Background: an optimization exercise with open tools, aiming at small area. Do not read the settings as production practice. The RTL was checked by simulation tests, not by an equivalence proof against the original design. Some runs may be left out. An edit can pass the tests and still lose a function that they never use. Power is estimated from default activity; no workload was simulated.

run_1/zoom.png
Window x 159 to 184, y 227 to 252 µm. Cells in grey, sequential cells in the stronger grey; small squares are vias.
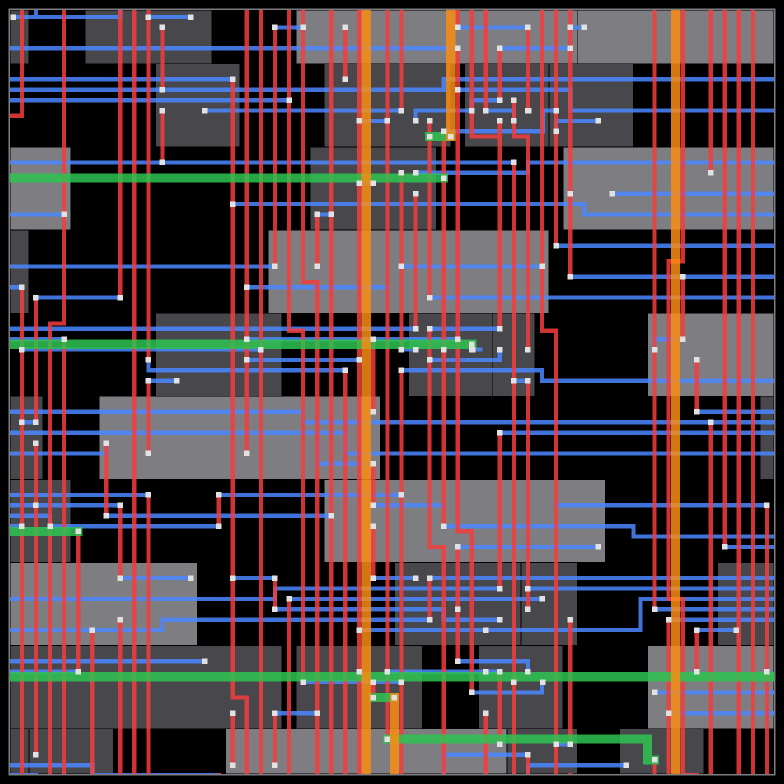
run_1/pdn.png
Pins as bars on the die edge. Tap cells in grey.
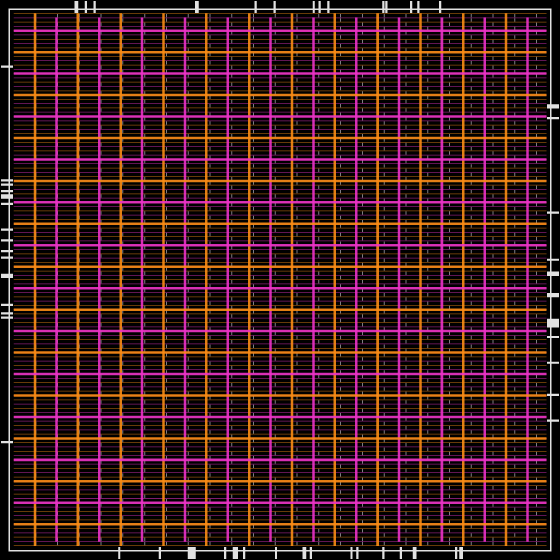
run_1/final_placement.png
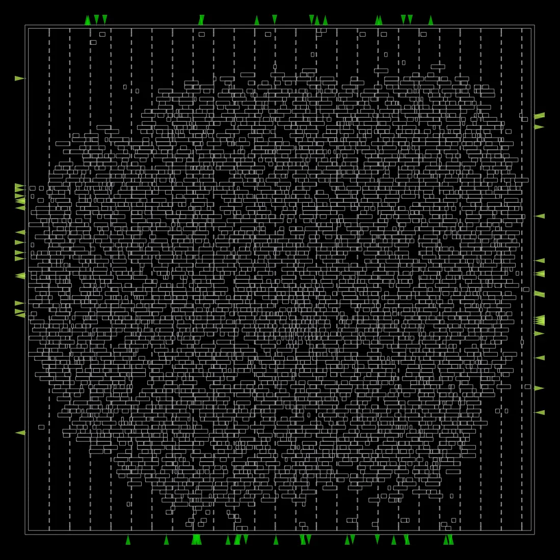
==> design.v <==
module RegisterFile(we, rst, clk, data_in, data_out, data_oe, addr, enable_reg);
       input [5:0] addr;
       input we, rst, clk;
       input  [31:0] data_in;
       output [31:0] data_out;
       output data_oe;
       wire [31:0] r0v,r1v,r2v,r3v,r4v,r5v,r6v,r7v,r8v,r9v,r10v,r11v,r12v,r13v,r14v,r15v,r16v,r17v,r18v,r19v,r20v,r21v,r22v,r23v,r24v,r25v,r26v,r27v,r28v,r29v,r30v,r31v,r32v;
       wire [63:0] rd_select;
     input enable_reg;
     wire [31:0] mux_out;
      decoder_6_to_64 dec (addr,rd_select);
       bit_reg r0 (.r(r0v), .data(data_in), .we(rd_select[0] & we), .rst(rst), .clk(clk));
      bit_reg r1 (.r(r1v), .data(data_in), .we(rd_select[1] & we), .rst(rst), .clk(clk));
      bit_reg r2 (.r(r2v), .data(data_in), .we(rd_select[2] & we), .rst(rst), .clk(clk));
      bit_reg r3 (.r(r3v), .data(data_in), .we(rd_select[3] & we), .rst(rst), .clk(clk));
      bit_reg r4 (.r(r4v), .data(data_in), .we(rd_select[4] & we), .rst(rst), .clk(clk));
      bit_reg r5 (.r(r5v), .data(data_in), .we(rd_select[5] & we), .rst(rst), .clk(clk));
      bit_reg r6 (.r(r6v), .data(data_in), .we(rd_select[6] & we), .rst(rst), .clk(clk));
      bit_reg r7 (.r(r7v), .data(data_in), .we(rd_select[7] & we), .rst(rst), .clk(clk));
      bit_reg r8 (.r(r8v), .data(data_in), .we(rd_select[8] & we), .rst(rst), .clk(clk));
      bit_reg r9 (.r(r9v), .data(data_in), .we(rd_select[9] & we), .rst(rst), .clk(clk));
      bit_reg r10 (.r(r10v), .data(data_in), .we(rd_select[10] & we), .rst(rst), .clk(clk));
      bit_reg r11 (.r(r11v), .data(data_in), .we(rd_select[11] & we), .rst(rst), .clk(clk));
      bit_reg r12 (.r(r12v), .data(data_in), .we(rd_select[12] & we), .rst(rst), .clk(clk));
      bit_reg r13 (.r(r13v), .data(data_in), .we(rd_select[13] & we), .rst(rst), .clk(clk));
      bit_reg r14 (.r(r14v), .data(data_in), .we(rd_select[14] & we), .rst(rst), .clk(clk));
      bit_reg r15 (.r(r15v), .data(data_in), .we(rd_select[15] & we), .rst(rst), .clk(clk));
      bit_reg r16 (.r(r16v), .data(data_in), .we(rd_select[16] & we), .rst(rst), .clk(clk));
      bit_reg r17 (.r(r17v), .data(data_in), .we(rd_select[17] & we), .rst(rst), .clk(clk));
      bit_reg r18 (.r(r18v), .data(data_in), .we(rd_select[18] & we), .rst(rst), .clk(clk));
      bit_reg r19 (.r(r19v), .data(data_in), .we(rd_select[19] & we), .rst(rst), .clk(clk));
      bit_reg r20 (.r(r20v), .data(data_in), .we(rd_select[20] & we), .rst(rst), .clk(clk));
      bit_reg r21 (.r(r21v), .data(data_in), .we(rd_select[21] & we), .rst(rst), .clk(clk));
      bit_reg r22 (.r(r22v), .data(data_in), .we(rd_select[22] & we), .rst(rst), .clk(clk));
      bit_reg r23 (.r(r23v), .data(data_in), .we(rd_select[23] & we), .rst(rst), .clk(clk));
      bit_reg r24 (.r(r24v), .data(data_in), .we(rd_select[24] & we), .rst(rst), .clk(clk));
      bit_reg r25 (.r(r25v), .data(data_in), .we(rd_select[25] & we), .rst(rst), .clk(clk));
      bit_reg r26 (.r(r26v), .data(data_in), .we(rd_select[26] & we), .rst(rst), .clk(clk));
      bit_reg r27 (.r(r27v), .data(data_in), .we(rd_select[27] & we), .rst(rst), .clk(clk));
      bit_reg r28 (.r(r28v), .data(data_in), .we(rd_select[28] & we), .rst(rst), .clk(clk));
      bit_reg r29 (.r(r29v), .data(data_in), .we(rd_select[29] & we), .rst(rst), .clk(clk));
      bit_reg r30 (.r(r30v), .data(data_in), .we(rd_select[30] & we), .rst(rst), .clk(clk));
      bit_reg r31 (.r(r31v), .data(data_in), .we(rd_select[31] & we), .rst(rst), .clk(clk));
      bit_reg r32 (.r(r32v), .data(data_in), .we(rd_select[32] & we), .rst(rst), .clk(clk));
      bit_mux64to1  mux1 (.select(addr), .in0(r0v), .in1(r1v), .in2(r2v), .in3(r3v), .in4(r4v), .in5(r5v), .in6(r6v), .in7(r7v), .in8(r8v), .in9(r9v), .in10(r10v), .in11(r11v), .in12(r12v), .in13(r13v), .in14(r14v), .in15(r15v), .in16(r16v), .in17(r17v), .in18(r18v), .in19(r19v), .in20(r20v), .in21(r21v), .in22(r22v), .in23(r23v), .in24(r24v), .in25(r25v), .in26(r26v), .in27(r27v), .in28(r28v), .in29(r29v), .in30(r30v),.in31(r31v),.in32(r32v),
        .in33(32'b0), .in34(32'b0), .in35(32'b0), .in36(32'b0), .in37(32'b0), .in38(32'b0), .in39(32'b0),
        .in40(32'b0), .in41(32'b0), .in42(32'b0), .in43(32'b0), .in44(32'b0), .in45(32'b0), .in46(32'b0), .in47(32'b0),
        .in48(32'b0), .in49(32'b0), .in50(32'b0), .in51(32'b0), .in52(32'b0), .in53(32'b0), .in54(32'b0), .in55(32'b0),
        .in56(32'b0), .in57(32'b0), .in58(32'b0), .in59(32'b0), .in60(32'b0), .in61(32'b0), .in62(32'b0), .in63(32'b0),
        .out(mux_out));
      assign data_out = mux_out;
      assign data_oe = ~we && enable_reg;
   endmodule
module decoder_6_to_64 (
    input [5:0] binary_in, 
    output reg [63:0] onehot_out
);
    integer i;
    always @(*) begin
        onehot_out = 64'b0;
        for (i = 0; i < 64; i = i + 1) begin
            onehot_out[i] = (i == binary_in);
        end
    end
endmodule
module bit_reg (
    input wire clk,        
    input wire rst,        
    input wire[31:0] data,       
    input wire we,         
    output reg [31:0]r           
);
    always @(posedge clk or posedge rst) begin
        if (rst) begin
            r <= 32'b0;   
        end else begin
            if (we) begin
                r <= data;   
            end
        end
    end
endmodule
module bit_mux64to1(
    input [5:0] select,
    input [31:0] in0, in1, in2, in3, in4, in5, in6, in7,
     in8, in9, in10, in11, in12, in13, in14, in15,
     in16, in17, in18, in19, in20, in21, in22, in23,
     in24, in25, in26, in27, in28, in29, in30, in31,
    in32, in33, in34, in35, in36, in37, in38, in39,
     in40, in41, in42, in43, in44, in45, in46, in47,
     in48, in49, in50, in51, in52, in53, in54, in55,
     in56, in57, in58, in59, in60, in61, in62, in63,
    output reg [31:0] out
);
    always @(*)
    begin
        case(select)
            6'b000000: out = in0;
            6'b000001: out = in1;
            6'b000010: out = in2;
            6'b000011: out = in3;
            6'b000100: out = in4;
            6'b000101: out = in5;
            6'b000110: out = in6;
            6'b000111: out = in7;
            6'b001000: out = in8;
            6'b001001: out = in9;
            6'b001010: out = in10;
            6'b001011: out = in11;
            6'b001100: out = in12;
            6'b001101: out = in13;
            6'b001110: out = in14;
            6'b001111: out = in15;
            6'b010000: out = in16;
            6'b010001: out = in17;
            6'b010010: out = in18;
            6'b010011: out = in19;
            6'b010100: out = in20;
            6'b010101: out = in21;
            6'b010110: out = in22;
            6'b010111: out = in23;
            6'b011000: out = in24;
            6'b011001: out = in25;
            6'b011010: out = in26;
            6'b011011: out = in27;
            6'b011100: out = in28;
            6'b011101: out = in29;
            6'b011110: out = in30;
            6'b011111: out = in31;
            6'b100000: out = in32;
            6'b100001: out = in33;
            6'b100010: out = in34;
            6'b100011: out = in35;
            6'b100100: out = in36;
            6'b100101: out = in37;
            6'b100110: out = in38;
            6'b100111: out = in39;
            6'b101000: out = in40;
            6'b101001: out = in41;
            6'b101010: out = in42;
            6'b101011: out = in43;
            6'b101100: out = in44;
            6'b101101: out = in45;
            6'b101110: out = in46;
            6'b101111: out = in47;
            6'b110000: out = in48;
            6'b110001: out = in49;
            6'b110010: out = in50;
            6'b110011: out = in51;
            6'b110100: out = in52;
            6'b110101: out = in53;
            6'b110110: out = in54;
            6'b110111: out = in55;
            6'b111000: out = in56;
            6'b111001: out = in57;
            6'b111010: out = in58;
            6'b111011: out = in59;
            6'b111100: out = in60;
            6'b111101: out = in61;
            6'b111110: out = in62;
            6'b111111: out = in63;
            default: out = 32'h00000000;  
        endcase
    end
endmodule
==> run.sh <==
#!/bin/bash
# synth_recipe.tcl (not shown) runs the flow's synth.tcl, then flattens the netlist and writes it again
# the make line also repeats each setting of config.mk as NAME=value (left out here)
make -C /OpenROAD-flow-scripts/flow DESIGN_CONFIG=/design/flow/config.mk WORK_HOME=/design/flow/orfs CLKGATE_MAP_FILE= SYNTH_SCRIPT=/design/flow/synth_recipe.tcl finish
==> config.mk <==
export PLATFORM = sky130hd
export DESIGN_NAME = RegisterFile
export DESIGN_NICKNAME = RegisterFile
export VERILOG_FILES = /design/flow/design.v
export SDC_FILE = /design/flow/constraint.sdc
export NUM_CORES = 4
export LEC_CHECK = 0
export CAP_MARGIN = 20
export CORE_MARGIN = 2
export CORE_UTILIZATION = 40
export SLEW_MARGIN = 20
==> constraint.sdc <==
create_clock -name core_clock -period 8.0 [get_ports {clk}]
set_input_delay 1.6000 -clock core_clock [delete_from_list [all_inputs] [get_ports {clk}]]
set_output_delay 1.6000 -clock core_clock [all_outputs]
set_load 0.01 [all_outputs]
==> impl_metrics.json, run 1 <==
{
  "yosysWarnings": 3,
  "worstSkewPairLatency_ps": 690,
  "place.gp.congestion": 0.840,
  "biggestCellCategory": "registers",
  "hold_viol": 0,
  "path_common_cell": "clkdlybuf4s50_1",
  "wl_met1_um": 69500,
  "dr_wl_met3_um": 13000,
  "route.met2.wl_um": 70900,
  "grtUsageMet3_pct": 5.19,
  "fin_crit_sh_pct": 91.9,
  "worst_pin_slew_ps": 1140,
  "p_per_area_nw_per_um2": 244,
  "rsz0062_at_grt": "no",
  "synthCells": 3377,
  "synth_common_cells": "dfrtp_1, mux2_2, a22oi_1",
  "crit_path_start_kind": "primary input",
  "synth_compound_area_share_pct": 8.73,
  "p_sw_share_pct": 24.2,
  "critical-path-max-stage-delay_ps": 980,
  "grt_pass1_vias": 30571,
  "hold_start": "r20.r[13]$_DFFE_PP0P_",
  "avgSynthCellArea_um2": 13.6,
  "clkPwrFrac_pct": 40.8,
  "multi_input_area_um2": 18300,
  "cp_data_required_time_ps": 6400,
  "synth_nets": 3419,
  "drtIter0Drc": 3230,
  "hold_slack_ps": 490,
  "synth_seq_cells": 1056,
  "syn_area_um2": 45800,
  "critical-path-top-delay-family": "simple AND/OR/NAND/NOR gates",
  "netlist.area_leader.share_pct": 57.7,
  "synth_simple_gate_area_share_pct": 4.41,
  "use_met1_pct": 39.1,
  "final_cell_mix": "dfrtp_1, mux2_2, a22oi_1",
  "yosysTopAreaCell": "dfrtp_1",
  "maxCapViolations": 0,
  "final-clk-cell-share_pct": 6.92,
  "period_needed_ps": 7350,
  "synth_edf_count": 0,
  "syn2layout_area_growth_pct": 14.3,
  "r2r_end": "r26.r[22]$_DFFE_PP0P_",
  "synthTopCellsByArea": "dfrtp_1, mux2_2, a22oi_1, nand2_1, clkbuf_1",
  "r2r_start": "r26.r[22]$_DFFE_PP0P_",
  "setup_viol": 0,
  "critPathMaxFanout": 22,
  "postRouteWirelength_um": 158000,
  "critical_path_arrival_ps": 5750,
  "slew_headroom_pct": 23.6,
  "grt_max_degree": 176,
  "die_area_um2": 117000,
  "buf_share_pct": 3.85,
  "seqPwrFrac_pct": 50.2,
  "yosys.area_share.adder_pct": 0,
  "firstDrtPassIters": 5,
  "cts_tree": "done",
  "cts_max_path_buffers": 3,
  "nClkBuffers": 174,
  "synthFlopType": "dfrtp_1",
  "n_tap_cell": 1512,
  "final_common_cell": "dfrtp_1",
  "cts_setup_buffers": 0,
  "status": "complete, no violations",
  "track_usage_pct": 27.0,
  "critical_path.cell_chain": "clkdlybuf4s50_1, or4b_1, nor2_4, buf_4, a22oi_1, nand2_1, nor3_1, a21oi_1, clkdlybuf4s50_1",
  "reg2reg_depth": 1,
  "antenna_found_initial": 5,
  "root_buffer": "clkbuf_16",
  "max_freq_mhz": 136,
  "non_clock_buffer_count": 220,
  "grt_busiest_layer": "met2",
  "dpl.hpwl_um": 94500,
  "p_leak_uw": 0.0246,
  "use_met2_pct": 41.1,
  "final_layout_size_suffix_gt1_share_pct": 41.8,
  "synth_top_family_by_area": "multiplexers",
  "comb_power_share_pct": 9.0,
  "path_class": "in2out",
  "hold_class": "reg2reg",
  "cts-hold-fix-buffers": 0
}
About zoom.png:
green -> met3
blue -> met1
red -> met2
orange -> met4
netlist names of flops here include = `r27.r` (2)
sequential cells in the window = 8
most frequent = dfrtp_1 (8), mux2_2 (6), a22oi_1 (5)
cells with their middle in the window = 25

About pdn.png:
magenta -> VDD
orange -> VSS
met1 rails = 125
signal pins = 75
worst vdd rail ir drop: 0.000197 V
Die H: 342 µm
die extent in x: 342 µm
Core Box Area: 114000 µm²

About final_placement.png:
FILL cells: 10231
std cell rows: 124
Seq Cell Count: 1056

-- run 1: power groups by stage --
stage               Clock, µW  Sequential [µW]  Combinational [µW]
finish                   5200             6400                1140
global route             5480             6490                1250
detailed placement          0             6490                1150
floorplan                   0             6420                 866
CTS                      5270             6400                1160
global placement            0             6470                1120
-- run 1: metrics by stage --
stage                     util [%]  std cells  cell area, µm²  total power, µW   TNS, ps
after detailed placement      42.8       4795           48700             7640         0
after global routing          45.9       4994           52300            13200         0
final                         45.9       4997           52300            12700         0
after global placement        42.7       4792           48700             7590         0
after floorplan                  -       3377           45800             7280  -8618580
after CTS                     45.9       4991           52300            12800         0
-- run 1: worst max-delay path by stage --
stage / start / cells past startpoint / slack (ps) / to
after floorplan: rst / 1 / -8160 / r0.r[0]$_DFFE_PP0P_
after global placement: addr[2] / 10 / 740 / data_out[11]
after detailed placement: addr[4] / 9 / 720 / data_out[29]
after CTS: addr[4] / 9 / 710 / data_out[29]
after global routing: addr[4] / 9 / 580 / data_out[31]
final: addr[4] / 9 / 650 / data_out[29]
==> run 2: changes to the inputs <==
==> design.v (replaced) <==
module RegisterFile(we, rst, clk, data_in, data_out, data_oe, addr, enable_reg);
   input [5:0] addr;
   input we, rst, clk;
   input [31:0] data_in;
   output [31:0] data_out;
   output data_oe;
   input enable_reg;
   wire [32:0] dec;
   wire [32:0] wr;
   wire [32:0] sel;
   wire [31:0] rowq [0:32];
   reg  [32:0] valid;
   genvar i, j;
   generate
      for (i = 0; i < 33; i = i + 1) begin : g_row
         assign dec[i] = (addr == i);
         assign wr[i]  = we & dec[i];
         assign sel[i] = dec[i] & valid[i];
         rf_row row (.clk(clk), .w(wr[i]), .wn(~wr[i]), .d(data_in), .q(rowq[i]));
      end
      for (j = 0; j < 32; j = j + 1) begin : g_rd
         wire [32:0] col;
         for (i = 0; i < 33; i = i + 1) begin : g_col
            assign col[i] = rowq[i][j];
         end
         rf_rdbit rd (.sel(sel), .q(col), .o(data_out[j]));
      end
   endgenerate
   always @(posedge clk or posedge rst) begin
      if (rst) valid <= 33'b0;
      else     valid <= valid | wr;
   end
   assign data_oe = ~we & enable_reg;
endmodule
module rf_row (
   input  wire        clk,
   input  wire        w,
   input  wire        wn,
   input  wire [31:0] d,
   output reg  [31:0] q
);
   always @(posedge clk)
      q <= (d & {32{w}}) | (q & {32{wn}});
endmodule
module rf_rdbit (
   input  wire [32:0] sel,
   input  wire [32:0] q,
   output wire        o
);
   wire [10:0] gn;
   genvar k;
   generate
      for (k = 0; k < 11; k = k + 1) begin : g_grp
         rf_aoi3 g (.s(sel[3*k+2:3*k]), .q(q[3*k+2:3*k]), .on(gn[k]));
      end
   endgenerate
   assign o = ~&gn;
endmodule
module rf_aoi3 (
   input  wire [2:0] s,
   input  wire [2:0] q,
   output wire       on
);
   assign on = ~|(s & q);
endmodule
--- a/config.mk
+++ b/config.mk
@@ -9,3 +9,5 @@
 export CORE_MARGIN = 2
 export CORE_UTILIZATION = 40
 export SLEW_MARGIN = 20
+export SYNTH_HIERARCHICAL = 1
+export SYNTH_MINIMUM_KEEP_SIZE = 0
run_2/final_placement.png
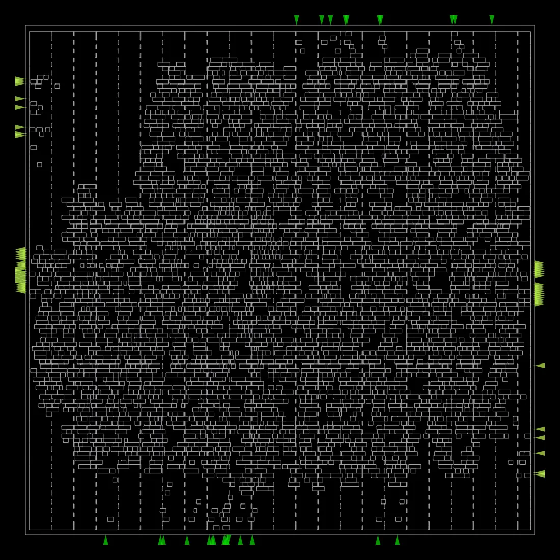
std cell rows: 114
final cell count without fillers: 4492

run_2/final_clocks.png
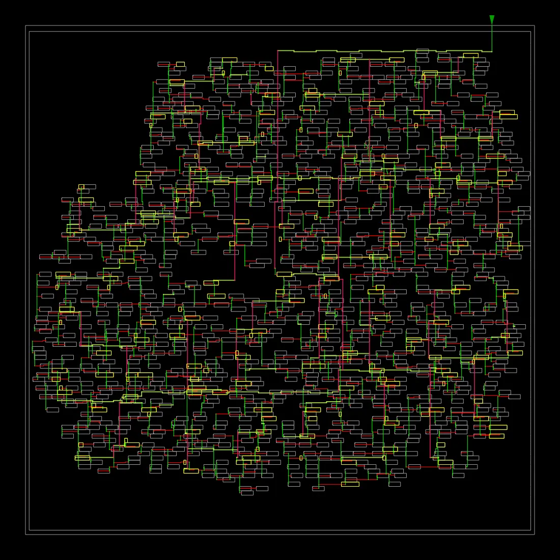
number of clock-tree buffers in the layout: 153
Seq Cell Count: 1089
Worst-Skew Late Latency: 700 ps
clk sinks: 1089
Power Clock: 5290 µW

run_2/drive_strength.png
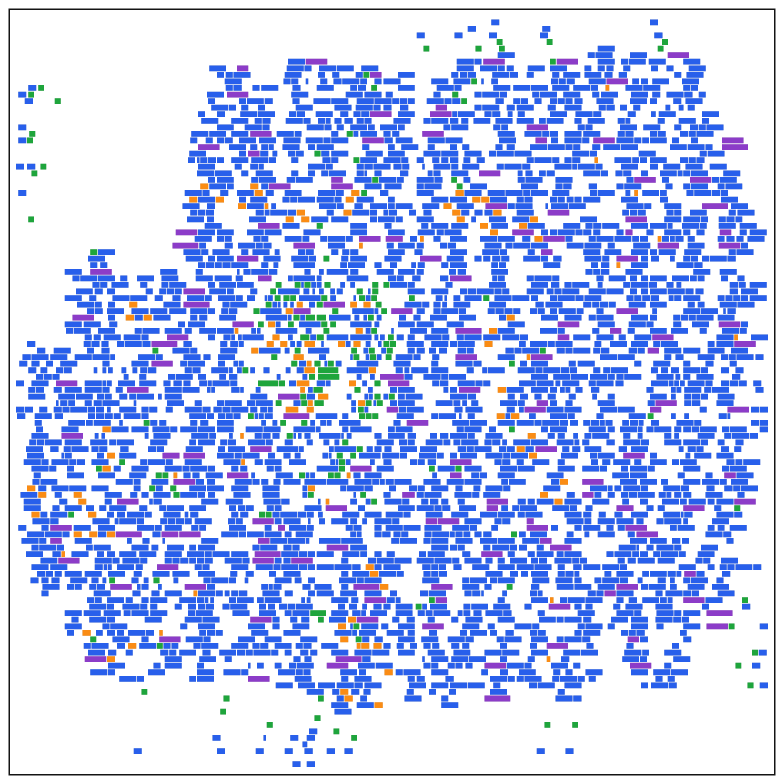
orange -> drive 2  # cells 114, share 3.5%
green -> drive 3 to 4  # cells 163, share 5.1%
purple -> drive 6 and up  # cells 156, share 4.9%
blue -> drive 1 or less  # cells 2782, share 87%
Non-clk bufs: 229
final instance area: 44000 µm²

==> run 2 against run 1 <==
  * First-iteration DRC count up 95%
  * Worst hold slack worse by 41 ps
  * Final area down 16%
  * Synthesized cell count decreased by 11%
  * Largest cell class unchanged
  * Fmax shrank 4.8%
  * Combinational power down 16%
  * Die area fell by 14%
  * Sequential share of layout area fell by 0.62 points
  * Still clean
  * Total power increased by 0.93%
==> impl_metrics.json, run 2 <==
{
  "status": "complete, no violations",
  "utilization_pct": 45.5,
  "io_buffers": 74,
  "ys_seq_area_share_pct": 56.2,
  "final_common_cell": "dfxtp_1",
  "use_met2_pct": 41.5,
  "regMostFlops": "g_row.row.q",
  "synth-xor-area-share_pct": 0,
  "skew_ps": 0,
  "cts_max_path_buffers": 3,
  "final_cell_mix": "dfxtp_1, a22o_1, a222oi_1",
  "synth_seq_cells": 1089,
  "ff2ff_setup_slack_ps": 7280,
  "vias": 31714,
  "cp_data_required_time_ps": 6400,
  "n_fill_cell": 8660,
  "biggestCellCategory": "registers",
  "critical_path_arrival_ps": 6120,
  "synth-async-reset-ratio_pct": 3.03,
  "viasPerCell": 7.06,
  "track_usage_pct": 28.1,
  "netlist.area_leader.share_pct": 54.1,
  "ioPinCount": 75,
  "clkTransAtPathRegs_ps": 60,
  "cts_tree": "done",
  "p_leak_uw": 0.0180,
  "seq_share_pct": 49.9,
  "slew_headroom_pct": 25.3,
  "p_per_area_nw_per_um2": 292,
  "route.met2.wl_um": 62200,
  "synth_simple_gate_area_share_pct": 4.14,
  "crit_path_start_kind": "primary input",
  "cts_buffers": 106,
  "multi_input_area_share_pct": 33.6,
  "yosysWarnings": 8,
  "wl_met1_um": 58900,
  "initial_core_util_pct": 40.4,
  "path_common_cell": "clkdlybuf4s50_1",
  "die_y_um": 317,
  "die_area_um2": 100000,
  "use_met1_pct": 38.1,
  "firstDrtPassIters": 10,
  "buf_share_pct": 4.47,
  "grtUsageMet3_pct": 8.27,
  "endpoint_kind": "output pin",
  "synth_top_family_by_area": "compound AO/OA/AOI/OAI gates",
  "vdd_ir_drop_max_v": 0.000176,
  "path_class": "in2out",
  "r2r_start": "valid[21]$_DFF_PP0_",
  "yosys.area_share.adder_pct": 0,
  "hold_start": "valid[31]$_DFF_PP0_",
  "grt_pass1_wl_um": 212000,
  "die_w_um": 317,
  "setup_tns_ps": 0,
  "cts_resized": 0,
  "crit_start": "addr[1]",
  "yosysTopAreaCell": "dfxtp_1",
  "n_tap_cell": 1276,
  "synth_common_cells": "dfxtp_1, a22o_1, a222oi_1",
  "drcViolationCount": 0,
  "syn2layout_area_growth_pct": 12.7,
  "nNonClkInverters": 1,
  "synth_edf_count": 0,
  "place_area_um2": 40300,
  "setup_viol": 0,
  "wl_per_cell_um": 32.4,
  "grt_busiest_layer": "met2",
  "muxShareOfSynthArea_pct": 0,
  "antenna_found_initial": 17,
  "synthTopCellsByArea": "dfxtp_1, a22o_1, a222oi_1, buf_6, dfrtp_1",
  "drtIter0Drc": 6304,
  "root_buffer": "clkbuf_16",
  "multi_input_gates": 1698,
  "p_total_uw": 12900,
  "dp_worst_setup_slack_ps": 454,
  "reg_top3": "g_row.row.q: 1056 flops, valid: 33 flops",
  "final-clk-cell-share_pct": 8.41,
  "critical_path.cell_chain": "clkdlybuf4s50_1, and4b_1, and3_1, a222oi_1, nand4_1, or3_1, clkdlybuf4s50_1",
  "antenna_left": 0,
  "grt_max_degree": 44,
  "synthCells": 3012,
  "synth_compound_area_share_pct": 33.6,
  "hold_viol": 0,
  "setup_ws_ps": 276,
  "nNetsFinal": 3167,
  "synth.distinct_cells": 34,
  "maxCapViolations": 0,
  "critPathMaxFanout": 18,
  "avgSynthCellArea_um2": 13.0,
  "synthFlopType": "dfxtp_1",
  "largest_register_ffs": 1056,
  "slew_viol_final": 0,
  "gr-total-overflow": 0,
  "cts_setup_buffers": 0,
  "worst_pin_slew_ps": 1120,
  "yosysMostFrequentCell": "dfxtp_1",
  "top_layer_used": "met5",
  "fin_crit_sh_pct": 96.6,
  "hold_class": "reg2reg",
  "rsz0062_at_grt": "no",
  "syn_area_um2": 39100,
  "dp.cells": 4291,
  "postRouteWirelength_um": 146000,
  "htreeDepth": 3,
  "grt_pass1_vias": 31257,
  "core_um2": 96700,
  "synth_nets": 3054,
  "dr_wl_met3_um": 18400,
  "max_freq_mhz": 129,
  "dpl.hpwl_um": 84200,
  "period_needed_ps": 7720,
  "diodes": 1,
  "place.gp.congestion": 0.883,
  "hold_slack_ps": 449,
  "cts-hold-fix-buffers": 0,
  "critical-path-max-stage-delay_ps": 800,
  "multi_input_area_um2": 14800,
  "crit_slowest_cell": "clkdlybuf4s50_1",
  "critical-path-top-delay-family": "simple AND/OR/NAND/NOR gates",
  "final_layout_size_suffix_gt1_share_pct": 13.5
}
run 2: cell types whose count changed in the layout (fill, tap and decap cells not counted), moves of 349 or more:
| cell | before | now |
|---|---|---|
| a222oi_1 | 3 | 352 |
| a22o_1 | 5 | 990 |
| a22oi_1 | 479 | 0 |
| dfrtp_1 | 1056 | 33 |
| dfxtp_1 | 0 | 1056 |
| mux2_2 | 1048 | 0 |
run 2: worst paths after layout:
path                                        to  cells after the start
setup reg to reg           valid[21]$_DFF_PP0_                      1
min in group asynchronous  valid[24]$_DFF_PP0_                      3
hold / removal             valid[31]$_DFF_PP0_                      1
setup / recovery                  data_out[25]                      7
max in group asynchronous  valid[25]$_DFF_PP0_                      3
hold reg to reg            valid[31]$_DFF_PP0_                      1
run 2: per-module statistics from Yosys (local to each module, per instance):
module | cells inside | cell area [µm²]
rf_aoi3 | 1 | 10.0
rf_row | 70 | 991
rf_rdbit | 4 | 23.8
RegisterFile | 222 | 2090
run 2: power by group:
group | total [µW] | internal (µW) | switching (µW)
Combinational | 955 | 551 | 404
Sequential | 6630 | 6190 | 432
Clock | 5290 | 3080 | 2210
==> run 3: changes to the inputs <==
--- a/config.mk
+++ b/config.mk
@@ -7,7 +7,8 @@
 export LEC_CHECK = 0
 export CAP_MARGIN = 20
 export CORE_MARGIN = 2
-export CORE_UTILIZATION = 40
+export CORE_UTILIZATION = 65
+export CTS_BUF_LIST = sky130_fd_sc_hd__clkbuf_4 sky130_fd_sc_hd__clkbuf_8
 export SLEW_MARGIN = 20
 export SYNTH_HIERARCHICAL = 1
 export SYNTH_MINIMUM_KEEP_SIZE = 0
run_3/registers.png
Bar = 50 µm.
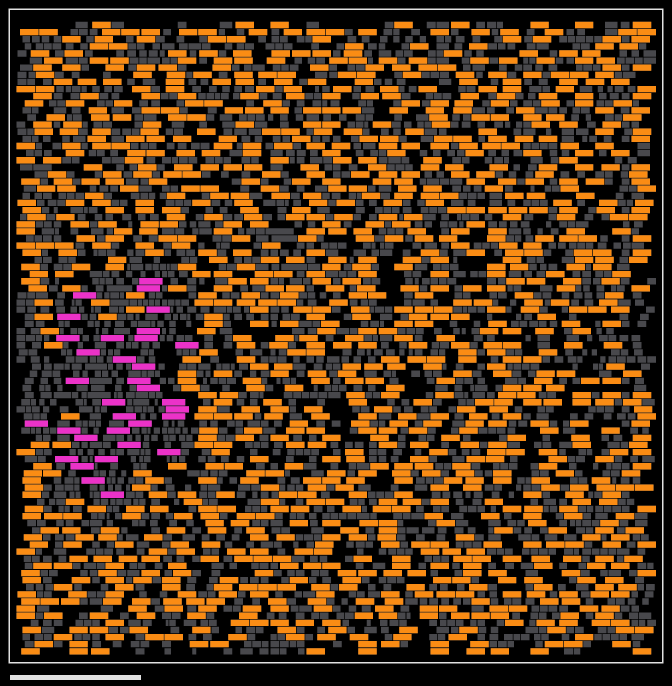
orange -> `g_row.row.q`  # flops 1056, where spread over the die
magenta -> `valid`  # flops 33, where middle left
Seq area share: 50.8%
Core Util, Final: 73.0%
register area: 22000 µm²

run_3/final_placement.png
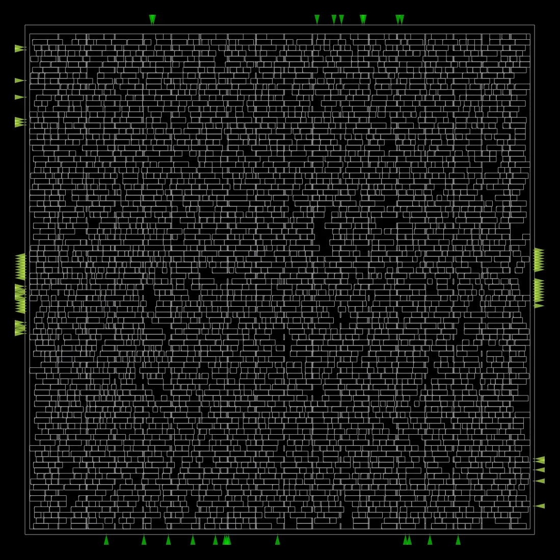
Tapcells: 773
Core Box Area: 59200 µm²
FILL cells: 4050
std cell rows: 89
final cell count without fillers: 4076

run_3/drive_strength.png
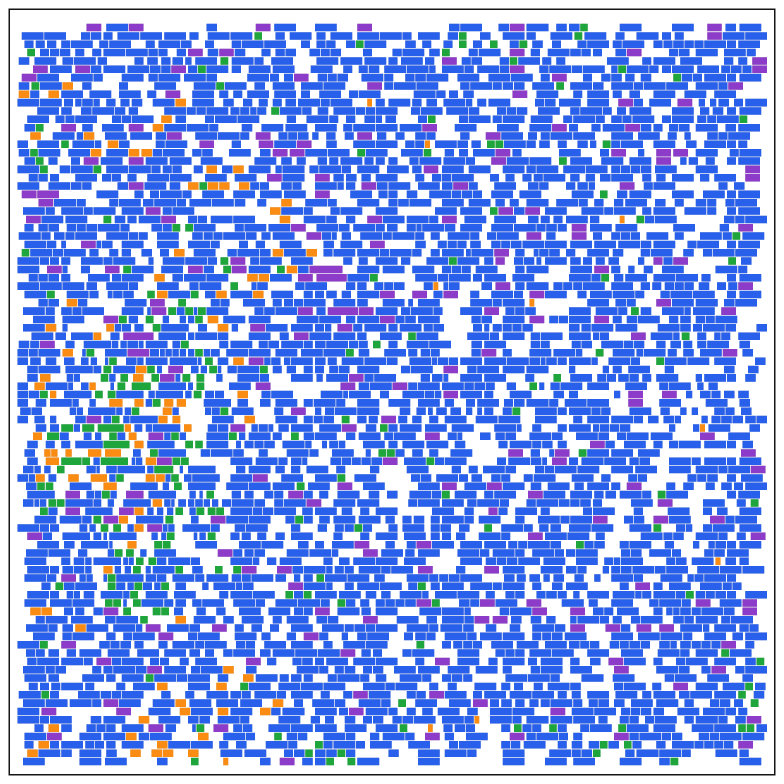
blue -> drive 1 or less  # cells 2750, share 83%
purple -> drive 6 and up  # cells 228, share 6.9%
green -> drive 3 to 4  # cells 211, share 6.4%
orange -> drive 2  # cells 112, share 3.4%
final setup margin: 530 ps
Non-clk bufs: 217

==> run 3 against run 2 <==
  * Synthesized cell count unchanged
  * Cell count down 9.3%
  * Core utilization up 27 points
  * Final area down 1.8%
  * Largest cell class unchanged
  * Critical path type unchanged
  * Critical path depth up 1
  * Routed wire length down 4.9%
  * Worst setup slack better by 250 ps
  * Critical endpoint is now data_out[19]
  * Worst hold slack worse by 3.6 ps
  * Clock skew unchanged
  * Combinational power down 2%
  * Clock-buffer cell count up 125
  * Via count up 3.2%
==> impl_metrics.json, run 3 <==
{
  "synth_seq_cells": 1089,
  "min_path_cells": 1,
  "maxCapViolations": 0,
  "dp.cells": 3776,
  "fin_crit_sh_pct": 93.4,
  "critical_path_arrival_ps": 5870,
  "ys_seq_area_share_pct": 56.2,
  "p_clk_uw": 4920,
  "synthTopCellsByArea": "dfxtp_1, a22o_1, a222oi_1, buf_6, dfrtp_1",
  "vias": 32744,
  "synth_common_cells": "dfxtp_1, a22o_1, a222oi_1",
  "vdd_ir_drop_max_v": 0.000221,
  "clkTransAtPathRegs_ps": 50,
  "initial_core_util_pct": 66.0,
  "yosysWarnings": 8,
  "critical-path-max-stage-delay_ps": 760,
  "synthCells": 3012,
  "endpoint_kind": "output pin",
  "syn2layout_area_growth_pct": 10.7,
  "grt_pass1_vias": 31912,
  "setup_viol": 0,
  "seqPwrFrac_pct": 53.1,
  "r2r_end": "valid[5]$_DFF_PP0_",
  "htreeDepth": 4,
  "p_int_uw": 9490,
  "max_freq_mhz": 134,
  "final_layout_size_suffix_gt1_share_pct": 16.7,
  "slew_viol_final": 0,
  "clkPwrFrac_pct": 39.4,
  "p_total_uw": 12500,
  "slew_headroom_pct": 23.2,
  "skew_ps": 0,
  "p_sw_share_pct": 24.0,
  "crit_cells": 8,
  "rsz0062_at_grt": "no",
  "cts_tree": "done",
  "firstDrtPassIters": 10,
  "yosysMostFrequentCell": "dfxtp_1",
  "cts_max_path_buffers": 3,
  "avgSynthCellArea_um2": 13.0,
  "clock-sinks": 1089,
  "track_usage_pct": 43.1,
  "largest_register_ffs": 1056,
  "path_class": "in2out",
  "final_common_cell": "dfxtp_1",
  "reg_top3": "g_row.row.q: 1056 flops, valid: 33 flops",
  "comb_power_share_pct": 7.5,
  "die_w_um": 249,
  "ioPinCount": 75,
  "die_y_um": 249,
  "netlist.area_leader.share_pct": 54.1,
  "p_seq_uw": 6640,
  "grt_pass1_wl_um": 204000,
  "status": "complete, no violations",
  "place_area_um2": 39600,
  "worst_pin_slew_ps": 1150,
  "synth_edf_count": 0,
  "synth_nets": 3054,
  "top_power_group": "registers",
  "cts-hold-fix-buffers": 0,
  "critical_path.cell_chain": "clkdlybuf4s50_1, and2_1, and3_1, buf_4, a222oi_1, nand4_1, or3_1, clkdlybuf4s50_1",
  "hold_class": "reg2reg",
  "ff2ff_setup_slack_ps": 7280,
  "root_buffer": "clkbuf_8",
  "crit_start": "addr[3]",
  "place.gp.congestion": 0.894,
  "synthFlopType": "dfxtp_1",
  "critPathMaxFanout": 16,
  "r2r_start": "valid[5]$_DFF_PP0_",
  "hold_viol": 0,
  "gr-total-overflow": 0,
  "grt_max_degree": 44
}
==> run 3: cell counts after synthesis <==
No cell type changed its count.
==> run 3: kinds of logic after synthesis <==
group	after synthesis	share of synthesized area [%]
AO/OA/AOI/OAI	1441	33.6
buffers and inverters	225	6.06
flip-flops	1089	56.2
AND/OR/NAND/NOR	257	4.14
==> run 3: per-module statistics from Yosys (local to each module, per instance) <==
module / area, µm² / times used / flops+latches
rf_row: 991 / 33 / 32
rf_aoi3: 10.0 / 352 / 0
RegisterFile: 2090 / 1 / 33
rf_rdbit: 23.8 / 32 / 0
==> run 3: per-layer routing <==
| metal | up-vias | GRT usage, % | part of all wire, % | wire length (µm) |
|---|---|---|---|---|
| li1 | 13190 | - | - | - |
| met1 | 16027 | 57.2 | 37 | 50900 |
| met2 | 3018 | 61.8 | 42 | 58800 |
| met3 | 501 | 14.1 | 15 | 20900 |
| met4 | 8 | 24.6 | 5.6 | 7810 |
| met5 | - | 0.849 | 0.082 | 113 |
==> run 3: cell type report <==
type	count	area [µm²]
flip-flops and latches	1089	22000
fillers	4050	16000
multi-input cells	1698	14800
clock buffers	278	3450
repair buffers	217	1890
well taps	773	967
clock inverters	18	148
diodes	2	5.00
inverters	1	3.75
==> run 4: changes to the inputs <==
--- a/config.mk
+++ b/config.mk
@@ -9,6 +9,8 @@
 export CORE_MARGIN = 2
 export CORE_UTILIZATION = 65
 export CTS_BUF_LIST = sky130_fd_sc_hd__clkbuf_4 sky130_fd_sc_hd__clkbuf_8
+export CTS_CLUSTER_DIAMETER = 60
+export CTS_CLUSTER_SIZE = 15
 export SLEW_MARGIN = 20
 export SYNTH_HIERARCHICAL = 1
 export SYNTH_MINIMUM_KEEP_SIZE = 0
run_4/final_clocks.png
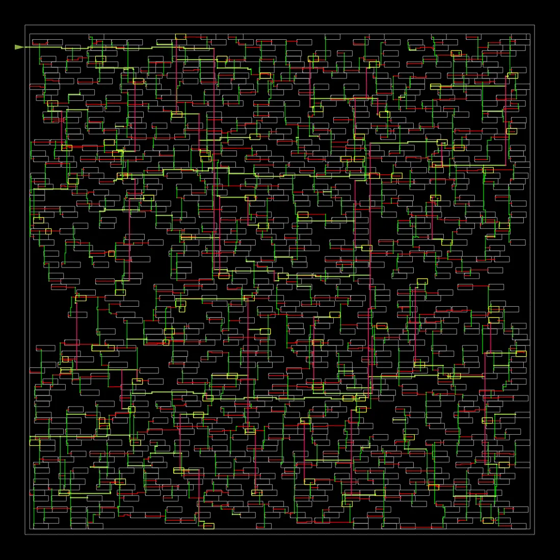
Worst-Skew Late Latency: 730 ps
Power Clock: 2770 µW

run_4/gate_families.png
Bar = 50 µm.
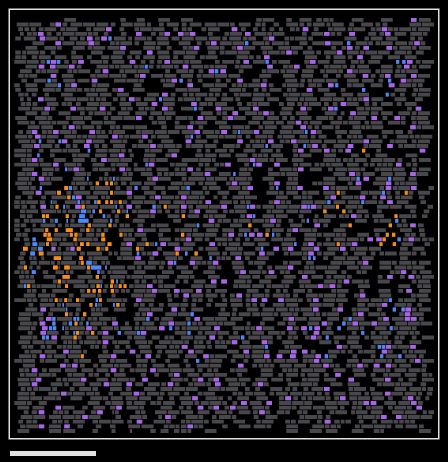
purple -> inverting AOI/OAI gates  # cells 354, most used a222oi_1, where spread over the die
orange -> AND and OR gates  # cells 101, most used and3_1, where a horizontal strip, middle
blue -> NAND gates  # cells 134, most used nand4_1
commonest non-fill, non-tap cell in the layout: dfxtp_1
fraction of area in multi-input gates: 36.2%
final cell count without fillers: 3877

run_4/registers.png
Bar = 50 µm.
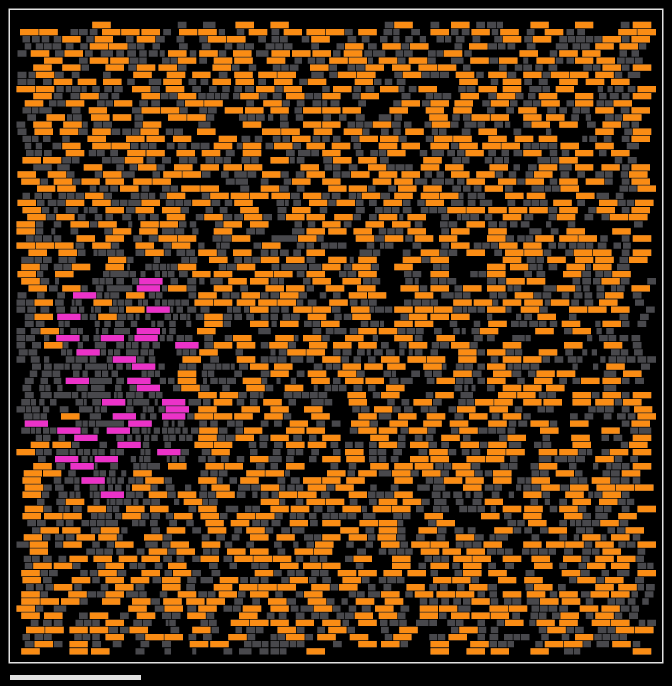
magenta -> `valid`  # flops 33, where middle left
orange -> `g_row.row.q`  # flops 1056, where spread over the die
Seq area share: 53.6%
Core Util, Final: 69.1%
P_seq: 6630 µW

==> run 4 against run 3 <==
  * Critical path type unchanged
  * Sequential share of layout area is 2.9 points higher
  * Largest power group unchanged
  * Register-to-register slack hardly changed
  * Final area is 5.3% lower
  * First-iteration DRC count is 3.4% higher
  * Still clean on timing, DRC and antenna
==> impl_metrics.json, run 4 <==
{
  "status": "complete, no violations",
  "crit_slowest_cell": "clkdlybuf4s50_1",
  "seqPwrFrac_pct": 64.1,
  "syn2layout_area_growth_pct": 4.79,
  "antenna_found_initial": 6,
  "synth_nets": 3054,
  "drtIter0Drc": 6987,
  "ioPinCount": 75,
  "setup_ws_ps": 659,
  "rsz0062_at_grt": "no",
  "synthFlopType": "dfxtp_1",
  "hold_class": "reg2reg",
  "gr-total-overflow": 0,
  "r2r_end": "valid[5]$_DFF_PP0_",
  "syn_area_um2": 39100,
  "die_area_um2": 62100,
  "netlist.area_leader.share_pct": 54.1,
  "place.gp.congestion": 0.894,
  "postRouteWirelength_um": 137000,
  "slew_headroom_pct": 21.2,
  "cts_max_path_buffers": 3,
  "dp.cells": 3776,
  "largest_register_ffs": 1056,
  "grt_max_degree": 44,
  "period_needed_ps": 7340,
  "die_w_um": 249,
  "regMostFlops": "g_row.row.q",
  "finalInstanceArea_um2": 40900,
  "synth_seq_cells": 1089,
  "synthTopCellsByArea": "dfxtp_1, a22o_1, a222oi_1, buf_6, dfrtp_1",
  "die_y_um": 249,
  "critical-path-max-stage-delay_ps": 900,
  "ys_seq_area_share_pct": 56.2,
  "yosysWarnings": 8,
  "hold_slack_ps": 459,
  "clkTransAtPathRegs_ps": 100,
  "p_per_area_nw_per_um2": 252,
  "critPathMaxFanout": 17,
  "vias": 32177,
  "comb_power_share_pct": 9.1,
  "yosysTopAreaCell": "dfxtp_1",
  "synthCells": 3012,
  "setup_tns_ps": 0,
  "drcViolationCount": 0,
  "critical-path-top-delay-family": "simple AND/OR/NAND/NOR gates",
  "hold_end": "valid[0]$_DFF_PP0_",
  "yosysMostFrequentCell": "dfxtp_1",
  "core_um2": 59200,
  "path_class": "in2out",
  "cp_data_required_time_ps": 6400,
  "firstDrtPassIters": 13,
  "io_buffers": 74,
  "clock-sinks": 1089,
  "p_sw_share_pct": 24.8,
  "avgSynthCellArea_um2": 13.0,
  "critical_path_arrival_ps": 5740,
  "skew_ps": 0,
  "antenna_left": 0,
  "synth_edf_count": 0,
  "r2r_start": "valid[5]$_DFF_PP0_",
  "synth_common_cells": "dfxtp_1, a22o_1, a222oi_1",
  "reg2reg_depth": 1,
  "setup_viol": 0,
  "p_int_uw": 7770,
  "synth.distinct_cells": 34,
  "cts-hold-fix-buffers": 0,
  "dpl.hpwl_um": 78400,
  "num_rows": 89,
  "p_leak_uw": 0.0168,
  "crit_path_start_kind": "primary input",
  "grt_pass1_vias": 31048,
  "p_total_uw": 10300,
  "cts_resized": 0,
  "worst_pin_slew_ps": 1180,
  "htreeDepth": 3,
  "endpoint": "data_out[19]",
  "root_buffer": "clkbuf_8",
  "crit_start": "addr[3]",
  "cts_setup_buffers": 0,
  "hold_start": "valid[0]$_DFF_PP0_",
  "path_common_cell": "clkdlybuf4s50_1",
  "final_cell_mix": "dfxtp_1, a22o_1, a222oi_1",
  "max_freq_mhz": 136,
  "min_path_cells": 1,
  "nNetsFinal": 3131,
  "vdd_ir_drop_max_v": 0.000195,
  "viasPerCell": 8.30,
  "cts_tree": "done",
  "cts_buffers": 82,
  "initial_core_util_pct": 66.0,
  "grt_pass1_wl_um": 201000,
  "place_area_um2": 39600,
  "maxCapViolations": 0,
  "ff2ff_setup_slack_ps": 7270,
  "endpoint_kind": "output pin",
  "fin_crit_sh_pct": 91.8,
  "hold_viol": 0,
  "slew_viol_final": 0,
  "clkPwrFrac_pct": 26.8,
  "final_layout_size_suffix_gt1_share_pct": 11.3,
  "track_usage_pct": 42.3,
  "critical_path.cell_chain": "clkdlybuf4s50_1, and2b_1, and3_1, buf_4, a222oi_1, nand4_1, or3_1, clkdlybuf4s50_1",
  "synth-async-reset-ratio_pct": 3.03,
  "path_buf_inv": 3,
  "wl_per_cell_um": 35.3,
  "switchingPower_uw": 2560,
  "reg_top3": "g_row.row.q: 1056 flops, valid: 33 flops",
  "crit_cells": 8,
  "dp_worst_setup_slack_ps": 820
}
[run 4: changes by cell type in the layout (fill, tap and decap cells not counted)]
cell	previous run	this run
clkinv_8	1	0
clkbuf_8	218	87
clkbuf_4	60	6
diode_2	2	4
inv_6	3	1
clkinvlp_4	4	0
clkinv_2	9	0
[run 4: power groups by stage]
stage	clock network, µW	logic (µW)	registers [µW]
2_1_floorplan	0	654	6580
3_3_place_gp	0	868	6670
3_5_place_dp	0	919	6700
4_1_cts	2770	923	6590
5_1_grt	2940	1010	6680
6_report	2770	936	6630
[run 4: logic make-up after synthesis]
family / Yosys count / synth area share [%]
buffers and inverters: 225 / 6.06
DFF: 1089 / 56.2
and+or+nand+nor: 257 / 4.14
AOI/OAI and AO/OA: 1441 / 33.6
[run 4: per-layer routing]
layer  up-vias  GRT usage [%]  wire length, µm
li1      12898              -                -
met1     15932           56.6            50700
met2      2844           62.0            59000
met3       495           12.8            19600
met4         8           21.8             7370
met5         -          0.927              109
[run 4: area by class of cell]
class                   instances  area [µm²]
flip-flops and latches       1089       22000
clock buffers                  93        1240
inverters                       1        3.75
fillers                      4322       18300
clock inverters                 2        38.8
diodes                          4        10.0
multi-input cells            1698       14800
repair buffers                217        1890
well taps                     773         967
==> run 5: changes to the inputs <==
==> flow/run.sh (new file) <==
#!/bin/bash
# The standard ORFS layout (standard.sh, standard synthesis included), with one
# change: the buffers placed on the input and output ports are sky130_fd_sc_hd__buf_1
# instead of the cell buffer_ports picks by default (a delay buffer, clkdlybuf4s50_1).
set -euo pipefail
export BUFFER_PORTS_ARGS="-buffer_cell sky130_fd_sc_hd__buf_1"
bash standard.sh > standard_flow.log 2>&1
==> standard.sh (new file) <==
#!/bin/bash
# synth_recipe.tcl (not shown) runs the flow's synth.tcl, then flattens the netlist and writes it again
# the make line also repeats each setting of config.mk as NAME=value (left out here)
make -C /OpenROAD-flow-scripts/flow DESIGN_CONFIG=/design/flow/config.mk WORK_HOME=/design/flow/orfs CLKGATE_MAP_FILE= SYNTH_SCRIPT=/design/flow/synth_recipe.tcl "${@:-finish}"
removed: run.sh
run_5/gate_families.png
Bar = 50 µm.
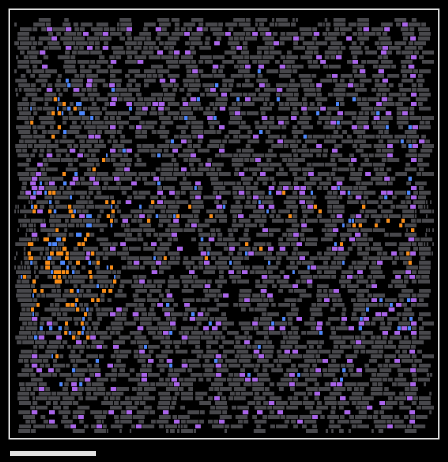
purple -> inverting AOI/OAI gates  # cells 354, most used a222oi_1, where spread over the die
orange -> AND and OR gates  # cells 101, most used and3_1
blue -> NAND gates  # cells 134, most used nand4_1
final cell count without fillers: 3830
fraction of area in multi-input gates: 37.0%

run_5/drive_strength.png
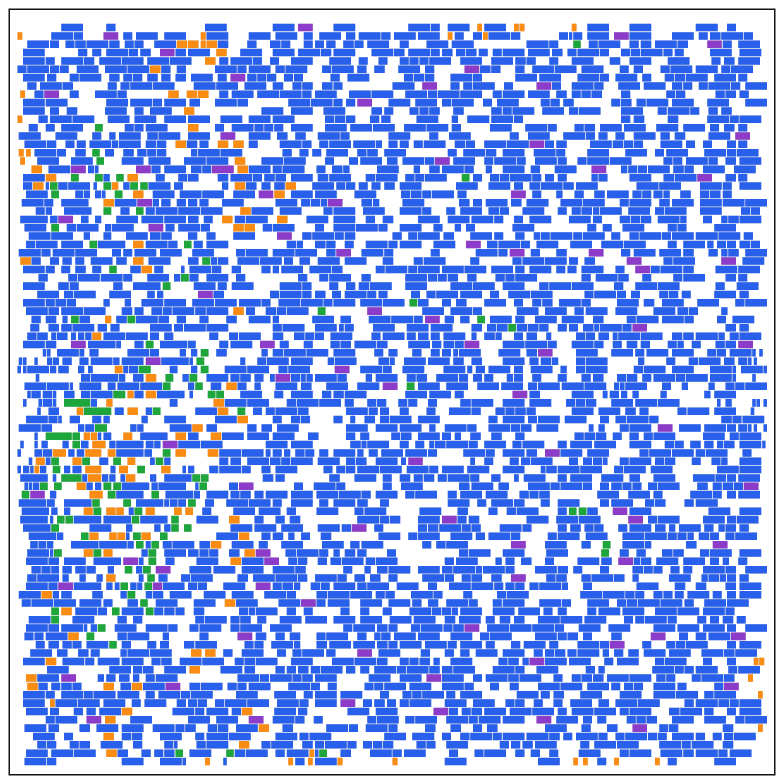
orange -> drive 2  # cells 139, share 4.5%
purple -> drive 6 and up  # cells 88, share 2.9%
green -> drive 3 to 4  # cells 110, share 3.6%
blue -> drive 1 or less  # cells 2718, share 89%
Layout area overhead: 2.54%
Non-clk bufs: 170
final setup margin: 1210 ps

run_5/registers.png
Bar = 50 µm.
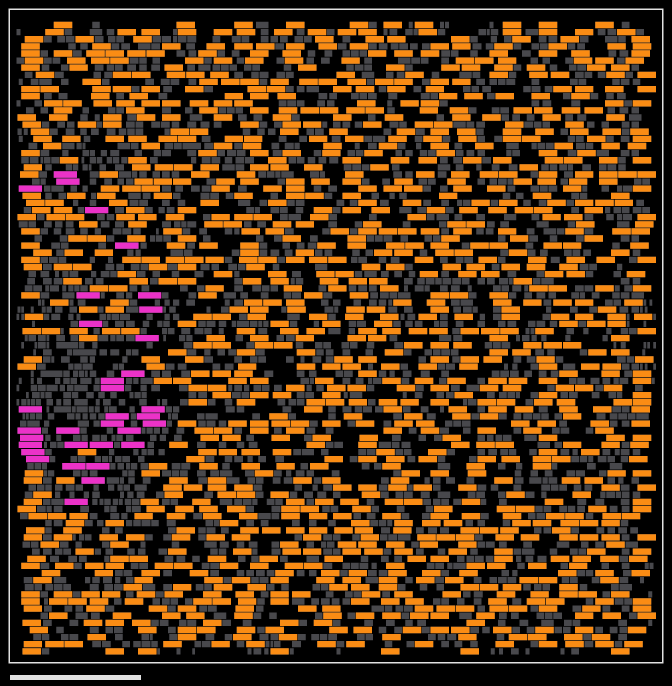
orange -> `g_row.row.q`  # flops 1056, where spread over the die
magenta -> `valid`  # flops 33
Seq area share: 54.8%
P_seq: 6640 µW

==> run 5 against run 4 <==
  * Fmax is 8.1% higher
  * Die area unchanged
  * Cell count down 1.2%
  * Total power shrank 0.73%
  * Critical endpoint is now data_out[11]
  * Largest cell class unchanged
  * Largest power group unchanged
  * Highest routed layer is now met4
==> impl_metrics.json, run 5 <==
{
  "status": "complete, no violations",
  "crit_path_start_kind": "primary input",
  "top_power_group": "registers",
  "place.gp.congestion": 0.949,
  "crit_start": "addr[0]",
  "synth.distinct_cells": 34,
  "hold_slack_ps": 457,
  "comb_power_share_pct": 8.7,
  "hold_class": "reg2reg",
  "multi_input_area_um2": 14800,
  "netlist.area_leader.share_pct": 54.1,
  "critical-path-top-delay-family": "simple AND/OR/NAND/NOR gates",
  "worst_pin_slew_ps": 1210,
  "dpl.hpwl_um": 77200,
  "crit_slowest_cell": "and3_1",
  "cts_setup_buffers": 0,
  "synthFlopType": "dfxtp_1",
  "critical_path_arrival_ps": 5190,
  "antenna_found_initial": 2,
  "gr-total-overflow": 0,
  "cts-hold-fix-buffers": 0,
  "p_int_uw": 7710,
  "cts_resized": 0,
  "max_freq_mhz": 147,
  "path_buf_inv": 3,
  "utilization_pct": 67.6,
  "yosysWarnings": 8,
  "syn_area_um2": 39100,
  "yosys.area_share.adder_pct": 0,
  "synthCells": 3012,
  "synth_compound_area_share_pct": 33.6,
  "cts_buffers": 82,
  "firstDrtPassIters": 13,
  "yosysMostFrequentCell": "dfxtp_1",
  "htreeDepth": 3,
  "final_common_cell": "dfxtp_1",
  "p_total_uw": 10300,
  "wl_per_cell_um": 34.1,
  "drtIter0Drc": 6191,
  "vias": 31450,
  "num_rows": 89,
  "largest_register_ffs": 1056,
  "rsz0062_at_grt": "no",
  "switchingPower_uw": 2550,
  "synth_nets": 3054,
  "ioPinCount": 75,
  "nNetsFinal": 3084,
  "seqPwrFrac_pct": 64.8,
  "p_clk_uw": 2720,
  "postRouteWirelength_um": 130000,
  "root_buffer": "clkbuf_8",
  "synth_top_family_by_area": "compound AO/OA/AOI/OAI gates",
  "hold_viol": 0,
  "fin_crit_sh_pct": 84.9,
  "place_area_um2": 38800,
  "worstSkewPairLatency_ps": 720,
  "ff2ff_setup_slack_ps": 7270,
  "path_class": "in2out",
  "critical-path-max-stage-delay_ps": 1040,
  "core_um2": 59200,
  "p_sw_share_pct": 24.8,
  "clock-sinks": 1089,
  "reg_top3": "g_row.row.q: 1056 flops, valid: 33 flops",
  "io_buffers": 74,
  "critical_path.cell_chain": "buf_1, nor4bb_4, and3_1, buf_4, a222oi_1, nand4_1, or3_1, buf_1",
  "r2r_end": "valid[29]$_DFF_PP0_",
  "endpoint": "data_out[11]",
  "period_needed_ps": 6790,
  "antenna_left": 0,
  "n_fill_cell": 4407,
  "regArea_um2": 22000,
  "skew_ps": 0,
  "grt_max_degree": 34,
  "dp_worst_setup_slack_ps": 1390,
  "clkTransAtPathRegs_ps": 80,
  "cp_data_required_time_ps": 6400,
  "finalInstanceArea_um2": 40100,
  "crit_cells": 8,
  "p_per_area_nw_per_um2": 256,
  "synth_common_cells": "dfxtp_1, a22o_1, a222oi_1",
  "initial_core_util_pct": 66.0,
  "grt_pass1_wl_um": 195000,
  "synth_seq_cells": 1089,
  "dp.cells": 3730,
  "critPathMaxFanout": 20,
  "clkPwrFrac_pct": 26.5,
  "cts_max_path_buffers": 3,
  "final_layout_size_suffix_gt1_share_pct": 11.0,
  "die_w_um": 249,
  "cts_tree": "done",
  "yosysTopAreaCell": "dfxtp_1",
  "regMostFlops": "g_row.row.q",
  "reg2reg_depth": 1,
  "r2r_start": "valid[29]$_DFF_PP0_",
  "die_y_um": 249,
  "synth-async-reset-ratio_pct": 3.03,
  "final_cell_mix": "dfxtp_1, a22o_1, a222oi_1",
  "slew_headroom_pct": 19.3,
  "ys_seq_area_share_pct": 56.2,
  "slew_viol_final": 0,
  "maxCapViolations": 0,
  "vdd_ir_drop_max_v": 0.000189,
  "drcViolationCount": 0,
  "path_common_cell": "buf_1",
  "viasPerCell": 8.21,
  "synth-xor-area-share_pct": 0,
  "setup_tns_ps": 0,
  "synth_simple_gate_area_share_pct": 4.14,
  "powerComb_uw": 891,
  "setup_viol": 0,
  "synth_edf_count": 0,
  "track_usage_pct": 40.4,
  "die_area_um2": 62100,
  "muxShareOfSynthArea_pct": 0,
  "endpoint_kind": "output pin",
  "p_leak_uw": 0.0165,
  "synthTopCellsByArea": "dfxtp_1, a22o_1, a222oi_1, buf_6, dfrtp_1",
  "grt_pass1_vias": 30362,
  "avgSynthCellArea_um2": 13.0
}
==> run 5: worst min path at each step <==
stage,startpoint,to,slack [ps],cells after the start
final,valid[23]$_DFF_PP0_,valid[23]$_DFF_PP0_,460,1
after floorplan,valid[0]$_DFF_PP0_,valid[0]$_DFF_PP0_,420,1
after global placement,valid[15]$_DFF_PP0_,valid[15]$_DFF_PP0_,430,1
after global routing,valid[23]$_DFF_PP0_,valid[23]$_DFF_PP0_,480,1
after detailed placement,valid[12]$_DFF_PP0_,valid[12]$_DFF_PP0_,440,1
after CTS,valid[8]$_DFF_PP0_,valid[8]$_DFF_PP0_,460,1
==> run 5: routing by layer <==
metal | vias to the layer above | track usage, % | share of wire, % | wire, µm
met5 | - | 0 | 0 | 0
met4 | 0 | 22.3 | 5.9 | 7740
met3 | 428 | 7.64 | 12 | 15300
met2 | 2544 | 61.0 | 44 | 57600
met1 | 15674 | 54.9 | 38 | 49700
li1 | 12804 | - | - | -
==> run 5: layout make-up <==
type,count,share of cell area (%)
timing repair buffer,170,2.61
antenna,2,0.0125
tap,773,2.41
inverter,1,0.00937
sequential,1089,54.8
clock inverter,3,0.0468
multi-input combinational,1698,37.0
clock buffer,94,3.10
==> run 6: changes to the inputs <==
--- a/design.v
+++ b/design.v
@@ -9,6 +9,9 @@
    wire [32:0] wr;
    wire [32:0] sel;
    wire [31:0] rowq [0:32];
+   wire [32:0] rowr;
+   wire [31:0] rdq;
+   wire        rdr;
    reg  [32:0] valid;
    genvar i, j;
    generate
@@ -16,16 +19,18 @@
          assign dec[i] = (addr == i);
          assign wr[i]  = we & dec[i];
          assign sel[i] = dec[i] & valid[i];
-         rf_row row (.clk(clk), .w(wr[i]), .wn(~wr[i]), .d(data_in), .q(rowq[i]));
+         rf_row row (.clk(clk), .w(wr[i]), .wn(~wr[i]), .d(data_in), .q(rowq[i]), .r(rowr[i]));
       end
       for (j = 0; j < 32; j = j + 1) begin : g_rd
          wire [32:0] col;
          for (i = 0; i < 33; i = i + 1) begin : g_col
             assign col[i] = rowq[i][j];
          end
-         rf_rdbit rd (.sel(sel), .q(col), .o(data_out[j]));
+         rf_rdbit rd (.sel(sel), .q(col), .o(rdq[j]));
       end
    endgenerate
+   rf_rdbit rd_ref (.sel(sel), .q(rowr), .o(rdr));
+   assign data_out = rdq ^ {32{rdr}};
    always @(posedge clk or posedge rst) begin
       if (rst) valid <= 33'b0;
       else     valid <= valid | wr;
@@ -37,10 +42,27 @@
    input  wire        w,
    input  wire        wn,
    input  wire [31:0] d,
-   output reg  [31:0] q
+   output wire [31:0] q,
+   output reg         r
+);
+   genvar b;
+   generate
+      for (b = 0; b < 32; b = b + 1) begin : g_bit
+         rf_bit u (.clk(clk), .w(w), .wn(wn), .d(d[b]), .q(q[b]));
+      end
+   endgenerate
+   always @(posedge clk)
+      r <= ~(r & wn);
+endmodule
+module rf_bit (
+   input  wire clk,
+   input  wire w,
+   input  wire wn,
+   input  wire d,
+   output reg  q
 );
    always @(posedge clk)
-      q <= (d & {32{w}}) | (q & {32{wn}});
+      q <= ~((q | w) & (d | wn));
 endmodule
 module rf_rdbit (
    input  wire [32:0] sel,
run_6/registers.png
Bar = 50 µm.
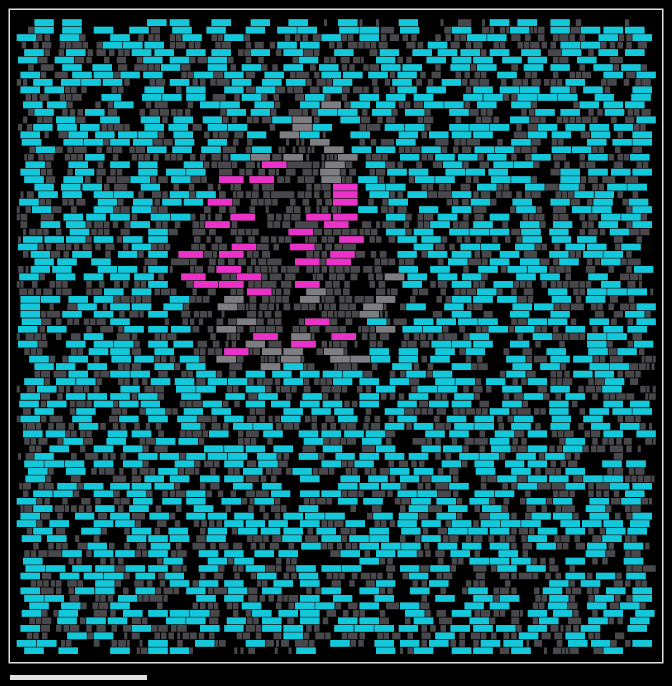
magenta -> `valid`  # flops 33
cyan -> `g_row.row.g_bit.u.q`  # flops 1056, where spread over the die
not coloured = 33
P_seq: 7110 µW
Seq area share: 58.6%

run_6/drive_strength.png
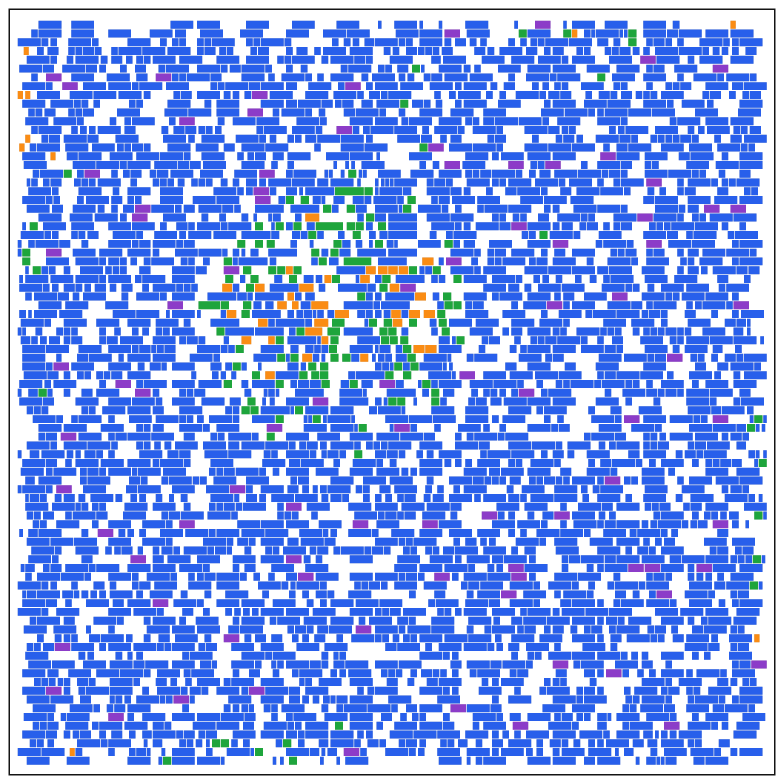
purple -> drive 6 and up  # cells 88, share 2.8%
green -> drive 3 to 4  # cells 135, share 4.2%
blue -> drive 1 or less  # cells 2924, share 92%
orange -> drive 2  # cells 45, share 1.4%
Non-clk bufs: 196
final instance area: 38600 µm²
Layout area overhead: 9.23%
final setup margin: 857 ps

run_6/final_clocks.png
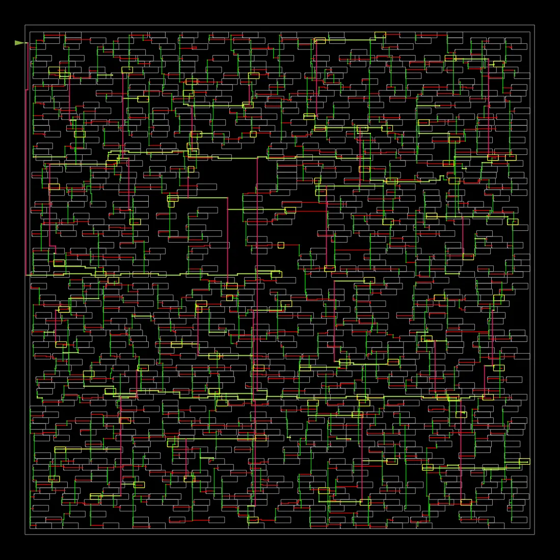
Seq Cell Count: 1122
Worst-Skew Late Latency: 710 ps
Power Clock: 2740 µW

==> run 6 against run 5 <==
  * Total power up 5.4%
  * Critical path type unchanged
  * Critical path depth increased by 2
  * Cell count rose by 1.6%
  * First-iteration DRC count down 7.5%
  * Still clean
  * Final area down 3.7%
  * Core utilization rose by 4.1 points
  * Highest routed layer is now met5
==> impl_metrics.json, run 6 <==
{
  "cts_tree": "done",
  "multi_input_gates": 1778,
  "route.met2.wl_um": 54300,
  "syn_area_um2": 35300,
  "die_w_um": 237,
  "cp_data_required_time_ps": 6400,
  "use_met2_pct": 65.2,
  "ioPinCount": 75,
  "vias": 31974,
  "wl_per_cell_um": 32.4,
  "critical_path_arrival_ps": 5540,
  "regMostFlops": "g_row.row.g_bit.u.q",
  "dp.cells": 3793,
  "synth-xor-area-share_pct": 0.793,
  "clkPwrFrac_pct": 25.4,
  "critical-path-max-stage-delay_ps": 950,
  "cts-hold-fix-buffers": 0,
  "clock-sinks": 1122,
  "n_tap_cell": 696,
  "worst_pin_slew_ps": 1200,
  "top_layer_used": "met5",
  "p_per_area_nw_per_um2": 280,
  "muxShareOfSynthArea_pct": 0,
  "p_leak_uw": 0.0144,
  "antenna_found_initial": 15,
  "ys_seq_area_share_pct": 64.0,
  "hold_start": "g_row[26].row.r$_DFF_P_",
  "firstDrtPassIters": 10,
  "crit_slowest_cell": "or3_2",
  "rsz0062_at_grt": "no",
  "synth_nets": 2973,
  "final-clk-cell-share_pct": 3.27,
  "p_int_uw": 8100,
  "status": "complete, no violations",
  "maxCapViolations": 0,
  "crit_path_start_kind": "primary input",
  "dpl.hpwl_um": 70900,
  "grt_max_degree": 44,
  "path_class": "in2out",
  "final_common_cell": "dfxtp_1",
  "synthFlopType": "dfxtp_1",
  "synthCells": 2931,
  "yosys.area_share.adder_pct": 0,
  "io_buffers": 74,
  "synth_compound_area_share_pct": 29.7,
  "finalNonFillerCells": 3893,
  "hold_viol": 0,
  "drcViolationCount": 0,
  "cts_setup_buffers": 0,
  "die_area_um2": 56200,
  "yosysMostFrequentCell": "dfxtp_1",
  "skew_ps": 0,
  "reg2reg_depth": 1,
  "nNonClkInverters": 1,
  "hold_class": "reg2reg",
  "r2r_start": "valid[17]$_DFF_PP0_",
  "top_power_group": "registers",
  "setup_viol": 0,
  "clkTransAtPathRegs_ps": 100,
  "cts_resized": 0,
  "root_buffer": "clkbuf_8",
  "ff2ff_setup_slack_ps": 7270,
  "buf_share_pct": 3.13,
  "dr_wl_met3_um": 18000,
  "nClkBuffers": 94,
  "num_rows": 85,
  "nNetsFinal": 3225,
  "endpoint_kind": "output pin",
  "cts_buffers": 84,
  "r2r_end": "valid[17]$_DFF_PP0_",
  "drtIter0Drc": 5727,
  "grt_pass1_vias": 30666,
  "synth_common_cells": "dfxtp_1, o22ai_1, a222oi_1",
  "multi_input_area_um2": 12600,
  "yosysTopAreaCell": "dfxtp_1",
  "fin_crit_sh_pct": 89.3,
  "setup_tns_ps": 0,
  "critical_path.cell_chain": "buf_1, and2b_1, and3_1, buf_4, a222oi_1, nand4_1, or3_2, buf_4, xor2_1, buf_1",
  "htreeDepth": 3,
  "regArea_um2": 22600,
  "wl_met1_um": 45700,
  "synth_edf_count": 0,
  "antenna_left": 0,
  "final_layout_size_suffix_gt1_share_pct": 8.40,
  "grtUsageMet3_pct": 12.3,
  "p_sw_share_pct": 25.1,
  "switchingPower_uw": 2720,
  "endpoint": "data_out[15]",
  "grt_busiest_layer": "met2",
  "multi_input_area_share_pct": 32.7,
  "vdd_ir_drop_max_v": 0.000201,
  "viasPerCell": 8.21,
  "gr-total-overflow": 0,
  "max_freq_mhz": 140,
  "track_usage_pct": 43.6,
  "avgSynthCellArea_um2": 12.1,
  "final_cell_mix": "dfxtp_1, o22ai_1, a222oi_1",
  "synth_seq_cells": 1122,
  "synth_top_family_by_area": "compound AO/OA/AOI/OAI gates",
  "synth.distinct_cells": 33,
  "biggestCellCategory": "registers",
  "slew_viol_final": 0,
  "reg_top3": "g_row.row.g_bit.u.q: 1056 flops, g_row.row.r: 33 flops, valid: 33 flops"
}
-- run 6: cell types whose count changed after synthesis, moves of 3 or more --
cell / change
a22o_2: -66
buf_2: +3
nand2_1: +33
a22o_1: -990
a222oi_1: +11
dfxtp_1: +33
o22ai_1: +1056
buf_6: -198
xor2_1: +32
-- run 6: critical path: cells and delay by family --
family | cells | cell delay, ps
AND/OR/NAND/NOR | 4 | 1850
XOR/XNOR | 1 | 200
buffers and inverters | 4 | 1450
AO/OA/AOI/OAI | 1 | 420
-- run 6: per-stage QoR --
stage | area, µm² | util [%] | hold slack, ps | setup WS (ps) | total power, µW
after floorplan | 35300 | - | 366 | 2310 | 7730
after global placement | 37300 | 69.3 | 374 | 1120 | 8020
after detailed placement | 37300 | 69.3 | 379 | 1010 | 8150
after CTS | 38600 | 71.7 | 401 | 1010 | 10800
after global routing | 38600 | 71.7 | 415 | 765 | 11200
final | 38600 | 71.7 | 405 | 857 | 10800
==> run 7: changes to the inputs <==
--- a/config.mk
+++ b/config.mk
@@ -5,12 +5,12 @@
 export SDC_FILE = /design/flow/constraint.sdc
 export NUM_CORES = 4
 export LEC_CHECK = 0
-export CAP_MARGIN = 20
+export CAP_MARGIN = 0
 export CORE_MARGIN = 2
 export CORE_UTILIZATION = 65
 export CTS_BUF_LIST = sky130_fd_sc_hd__clkbuf_4 sky130_fd_sc_hd__clkbuf_8
 export CTS_CLUSTER_DIAMETER = 60
 export CTS_CLUSTER_SIZE = 15
-export SLEW_MARGIN = 20
+export SLEW_MARGIN = 0
 export SYNTH_HIERARCHICAL = 1
 export SYNTH_MINIMUM_KEEP_SIZE = 0
run_7/zoom.png
Window x 106 to 131, y 154 to 179 µm. Cells in grey, sequential cells in the stronger grey; small squares are vias.
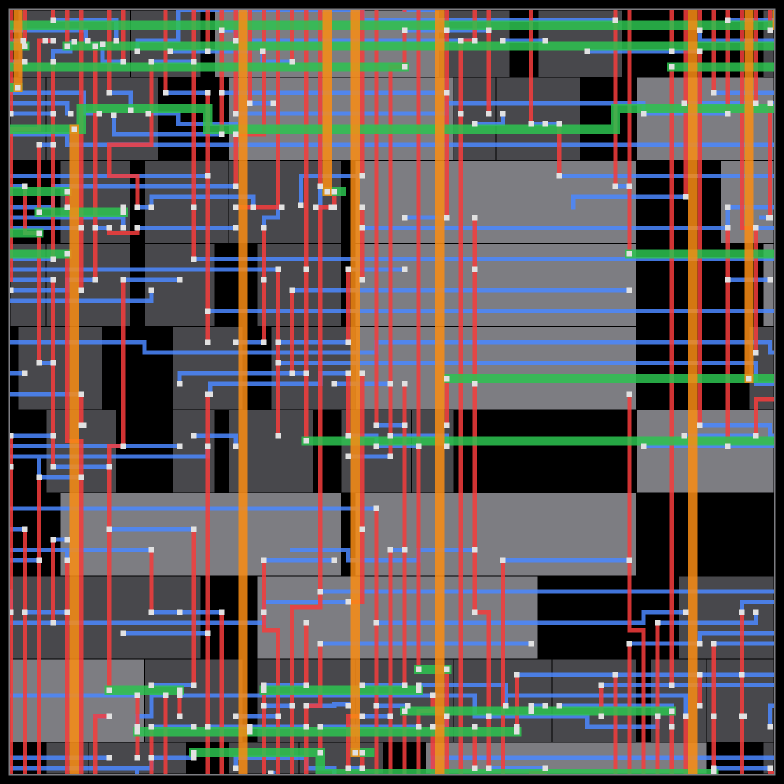
red -> met2
blue -> met1
green -> met3
orange -> met4
most frequent = buf_4 (8), dfrtp_1 (6)
netlist names of flops here include = `valid` (6), `g_row.row.g_bit.u.q` (2), `g_row.row.r` (2)
sequential cells in the window = 10
cells with their middle in the window = 40

run_7/gate_families.png
Bar = 50 µm.
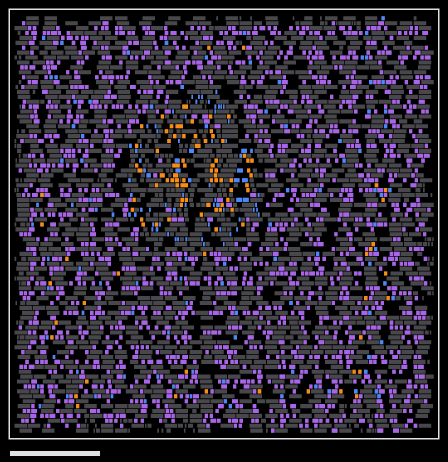
orange -> AND and OR gates  # cells 102, most used and3_1
blue -> NAND gates  # cells 170, most used nand4_1, where spread over the die
purple -> inverting AOI/OAI gates  # cells 1421, most used o22ai_1, where spread over the die
final cell count without fillers: 3893
fraction of area in multi-input gates: 32.7%

run_7/final_placement.png
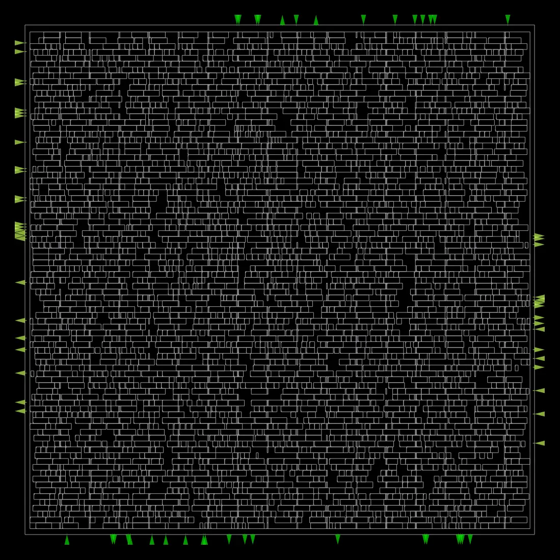
Core Box Area: 53800 µm²
Core Util, Final: 71.7%
std cell rows: 85
FILL cells: 3887
Tapcells: 696

==> run 7 against run 6 <==
  * First-iteration DRC count unchanged
  * Global-route usage stayed put
  * Sequential power is essentially flat
  * Core utilization is the same
  * Clock skew did not move
  * Fmax did not move
  * Critical path type unchanged
  * Largest power group unchanged
  * Register-to-register slack about the same
  * Combinational power hardly changed
  * Routed wire length stayed put
  * Non-clock buffer count unchanged
==> impl_metrics.json, run 7 <==
{
  "status": "complete, no violations",
  "ioPinCount": 75,
  "critPathMaxFanout": 33,
  "reg_top3": "g_row.row.g_bit.u.q: 1056 flops, g_row.row.r: 33 flops, valid: 33 flops",
  "setup_tns_ps": 0,
  "wl_per_cell_um": 32.4,
  "min_path_cells": 1,
  "seq_share_pct": 58.6,
  "nClkBuffers": 94,
  "non_clock_buffer_count": 196,
  "ys_seq_area_share_pct": 64.0,
  "vias": 31974,
  "die_area_um2": 56200,
  "synth_edf_count": 0,
  "nNonClkInverters": 1,
  "grt_pass1_wl_um": 187000,
  "synth_seq_cells": 1122,
  "cts_tree": "done",
  "gr-total-overflow": 0,
  "slew_headroom_pct": 19.8,
  "biggestCellCategory": "registers",
  "synthFlopType": "dfxtp_1",
  "hold_class": "reg2reg",
  "multi_input_area_um2": 12600,
  "final_cell_mix": "dfxtp_1, o22ai_1, a222oi_1",
  "clkTransAtPathRegs_ps": 100,
  "grt_pass1_vias": 30666,
  "diodes": 5,
  "p_leak_uw": 0.0144,
  "clock-sinks": 1122,
  "critical-path-max-stage-delay_ps": 950,
  "drtIter0Drc": 5727,
  "use_met2_pct": 65.2,
  "cts_max_path_buffers": 3,
  "netlist.area_leader.share_pct": 61.7,
  "antenna_left": 0,
  "initial_core_util_pct": 65.7,
  "p_per_area_nw_per_um2": 280,
  "buf_share_pct": 3.13,
  "yosysMostFrequentCell": "dfxtp_1",
  "grt_max_degree": 44,
  "period_needed_ps": 7140,
  "critical_path_arrival_ps": 5540,
  "postRouteWirelength_um": 126000,
  "avgSynthCellArea_um2": 12.1,
  "ff2ff_setup_slack_ps": 7270,
  "final_layout_size_suffix_gt1_share_pct": 8.40,
  "yosysWarnings": 9,
  "final_common_cell": "dfxtp_1",
  "path_buf_inv": 4,
  "viasPerCell": 8.21,
  "synth_common_cells": "dfxtp_1, o22ai_1, a222oi_1",
  "yosysTopAreaCell": "dfxtp_1",
  "synthTopCellsByArea": "dfxtp_1, o22ai_1, a222oi_1, dfrtp_1, nand4_1",
  "endpoint": "data_out[15]",
  "die_w_um": 237,
  "regMostFlops": "g_row.row.g_bit.u.q",
  "synth-async-reset-ratio_pct": 2.94,
  "drcViolationCount": 0,
  "vdd_ir_drop_max_v": 0.000201,
  "worstSkewPairLatency_ps": 710,
  "syn_area_um2": 35300,
  "crit_path_start_kind": "primary input",
  "regArea_um2": 22600,
  "largest_register_ffs": 1056,
  "path_class": "in2out",
  "cts-hold-fix-buffers": 0,
  "synthCells": 2931,
  "dpl.hpwl_um": 70900,
  "setup_viol": 0,
  "max_freq_mhz": 140,
  "slew_viol_final": 0,
  "antenna_found_initial": 15,
  "place.gp.congestion": 0.914,
  "htreeDepth": 3,
  "root_buffer": "clkbuf_8",
  "multi_input_gates": 1778,
  "synth.distinct_cells": 33,
  "crit_start": "addr[3]",
  "die_y_um": 237,
  "io_buffers": 74,
  "synth_nets": 2973,
  "crit_cells": 10,
  "grt_busiest_layer": "met2",
  "hold_end": "g_row[26].row.r$_DFF_P_",
  "crit_slowest_cell": "or3_2",
  "r2r_start": "valid[17]$_DFF_PP0_",
  "final-clk-cell-share_pct": 3.27,
  "rsz0062_at_grt": "no",
  "endpoint_kind": "output pin",
  "route.met2.wl_um": 54300,
  "track_usage_pct": 43.6,
  "critical_path.cell_chain": "buf_1, and2b_1, and3_1, buf_4, a222oi_1, nand4_1, or3_2, buf_4, xor2_1, buf_1",
  "hold_viol": 0,
  "dr_wl_met3_um": 18000,
  "fin_crit_sh_pct": 89.3,
  "worst_pin_slew_ps": 1200,
  "r2r_end": "valid[17]$_DFF_PP0_",
  "critical-path-top-delay-family": "simple AND/OR/NAND/NOR gates",
  "cp_data_required_time_ps": 6400,
  "maxCapViolations": 0,
  "grtUsageMet3_pct": 12.3,
  "use_met1_pct": 56.5,
  "skew_ps": 0,
  "reg2reg_depth": 1,
  "syn2layout_area_growth_pct": 9.23,
  "nFlopsAndLatches": 1122,
  "hold_start": "g_row[26].row.r$_DFF_P_",
  "firstDrtPassIters": 10,
  "cts_resized": 0,
  "nNetsFinal": 3225,
  "cts_setup_buffers": 0,
  "wl_met1_um": 45700,
  "cts_buffers": 84,
  "top_layer_used": "met5"
}
-- run 7: cell counts in the layout (fill, tap and decap cells not counted) --
Identical to the previous run, type by type.
-- run 7: through the flow --
stage                     area (µm²)  hold WS [ps]  setup slack [ps]  std cells  power [µW]
after global placement         37300           374              1120       3793        8020
after CTS                      38600           401              1010       3888       10800
after floorplan                35300           366              2310       2931        7730
final                          38600           405               857       3893       10800
after global routing           38600           415               765       3889       11200
after detailed placement       37300           379              1010       3793        8150
-- run 7: power by group --
| group | switching [µW] | leakage, µW | total, µW | internal, µW |
|---|---|---|---|---|
| combinational | 463 | 0.00375 | 957 | 494 |
| clock | 1720 | 0.000660 | 2740 | 1020 |
| sequential | 529 | 0.00995 | 7110 | 6580 |
| total | 2720 | 0.0144 | 10800 | 8100 |
-- run 7: logic make-up (layout without fill, tap and decap cells) --
group | count (synthesis) | count (layout) | share of synthesized area [%]
buf+inv | 31 | 292 | 0.446
compound gates | 1452 | 1452 | 29.7
xor+xnor | 32 | 32 | 0.793
other cells | 0 | 5 | 0
flops | 1122 | 1122 | 64.0
simple gates | 294 | 294 | 4.99
==> run 8: changes to the inputs <==
--- a/design.v
+++ b/design.v
@@ -5,21 +5,29 @@
    output [31:0] data_out;
    output data_oe;
    input enable_reg;
-   wire [32:0] dec;
    wire [32:0] wr;
+   wire [32:0] wrn;
    wire [32:0] sel;
    wire [31:0] rowq [0:32];
    wire [32:0] rowr;
    wire [31:0] rdq;
    wire        rdr;
-   reg  [32:0] valid;
+   wire [7:0] pa;
+   wire [4:0] pb;
+   wire [4:0] pbw;
    genvar i, j;
    generate
+      for (i = 0; i < 8; i = i + 1) begin : g_pa
+         assign pa[i] = (addr[2:0] == i);
+      end
+      for (i = 0; i < 5; i = i + 1) begin : g_pb
+         assign pb[i]  = (addr[5:3] == i);
+         assign pbw[i] = pb[i] & we;
+      end
       for (i = 0; i < 33; i = i + 1) begin : g_row
-         assign dec[i] = (addr == i);
-         assign wr[i]  = we & dec[i];
-         assign sel[i] = dec[i] & valid[i];
-         rf_row row (.clk(clk), .w(wr[i]), .wn(~wr[i]), .d(data_in), .q(rowq[i]), .r(rowr[i]));
+         rf_ctl ctl (.clk(clk), .rst(rst), .a(pa[i % 8]), .b(pb[i / 8]), .bw(pbw[i / 8]),
+                     .w(wr[i]), .wn(wrn[i]), .sel(sel[i]));
+         rf_row row (.clk(clk), .w(wr[i]), .wn(wrn[i]), .d(data_in), .q(rowq[i]), .r(rowr[i]));
       end
       for (j = 0; j < 32; j = j + 1) begin : g_rd
          wire [32:0] col;
@@ -31,11 +39,26 @@
    endgenerate
    rf_rdbit rd_ref (.sel(sel), .q(rowr), .o(rdr));
    assign data_out = rdq ^ {32{rdr}};
+   assign data_oe = ~we & enable_reg;
+endmodule
+module rf_ctl (
+   input  wire clk,
+   input  wire rst,
+   input  wire a,
+   input  wire b,
+   input  wire bw,
+   output wire w,
+   output wire wn,
+   output wire sel
+);
+   reg v;
+   assign wn  = ~(a & bw);
+   assign w   = ~wn;
+   assign sel = a & b & v;
    always @(posedge clk or posedge rst) begin
-      if (rst) valid <= 33'b0;
-      else     valid <= valid | wr;
+      if (rst) v <= 1'b0;
+      else     v <= v | w;
    end
-   assign data_oe = ~we & enable_reg;
 endmodule
 module rf_row (
    input  wire        clk,
--- a/config.mk
+++ b/config.mk
@@ -5,12 +5,13 @@
 export SDC_FILE = /design/flow/constraint.sdc
 export NUM_CORES = 4
 export LEC_CHECK = 0
-export CAP_MARGIN = 0
+export CAP_MARGIN = 20
 export CORE_MARGIN = 2
 export CORE_UTILIZATION = 65
 export CTS_BUF_LIST = sky130_fd_sc_hd__clkbuf_4 sky130_fd_sc_hd__clkbuf_8
 export CTS_CLUSTER_DIAMETER = 60
 export CTS_CLUSTER_SIZE = 15
-export SLEW_MARGIN = 0
+export GPL_TIMING_DRIVEN = 0
+export SLEW_MARGIN = 20
 export SYNTH_HIERARCHICAL = 1
 export SYNTH_MINIMUM_KEEP_SIZE = 0
run_8/drive_strength.png
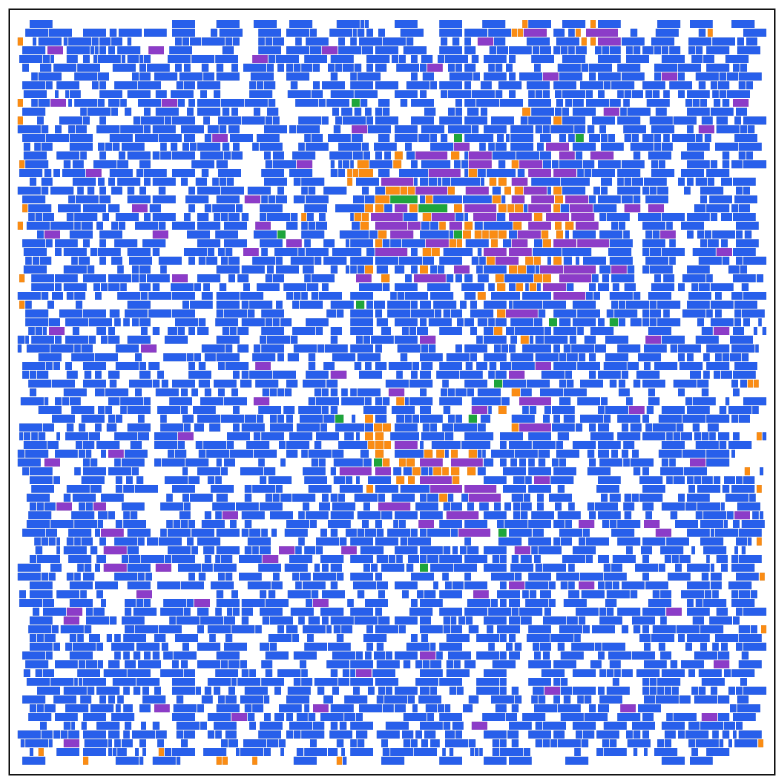
purple -> drive 6 and up  # cells 154, share 4.9%
blue -> drive 1 or less  # cells 2855, share 90%
orange -> drive 2  # cells 140, share 4.4%
green -> drive 3 to 4  # cells 16, share 0.51%
final instance area: 39300 µm²
Layout area overhead: 11.6%

run_8/registers.png
Bar = 50 µm.
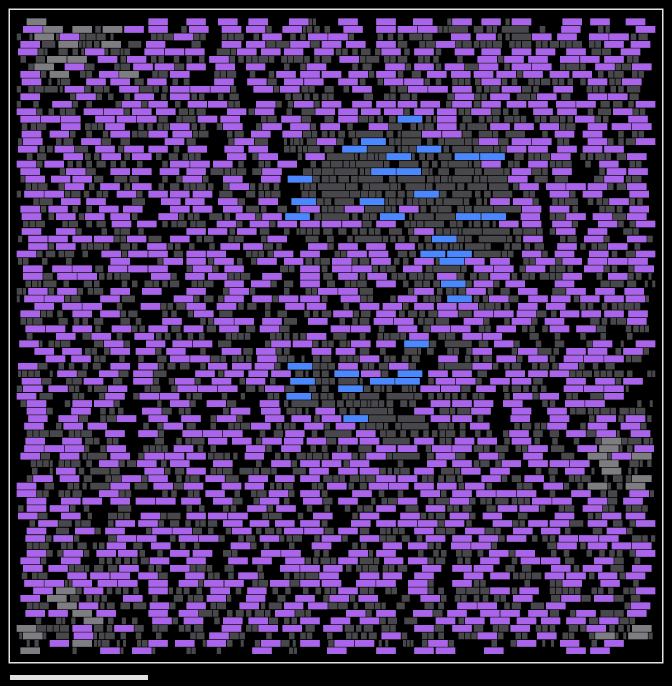
purple -> `g_row.row.g_bit.u.q`  # flops 1056, where spread over the die
blue -> `g_row.ctl.v`  # flops 33
Core Util, Final: 73.3%
register area: 22600 µm²

run_8/final_placement.png
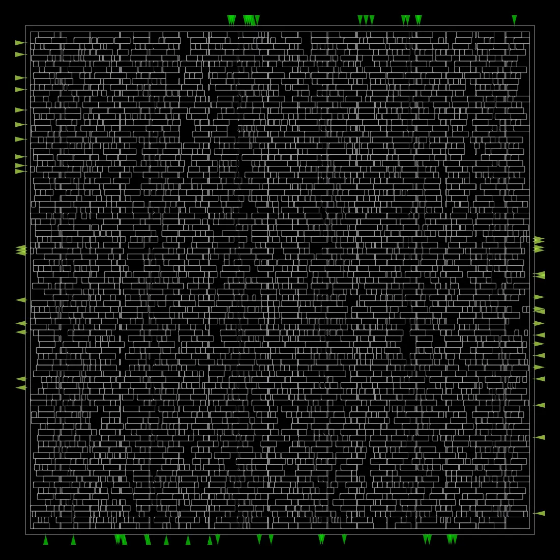
FILL cells: 3655
final cell count without fillers: 3868
Core Box Area: 53700 µm²

==> run 8 against run 7 <==
  * Sequential power about the same
  * Die area is 0.23% lower
  * Critical path depth grew 1
  * Clock-buffer cell count is 5 higher
  * Fmax is 0.50% lower
==> impl_metrics.json, run 8 <==
{
  "status": "complete, no violations",
  "synthTopCellsByArea": "dfxtp_1, o22ai_1, a222oi_1, dfrtp_1, nand4_1",
  "synth_edf_count": 0,
  "reg_top3": "g_row.row.g_bit.u.q: 1056 flops, g_row.ctl.v: 33 flops, g_row.row.r: 33 flops",
  "nNonClkInverters": 33,
  "initial_core_util_pct": 65.6,
  "die_y_um": 237,
  "p_leak_uw": 0.0148,
  "synth.distinct_cells": 24,
  "grt_pass1_wl_um": 191000,
  "cts_buffers": 84,
  "powerComb_uw": 979,
  "multi_input_area_share_pct": 32.0,
  "muxShareOfSynthArea_pct": 0,
  "comb_power_share_pct": 9.0,
  "vias": 32072,
  "ioPinCount": 75,
  "dr_wl_met3_um": 19000,
  "biggestCellCategory": "registers",
  "skew_ps": 0,
  "firstDrtPassIters": 13,
  "synth_seq_cells": 1122,
  "avgSynthCellArea_um2": 12.0,
  "rsz0062_at_grt": "no",
  "fin_crit_sh_pct": 89.7,
  "synth-xor-area-share_pct": 0.795,
  "synth_top_family_by_area": "compound AO/OA/AOI/OAI gates",
  "n_tap_cell": 696,
  "crit_path_start_kind": "primary input",
  "setup_tns_ps": 0,
  "cts_tree": "done",
  "hold_start": "g_row[13].row.r$_DFF_P_",
  "io_buffers": 71,
  "die_area_um2": 56100,
  "top_power_group": "registers",
  "ys_seq_area_share_pct": 64.2,
  "reg2reg_depth": 1,
  "seq_share_pct": 57.5,
  "endpoint_kind": "output pin",
  "final-clk-cell-share_pct": 3.30,
  "cts_max_path_buffers": 3,
  "critPathMaxFanout": 25,
  "worst_pin_slew_ps": 1070,
  "ff2ff_setup_slack_ps": 7310,
  "final_layout_size_suffix_gt1_share_pct": 9.79,
  "antenna_left": 0,
  "root_buffer": "clkbuf_8",
  "cts_setup_buffers": 0,
  "regMostFlops": "g_row.row.g_bit.u.q",
  "final_cell_mix": "dfxtp_1, o22ai_1, a222oi_1",
  "num_rows": 85,
  "netlist.area_leader.share_pct": 61.8,
  "antenna_found_initial": 12,
  "wl_met1_um": 45600,
  "die_w_um": 237,
  "clkTransAtPathRegs_ps": 90,
  "dp_worst_setup_slack_ps": 1090,
  "htreeDepth": 3,
  "top_layer_used": "met5",
  "vdd_ir_drop_max_v": 0.000213,
  "track_usage_pct": 44.9,
  "multi_input_gates": 1767,
  "cp_data_required_time_ps": 6400,
  "clkPwrFrac_pct": 25.5
}
[run 8: per-module statistics from Yosys, one instance, submodules excluded]
module | flops+latches | copies in the design | area [µm²] | cells inside
RegisterFile | 0 | 1 | 527 | 58
rf_ctl | 1 | 33 | 53.8 | 6
rf_bit | 1 | 1056 | 26.3 | 2
rf_rdbit | 0 | 33 | 23.8 | 4
rf_row | 1 | 33 | 23.8 | 2
rf_aoi3 | 0 | 363 | 10.0 | 1
[run 8: metal layers]
layer  track usage [%]  up-vias
met2              67.7     2725
met4              28.6        8
met5             0.346        -
met1              56.7    15484
li1                  -    13223
met3              13.2      632
[run 8: critical path: stages]
cell and delay [ps]:
buf_1 270, and3b_1 500, and3_2 440, buf_12 220, a222oi_1 360, nand4_1 500, or3_1 560, buf_6 160
buf_12 170, xor2_1 530, buf_1 230
[run 8: metrics by stage]
step                total power, µW  hold WS [ps]  std cells
floorplan                      7720           366       2929
global placement               7990           373       3696
detailed placement             8160           377       3759
CTS                           10800           399       3860
global route                  11200           415       3865
finish                        10900           398       3868
==> run 9: changes to the inputs <==
--- a/design.v
+++ b/design.v
@@ -15,17 +15,22 @@
    wire [7:0] pa;
    wire [4:0] pb;
    wire [4:0] pbw;
+   reg        live;
+   always @(posedge clk or posedge rst) begin
+      if (rst) live <= 1'b0;
+      else     live <= 1'b1;
+   end
    genvar i, j;
    generate
       for (i = 0; i < 8; i = i + 1) begin : g_pa
          assign pa[i] = (addr[2:0] == i);
       end
       for (i = 0; i < 5; i = i + 1) begin : g_pb
-         assign pb[i]  = (addr[5:3] == i);
-         assign pbw[i] = pb[i] & we;
+         assign pb[i]  = (addr[5:3] == i) & live;
+         assign pbw[i] = (addr[5:3] == i) & we & ~rst;
       end
       for (i = 0; i < 33; i = i + 1) begin : g_row
-         rf_ctl ctl (.clk(clk), .rst(rst), .a(pa[i % 8]), .b(pb[i / 8]), .bw(pbw[i / 8]),
+         rf_ctl ctl (.clk(clk), .live(live), .a(pa[i % 8]), .b(pb[i / 8]), .bw(pbw[i / 8]),
                      .w(wr[i]), .wn(wrn[i]), .sel(sel[i]));
          rf_row row (.clk(clk), .w(wr[i]), .wn(wrn[i]), .d(data_in), .q(rowq[i]), .r(rowr[i]));
       end
@@ -43,7 +48,7 @@
 endmodule
 module rf_ctl (
    input  wire clk,
-   input  wire rst,
+   input  wire live,
    input  wire a,
    input  wire b,
    input  wire bw,
@@ -55,10 +60,8 @@
    assign wn  = ~(a & bw);
    assign w   = ~wn;
    assign sel = a & b & v;
-   always @(posedge clk or posedge rst) begin
-      if (rst) v <= 1'b0;
-      else     v <= v | w;
-   end
+   always @(posedge clk)
+      v <= (v & live) | w;
 endmodule
 module rf_row (
    input  wire        clk,
==> flow/run.sh (replaced) <==
#!/bin/bash
# The standard ORFS layout (standard.sh, standard synthesis included), with two
# changes:
#  - the buffers placed on the input and output ports are sky130_fd_sc_hd__buf_1 instead of
#    the cell buffer_ports picks by default (a delay buffer, clkdlybuf4s50_1);
set -euo pipefail
export BUFFER_PORTS_ARGS="-buffer_cell sky130_fd_sc_hd__buf_1"
export CTS_ARGS="-sink_clustering_enable -repair_clock_nets -buf_list {sky130_fd_sc_hd__clkbuf_4 sky130_fd_sc_hd__clkbuf_8} -sink_clustering_size 15 -sink_clustering_max_diameter 60 -dont_use_dummy_load"
bash standard.sh > standard_flow.log 2>&1
--- a/config.mk
+++ b/config.mk
@@ -11,7 +11,6 @@
 export CTS_BUF_LIST = sky130_fd_sc_hd__clkbuf_4 sky130_fd_sc_hd__clkbuf_8
 export CTS_CLUSTER_DIAMETER = 60
 export CTS_CLUSTER_SIZE = 15
-export GPL_TIMING_DRIVEN = 0
 export SLEW_MARGIN = 20
 export SYNTH_HIERARCHICAL = 1
 export SYNTH_MINIMUM_KEEP_SIZE = 0
run_9/final_clocks.png
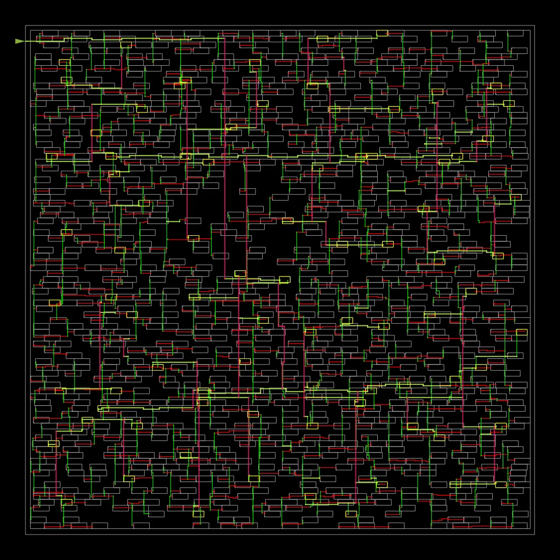
clk sinks: 1123
Worst-Skew Late Latency: 730 ps
Power Clock: 2660 µW
CTS Buf Count: 84
number of clock-tree buffers in the layout: 84

run_9/zoom.png
Window x 106 to 131, y 153 to 178 µm. Cells in grey, sequential cells in the stronger grey; small squares are vias.
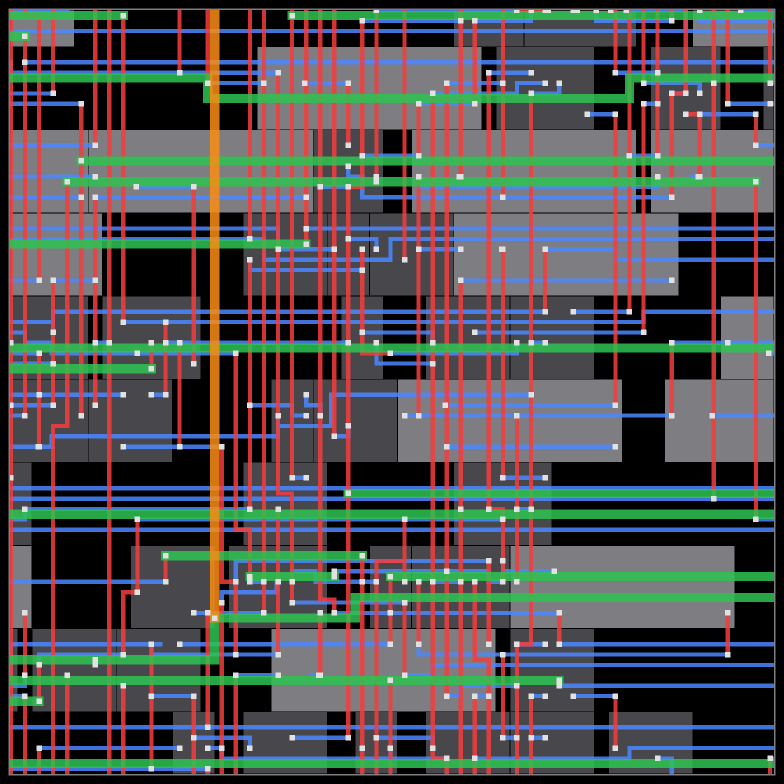
green -> met3
red -> met2
blue -> met1
orange -> met4
netlist names of flops here include = `g_row.ctl.v` (5), `g_row.row.g_bit.u.q` (3)
most frequent = dfxtp_1 (8), nand2_1 (7), buf_4 (7)
cells with their middle in the window = 39
sequential cells in the window = 8

run_9/gate_families.png
Bar = 50 µm.
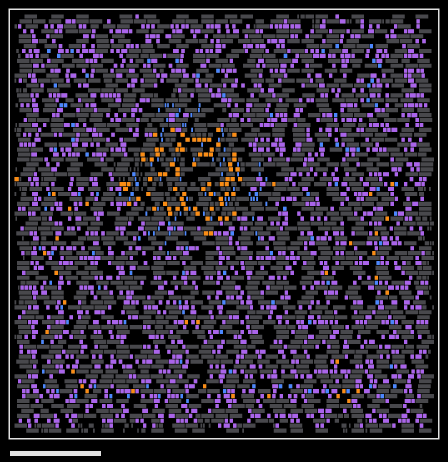
orange -> AND and OR gates  # cells 106
purple -> inverting AOI/OAI gates  # cells 1419, most used o22ai_1, where spread over the die
blue -> NAND gates  # cells 170, most used nand2_1, where spread over the die
fraction of area in multi-input gates: 33.0%
final cell count without fillers: 3841

==> run 9 against run 8 <==
  * Die area fell by 0.62%
  * First-iteration DRC count fell by 1.8%
  * Total power fell by 9.8%
  * Via count fell by 2.0%
  * Worst hold slack improved by 1.9 ps
  * Cell count fell by 0.70%
  * Clock-buffer cell count fell by 15
  * Fmax rose by 1.1%
  * Core utilization fell by 2.4 points
  * Sequential cell count rose by 1
  * Sequential share of layout area rose by 1.7 points
  * Worst setup slack improved by 77 ps
  * Largest cell class unchanged
==> impl_metrics.json, run 9 <==
{
  "viasPerCell": 8.18,
  "critical_path.cell_chain": "buf_1, nand2b_1, nor3_1, and3_2, a222oi_1, nand4_1, or3_2, buf_4, xor2_1, buf_1",
  "utilization_pct": 70.8,
  "synthTopCellsByArea": "dfxtp_1, o22ai_1, a222oi_1, nand4_1, a22o_1",
  "yosysTopAreaCell": "dfxtp_1",
  "cts_resized": 0,
  "p_sw_share_pct": 23.8,
  "cts_setup_buffers": 0,
  "dp_worst_setup_slack_ps": 1100,
  "ys_seq_area_share_pct": 64.2,
  "comb_power_share_pct": 5.9,
  "hold_slack_ps": 400,
  "ioPinCount": 75,
  "n_fill_cell": 3981,
  "drcViolationCount": 0,
  "io_buffers": 74,
  "synth.distinct_cells": 26,
  "yosysMostFrequentCell": "dfxtp_1",
  "reg2reg_depth": 1,
  "postRouteWirelength_um": 125000,
  "p_leak_uw": 0.0138,
  "skew_ps": 57.8,
  "synth_top_family_by_area": "compound AO/OA/AOI/OAI gates",
  "max_freq_mhz": 141,
  "critical_path_arrival_ps": 5500,
  "place.gp.congestion": 0.856,
  "yosys.area_share.adder_pct": 0,
  "drtIter0Drc": 5740,
  "root_buffer": "clkbuf_8",
  "muxShareOfSynthArea_pct": 0,
  "status": "complete, no violations",
  "final_layout_size_suffix_gt1_share_pct": 7.96,
  "htreeDepth": 3,
  "p_total_uw": 9790,
  "grt_pass1_wl_um": 185000,
  "antenna_found_initial": 10,
  "clkTransAtPathRegs_ps": 90,
  "antenna_left": 0,
  "crit_path_start_kind": "primary input",
  "synth_common_cells": "dfxtp_1, o22ai_1, a222oi_1",
  "r2r_start": "live$_DFF_PP0_",
  "setup_ws_ps": 898,
  "cts_tree": "done",
  "grt_max_degree": 36,
  "synth_simple_gate_area_share_pct": 4.81,
  "slew_headroom_pct": 27.9,
  "hold_start": "g_row[31].row.r$_DFF_P_",
  "worst_pin_slew_ps": 1070,
  "num_rows": 85,
  "p_per_area_nw_per_um2": 258,
  "cts_max_path_buffers": 3,
  "netlist.area_leader.share_pct": 64.1,
  "synth_edf_count": 0,
  "die_area_um2": 55800,
  "dpl.hpwl_um": 68800,
  "path_common_cell": "buf_1",
  "synth_nets": 2945,
  "finalInstanceArea_um2": 38000,
  "critPathMaxFanout": 33,
  "cts-hold-fix-buffers": 0,
  "path_class": "in2out",
  "initial_core_util_pct": 65.4,
  "final_cell_mix": "dfxtp_1, o22ai_1, a222oi_1",
  "wl_per_cell_um": 32.5,
  "nNetsFinal": 3185,
  "maxCapViolations": 0,
  "avgSynthCellArea_um2": 12.1,
  "period_needed_ps": 7100,
  "slew_viol_final": 0,
  "endpoint_kind": "output pin",
  "setup_viol": 0,
  "hold_viol": 0,
  "synth_compound_area_share_pct": 30.1,
  "regMostFlops": "g_row.row.g_bit.u.q",
  "hold_class": "reg2reg",
  "cp_data_required_time_ps": 6400,
  "synth-xor-area-share_pct": 0.800,
  "vdd_ir_drop_max_v": 0.000210,
  "core_um2": 53600,
  "rsz0062_at_grt": "no",
  "gr-total-overflow": 0,
  "final_common_cell": "dfxtp_1",
  "reg_top3": "g_row.row.g_bit.u.q: 1056 flops, g_row.ctl.v: 33 flops, g_row.row.r: 33 flops",
  "critical-path-max-stage-delay_ps": 890,
  "dp.cells": 3753,
  "synthFlopType": "dfxtp_1",
  "track_usage_pct": 43.3,
  "min_path_cells": 1
}
run 9: final timing paths:
check,to,slack (ps)
max reg2reg,g_row[29].ctl.v$_DFF_P_,6830
max in group asynchronous,live$_DFF_PP0_,7120
min reg2reg,g_row[31].row.r$_DFF_P_,400
min,g_row[31].row.r$_DFF_P_,400
min in group asynchronous,live$_DFF_PP0_,760
max,data_out[6],900
run 9: cell type report:
| class | count | share of cell area [%] |
|---|---|---|
| inverter | 1 | 0.00989 |
| timing repair buffer | 158 | 2.42 |
| multi-input combinational | 1775 | 33.0 |
| tap | 696 | 2.29 |
| sequential | 1123 | 59.2 |
| antenna | 4 | 0.0264 |
| clock buffer | 84 | 3.05 |
run 9: layer usage:
metal / part of all wire [%] / vias to the layer above / track usage [%]
li1: - / 13191 / -
met1: 38 / 15420 / 58.5
met2: 42 / 2419 / 62.7
met3: 14 / 398 / 12.7
met4: 5.8 / 10 / 23.7
met5: 0.051 / - / 0
run 9: critical path: cells and delay by family:
| family | cells | cell delay, ps |
|---|---|---|
| AOI/OAI and AO/OA | 1 | 240 |
| xor gates and xnor gates | 1 | 200 |
| and+or+nand+nor | 5 | 2800 |
| buffers and inverters | 3 | 630 |
==> run 10: changes to the inputs <==
--- a/config.mk
+++ b/config.mk
@@ -7,7 +7,7 @@
 export LEC_CHECK = 0
 export CAP_MARGIN = 20
 export CORE_MARGIN = 2
-export CORE_UTILIZATION = 65
+export CORE_UTILIZATION = 72
 export CTS_BUF_LIST = sky130_fd_sc_hd__clkbuf_4 sky130_fd_sc_hd__clkbuf_8
 export CTS_CLUSTER_DIAMETER = 60
 export CTS_CLUSTER_SIZE = 15
run_10/registers.png
Bar = 50 µm.
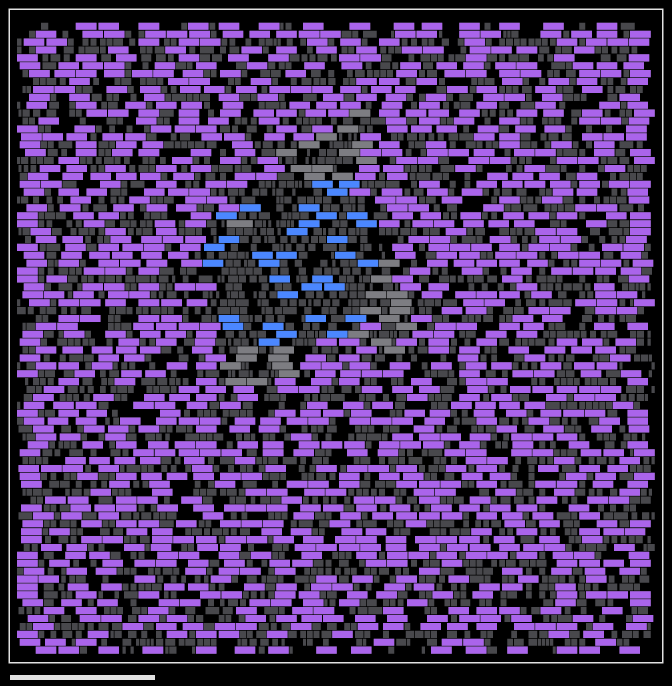
purple -> `g_row.row.g_bit.u.q`  # flops 1056, where spread over the die
blue -> `g_row.ctl.v`  # flops 33
not coloured = 34
P_seq: 6560 µW
register area: 22500 µm²
Core Util, Final: 79.0%

run_10/final_clocks.png
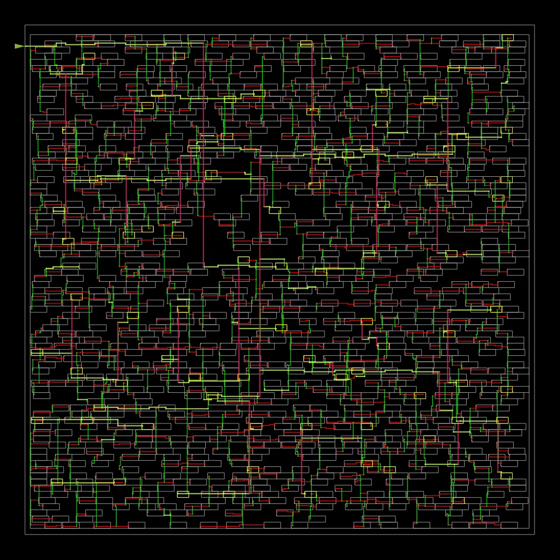
final clock skew: 31.2 ps
Seq Cell Count: 1123
Power Clock: 2630 µW

run_10/gate_families.png
Bar = 50 µm.
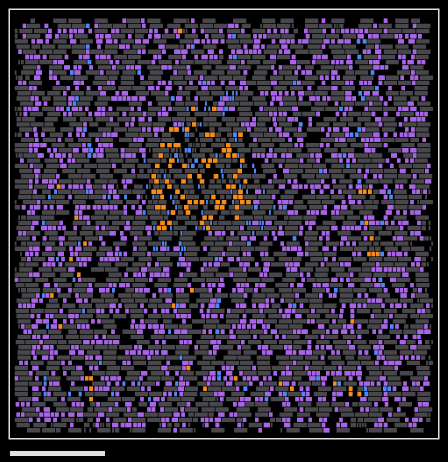
purple -> inverting AOI/OAI gates  # cells 1419, most used o22ai_1, where spread over the die
blue -> NAND gates  # cells 170, where spread over the die
orange -> AND and OR gates  # cells 106
final cell count without fillers: 3753
fraction of area in multi-input gates: 33.1%

==> run 10 against run 9 <==
  * Still clean on timing, DRC and antenna
  * Sequential power about the same
  * Fmax up 4.2%
  * Via count up 1.5%
  * Highest routed layer unchanged
==> impl_metrics.json, run 10 <==
{
  "vias": 31924,
  "crit_start": "addr[5]",
  "htreeDepth": 3,
  "vdd_ir_drop_max_v": 0.000254,
  "yosysWarnings": 10,
  "synth.distinct_cells": 26,
  "netlist.area_leader.share_pct": 64.1,
  "p_total_uw": 9780,
  "largest_register_ffs": 1056,
  "n_tap_cell": 615,
  "synth_nets": 2945,
  "diodes": 4,
  "regMostFlops": "g_row.row.g_bit.u.q",
  "die_area_um2": 50400,
  "biggestCellCategory": "registers",
  "r2r_end": "g_row[7].ctl.v$_DFF_P_",
  "dpl.hpwl_um": 68800,
  "setup_tns_ps": 0,
  "critPathMaxFanout": 33,
  "route.met2.wl_um": 50600,
  "endpoint_kind": "output pin",
  "drtIter0Drc": 6711,
  "ff2ff_setup_slack_ps": 7030,
  "path_common_cell": "buf_1",
  "critical_path_arrival_ps": 5210,
  "syn_area_um2": 35000,
  "cts_max_path_buffers": 3,
  "final_common_cell": "dfxtp_1",
  "cp_data_required_time_ps": 6400,
  "n_fill_cell": 3075,
  "fin_crit_sh_pct": 85.2,
  "endpoint": "data_out[23]",
  "buf_share_pct": 2.28,
  "drcViolationCount": 0,
  "cts-hold-fix-buffers": 0,
  "die_w_um": 225,
  "crit_cells": 10,
  "use_met2_pct": 67.4,
  "core_um2": 47800,
  "nNonClkInverters": 1,
  "initial_core_util_pct": 73.2,
  "ioPinCount": 75,
  "place.gp.congestion": 0.904,
  "use_met1_pct": 59.9,
  "p_leak_uw": 0.0137,
  "non_clock_buffer_count": 151,
  "crit_path_start_kind": "primary input",
  "synthCells": 2903,
  "status": "complete, no violations",
  "track_usage_pct": 46.6,
  "ys_seq_area_share_pct": 64.2,
  "multi_input_area_um2": 12500,
  "cts_buffers": 84,
  "postRouteWirelength_um": 122000,
  "cts_tree": "done",
  "antenna_found_initial": 15,
  "path_class": "in2out",
  "grt_pass1_vias": 30458,
  "synthTopCellsByArea": "dfxtp_1, o22ai_1, a222oi_1, nand4_1, a22o_1",
  "grt_busiest_layer": "met2",
  "critical_path.cell_chain": "buf_1, nand2b_1, nor3_1, and3_2, a222oi_1, nand4_1, or3_2, buf_4, xor2_1, buf_1",
  "synth_edf_count": 0,
  "synth_common_cells": "dfxtp_1, o22ai_1, a222oi_1",
  "place_area_um2": 36600
}
run 10: cell counts after synthesis:
Identical to the previous run, type by type.
run 10: where the power goes:
part           leakage (µW)  internal, µW  total (µW)  switching, µW
sequential          0.00999          6220        6560            344
clock              0.000604           943        2630           1680
combinational       0.00315           299         594            294
total                0.0137          7460        9780           2320
run 10: worst min path at each step:
stage	from	endpoint	slack, ps	depth (start not counted)
2_1_floorplan	g_row[10].row.r$_DFF_P_	g_row[10].row.r$_DFF_P_	370	1
3_3_place_gp	g_row[26].row.r$_DFF_P_	g_row[26].row.r$_DFF_P_	370	1
3_5_place_dp	g_row[31].row.r$_DFF_P_	g_row[31].row.r$_DFF_P_	380	1
4_1_cts	g_row[16].row.r$_DFF_P_	g_row[16].row.r$_DFF_P_	400	1
5_1_grt	g_row[29].row.r$_DFF_P_	g_row[29].row.r$_DFF_P_	410	1
6_report	g_row[31].row.r$_DFF_P_	g_row[31].row.r$_DFF_P_	400	1
run 10: cells by family (layout without fill, tap and decap cells):
kind of cell	after synthesis	after routing	share of synthesized area (%)
compound gates	1452	1452	30.1
flops	1123	1123	64.2
simple gates	290	290	4.81
xor+xnor	32	32	0.800
buf+inv	5	236	0.129
other cells	1	5	0.0107
==> run 11: changes to the inputs <==
--- a/design.v
+++ b/design.v
@@ -9,9 +9,9 @@
    wire [32:0] wrn;
    wire [32:0] sel;
    wire [31:0] rowq [0:32];
-   wire [32:0] rowr;
    wire [31:0] rdq;
-   wire        rdr;
+   wire [31:0] wd;
+   reg         ph;
    wire [7:0] pa;
    wire [4:0] pb;
    wire [4:0] pbw;
@@ -20,6 +20,11 @@
       if (rst) live <= 1'b0;
       else     live <= 1'b1;
    end
+   always @(posedge clk or posedge rst) begin
+      if (rst) ph <= 1'b0;
+      else     ph <= ~ph;
+   end
+   assign wd = data_in ^ {32{ph}};
    genvar i, j;
    generate
       for (i = 0; i < 8; i = i + 1) begin : g_pa
@@ -32,7 +37,7 @@
       for (i = 0; i < 33; i = i + 1) begin : g_row
          rf_ctl ctl (.clk(clk), .live(live), .a(pa[i % 8]), .b(pb[i / 8]), .bw(pbw[i / 8]),
                      .w(wr[i]), .wn(wrn[i]), .sel(sel[i]));
-         rf_row row (.clk(clk), .w(wr[i]), .wn(wrn[i]), .d(data_in), .q(rowq[i]), .r(rowr[i]));
+         rf_row row (.clk(clk), .w(wr[i]), .wn(wrn[i]), .d(wd), .q(rowq[i]));
       end
       for (j = 0; j < 32; j = j + 1) begin : g_rd
          wire [32:0] col;
@@ -42,8 +47,8 @@
          rf_rdbit rd (.sel(sel), .q(col), .o(rdq[j]));
       end
    endgenerate
-   rf_rdbit rd_ref (.sel(sel), .q(rowr), .o(rdr));
-   assign data_out = rdq ^ {32{rdr}};
+   wire hit = |sel;
+   assign data_out = rdq ^ {32{ph & hit}};
    assign data_oe = ~we & enable_reg;
 endmodule
 module rf_ctl (
@@ -68,8 +73,7 @@
    input  wire        w,
    input  wire        wn,
    input  wire [31:0] d,
-   output wire [31:0] q,
-   output reg         r
+   output wire [31:0] q
 );
    genvar b;
    generate
@@ -77,8 +81,6 @@
          rf_bit u (.clk(clk), .w(w), .wn(wn), .d(d[b]), .q(q[b]));
       end
    endgenerate
-   always @(posedge clk)
-      r <= ~(r & wn);
 endmodule
 module rf_bit (
    input  wire clk,
run_11/gate_families.png
Bar = 50 µm.
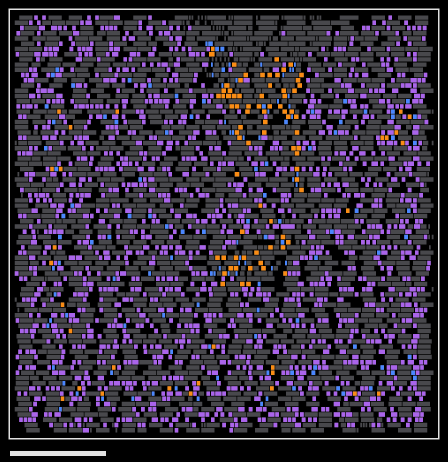
purple -> inverting AOI/OAI gates  # cells 1409, most used o22ai_1, where spread over the die
blue -> NAND gates  # cells 137, most used nand4_1, where spread over the die
orange -> AND and OR gates  # cells 104
final cell count without fillers: 3711
fraction of area in multi-input gates: 34.6%

run_11/final_clocks.png
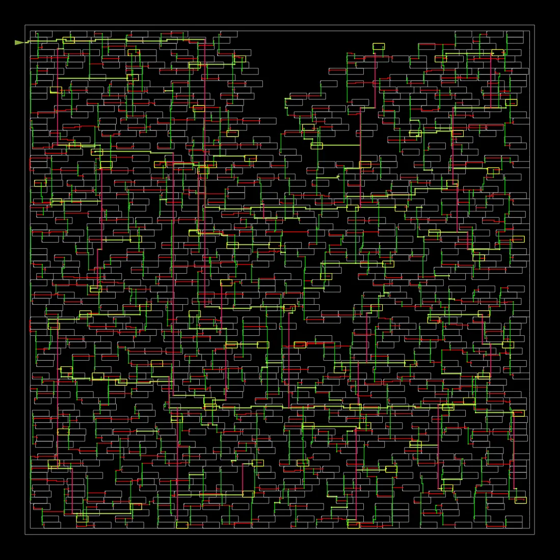
CTS Buf Count: 82
Seq Cell Count: 1091
clk sinks: 1091
Power Clock: 2580 µW

run_11/registers.png
Bar = 50 µm.
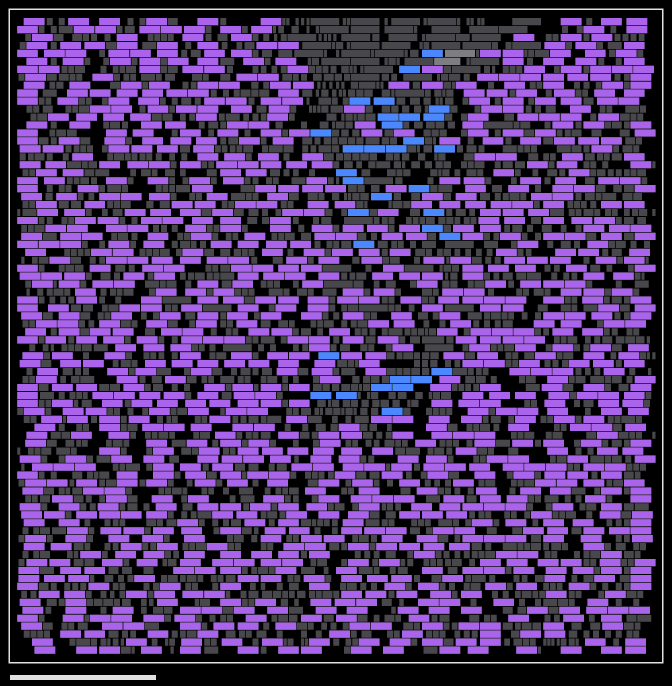
blue -> `g_row.ctl.v`  # flops 33
purple -> `g_row.row.g_bit.u.q`  # flops 1056, where spread over the die
not coloured = 2
Core Util, Final: 80.2%
register area: 21900 µm²

==> run 11 against run 10 <==
  * Highest routed layer unchanged
  * Largest power group unchanged
  * Via count increased by 0.72%
  * Final area increased by 0.85%
  * Worst hold slack gained 45 ps
  * Register-to-register slack worse by 2000 ps
  * Clock-buffer cell count down 2
  * First-iteration DRC count increased by 3.6%
  * Still clean
  * Sequential power shrank 3%
==> impl_metrics.json, run 11 <==
{
  "reg_top3": "g_row.row.g_bit.u.q: 1056 flops, g_row.ctl.v: 33 flops",
  "switchingPower_uw": 2320,
  "p_int_uw": 7290,
  "synth-async-reset-ratio_pct": 0.183,
  "vdd_ir_drop_max_v": 0.000214,
  "dp_worst_setup_slack_ps": 1670,
  "postRouteWirelength_um": 127000,
  "r2r_start": "ph$_DFF_PP0_",
  "place.gp.congestion": 0.904,
  "synth_compound_area_share_pct": 30.3,
  "synthTopCellsByArea": "dfxtp_1, o22ai_1, a222oi_1, nand4_1, a22o_1",
  "die_y_um": 223,
  "muxShareOfSynthArea_pct": 0,
  "synth_common_cells": "dfxtp_1, o22ai_1, a222oi_1",
  "hold_slack_ps": 444,
  "antenna_found_initial": 8,
  "critical_path.cell_chain": "buf_1, and3b_1, and3_2, a222oi_1, nand4_1, or3_1, xnor2_1, buf_1",
  "cts_resized": 0,
  "worst_pin_slew_ps": 1220,
  "core_um2": 47500,
  "synth_edf_count": 0,
  "antenna_left": 0,
  "die_w_um": 223,
  "max_freq_mhz": 150,
  "p_sw_share_pct": 24.1,
  "synth.distinct_cells": 29,
  "skew_ps": 34.5,
  "yosys.area_share.adder_pct": 0,
  "maxCapViolations": 0,
  "yosysMostFrequentCell": "dfxtp_1",
  "synthCells": 2871,
  "cts_tree": "done",
  "cp_data_required_time_ps": 6400,
  "r2r_end": "g_row[3].row.g_bit[13].u.q$_DFF_P_",
  "status": "complete, no violations",
  "hold_class": "reg2reg",
  "critical-path-top-delay-family": "simple AND/OR/NAND/NOR gates",
  "fin_crit_sh_pct": 83.2,
  "setup_ws_ps": 1340,
  "synth_simple_gate_area_share_pct": 4.62,
  "min_path_cells": 1,
  "p_per_area_nw_per_um2": 252,
  "slew_viol_final": 0,
  "root_buffer": "clkbuf_8",
  "wl_per_cell_um": 34.2,
  "num_rows": 80,
  "viasPerCell": 8.66,
  "ys_seq_area_share_pct": 63.3,
  "clkPwrFrac_pct": 26.8,
  "crit_cells": 8,
  "grt_pass1_vias": 31055,
  "ff2ff_setup_slack_ps": 5060,
  "regMostFlops": "g_row.row.g_bit.u.q",
  "nNetsFinal": 3138,
  "largest_register_ffs": 1056,
  "drtIter0Drc": 6952,
  "final_layout_size_suffix_gt1_share_pct": 8.47,
  "path_buf_inv": 2,
  "hold_end": "g_row[31].row.g_bit[21].u.q$_DFF_P_",
  "final_cell_mix": "dfxtp_1, o22ai_1, a222oi_1",
  "syn2layout_area_growth_pct": 10.5,
  "clkTransAtPathRegs_ps": 80,
  "setup_viol": 0,
  "drcViolationCount": 0,
  "syn_area_um2": 34500,
  "synth_nets": 2913,
  "crit_start": "addr[1]",
  "gr-total-overflow": 0,
  "p_leak_uw": 0.0135,
  "dp.cells": 3611,
  "slew_headroom_pct": 18.5,
  "die_area_um2": 49700,
  "htreeDepth": 3,
  "track_usage_pct": 49.0,
  "path_class": "in2out",
  "synth-xor-area-share_pct": 1.62,
  "initial_core_util_pct": 72.6,
  "crit_slowest_cell": "a222oi_1",
  "dpl.hpwl_um": 73200,
  "io_buffers": 74,
  "netlist.area_leader.share_pct": 63.2,
  "reg2reg_depth": 3,
  "period_needed_ps": 6660,
  "final_common_cell": "dfxtp_1",
  "crit_path_start_kind": "primary input",
  "worstSkewPairLatency_ps": 730,
  "hold_viol": 0,
  "critPathMaxFanout": 33,
  "endpoint_kind": "output pin",
  "firstDrtPassIters": 10,
  "setup_tns_ps": 0,
  "rsz0062_at_grt": "no",
  "cts-hold-fix-buffers": 0,
  "vias": 32155,
  "synthFlopType": "dfxtp_1",
  "finalInstanceArea_um2": 38100,
  "grt_pass1_wl_um": 185000,
  "critical_path_arrival_ps": 5060,
  "critical-path-max-stage-delay_ps": 840,
  "avgSynthCellArea_um2": 12.0,
  "grt_max_degree": 36,
  "cts_max_path_buffers": 3,
  "yosysWarnings": 9,
  "p_total_uw": 9600,
  "hold_start": "g_row[31].row.g_bit[21].u.q$_DFF_P_",
  "place_area_um2": 36600,
  "comb_power_share_pct": 6.6,
  "synth_seq_cells": 1091,
  "yosysTopAreaCell": "dfxtp_1",
  "synth_top_family_by_area": "compound AO/OA/AOI/OAI gates",
  "path_common_cell": "buf_1",
  "ioPinCount": 75,
  "endpoint": "data_out[29]",
  "cts_setup_buffers": 0,
  "seqPwrFrac_pct": 66.6
}
## run 11: cell count changes after synthesis, moves of 3 or more
cell      previous run  this run
buf_2                0         3
a222oi_1           363       352
xnor2_1              0        32
dfxtp_1           1122      1089
nor4_1               0         7
nand2_1             68        35
## run 11: worst reg2reg max path, stage by stage (launching register included)
cell     delay [ps]
dfrtp_4         810
buf_6           720
xor2_4         1040
o22ai_1         210
## run 11: power by group through the flow
stage / clock network, µW / logic [µW] / registers [µW]
floorplan: 0 / 432 / 6390
global placement: 0 / 542 / 6440
detailed placement: 0 / 590 / 6490
CTS: 2540 / 589 / 6370
global route: 2730 / 681 / 6440
finish: 2580 / 634 / 6390
## run 11: cell type report
class                   instances  area (µm²)
flip-flops and latches       1091       21900
multi-input cells            1771       13200
fillers                      2933        9410
repair buffers                148        1160
clock buffers                  82        1130
well taps                     615         769
inverters                       2        7.51
diodes                          2        5.00
## run 11: routing by layer
layer	vias up	track usage [%]	wire length, µm
met2	2934	72.2	54200
met4	6	38.2	11400
met1	15451	59.6	42300
met3	721	16.3	19000
met5	-	0	39
li1	13043	-	-

==> screenshots <==
Cell outlines without signal wires.
(a)
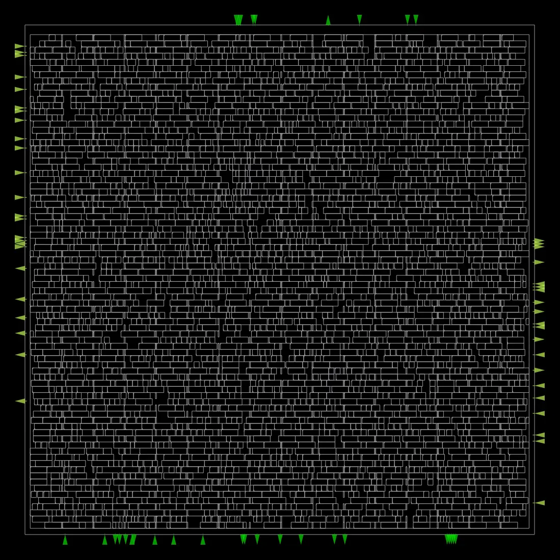
(b)
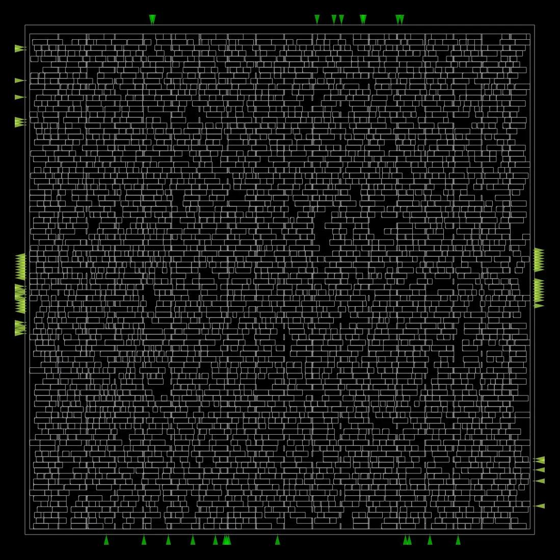
(c)
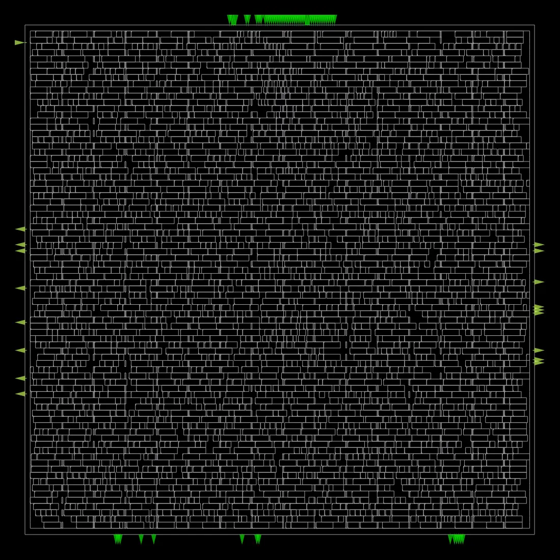
Run 4 is (b).
Run 11 is (c).
Run 10 is (a).


==> screenshots <==
Logic cells by family.
Plate I
Bar = 100 µm.
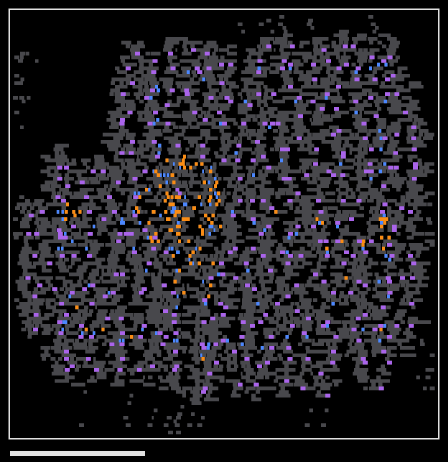
Plate II
Bar = 50 µm.
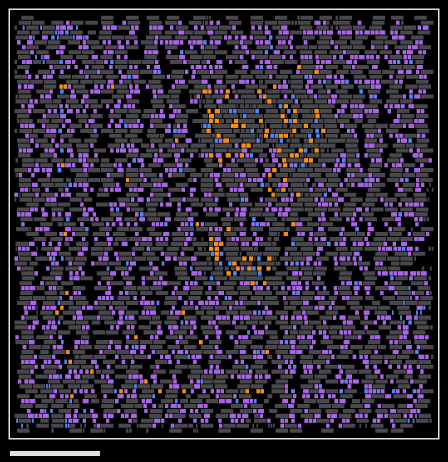
Plate III
Bar = 50 µm.
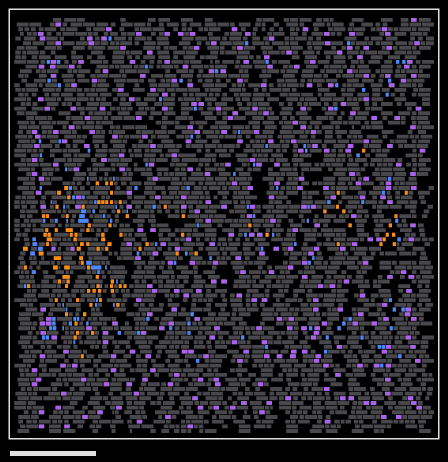
Plate II comes from run 8.
Plate I comes from run 2.
Plate III comes from run 3.
The one with the largest die is Plate I.

afterwards: timing with drivers on the ports:
How much do the figures lean on ideal ports? The routed layouts below were timed once more, with nothing changed but the port constraints.
Step 1 sets driving cells, clkbuf_16 on the clock port and buf_2 on the other inputs (assumed; they add their load-dependent delay and slew).
Step 2, shift: input delay + t, output delay - t, t = (earliest + latest rising clock arrival at the registers) / 2. This alone moves slack from input paths to output paths.
Slacks: no drivers / after step 1 / after step 2; pairs: no drivers / after step 1.
| run | t, ns | setup slack, ns | slew at the worst register clock pin (ns) |
|---|---|---|---|
| run 1 | 0.774 | 0.648 / 0.554 / 0.554 | 0.06 / 0.06 |
| run 2 | 0.762 | 0.276 / 0.194 / 0.194 | 0.07 / 0.07 |
| run 3 | 0.879 | 0.530 / 0.506 / 0.506 | 0.07 / 0.07 |
| run 4 | 0.794 | 0.659 / 0.633 / 0.633 | 0.10 / 0.10 |
| run 5 | 0.778 | 1.206 / 1.177 / 1.177 | 0.11 / 0.11 |
| run 6 | 0.772 | 0.857 / 0.787 / 0.787 | 0.11 / 0.11 |
| run 7 | 0.772 | 0.857 / 0.787 / 0.787 | 0.11 / 0.11 |
| run 8 | 0.777 | 0.821 / 0.751 / 0.751 | 0.10 / 0.10 |
| run 9 | 0.762 | 0.898 / 0.832 / 0.832 | 0.10 / 0.10 |
| run 10 | 0.774 | 1.186 / 1.104 / 1.104 | 0.10 / 0.10 |
| run 11 | 0.774 | 1.342 / 1.295 / 1.295 | 0.10 / 0.10 |
After both steps setup and hold are still met in every run listed. For run 1, which loses most, drivers alone change the setup slack by -0.094 ns; drivers and shift together by -0.094 ns.
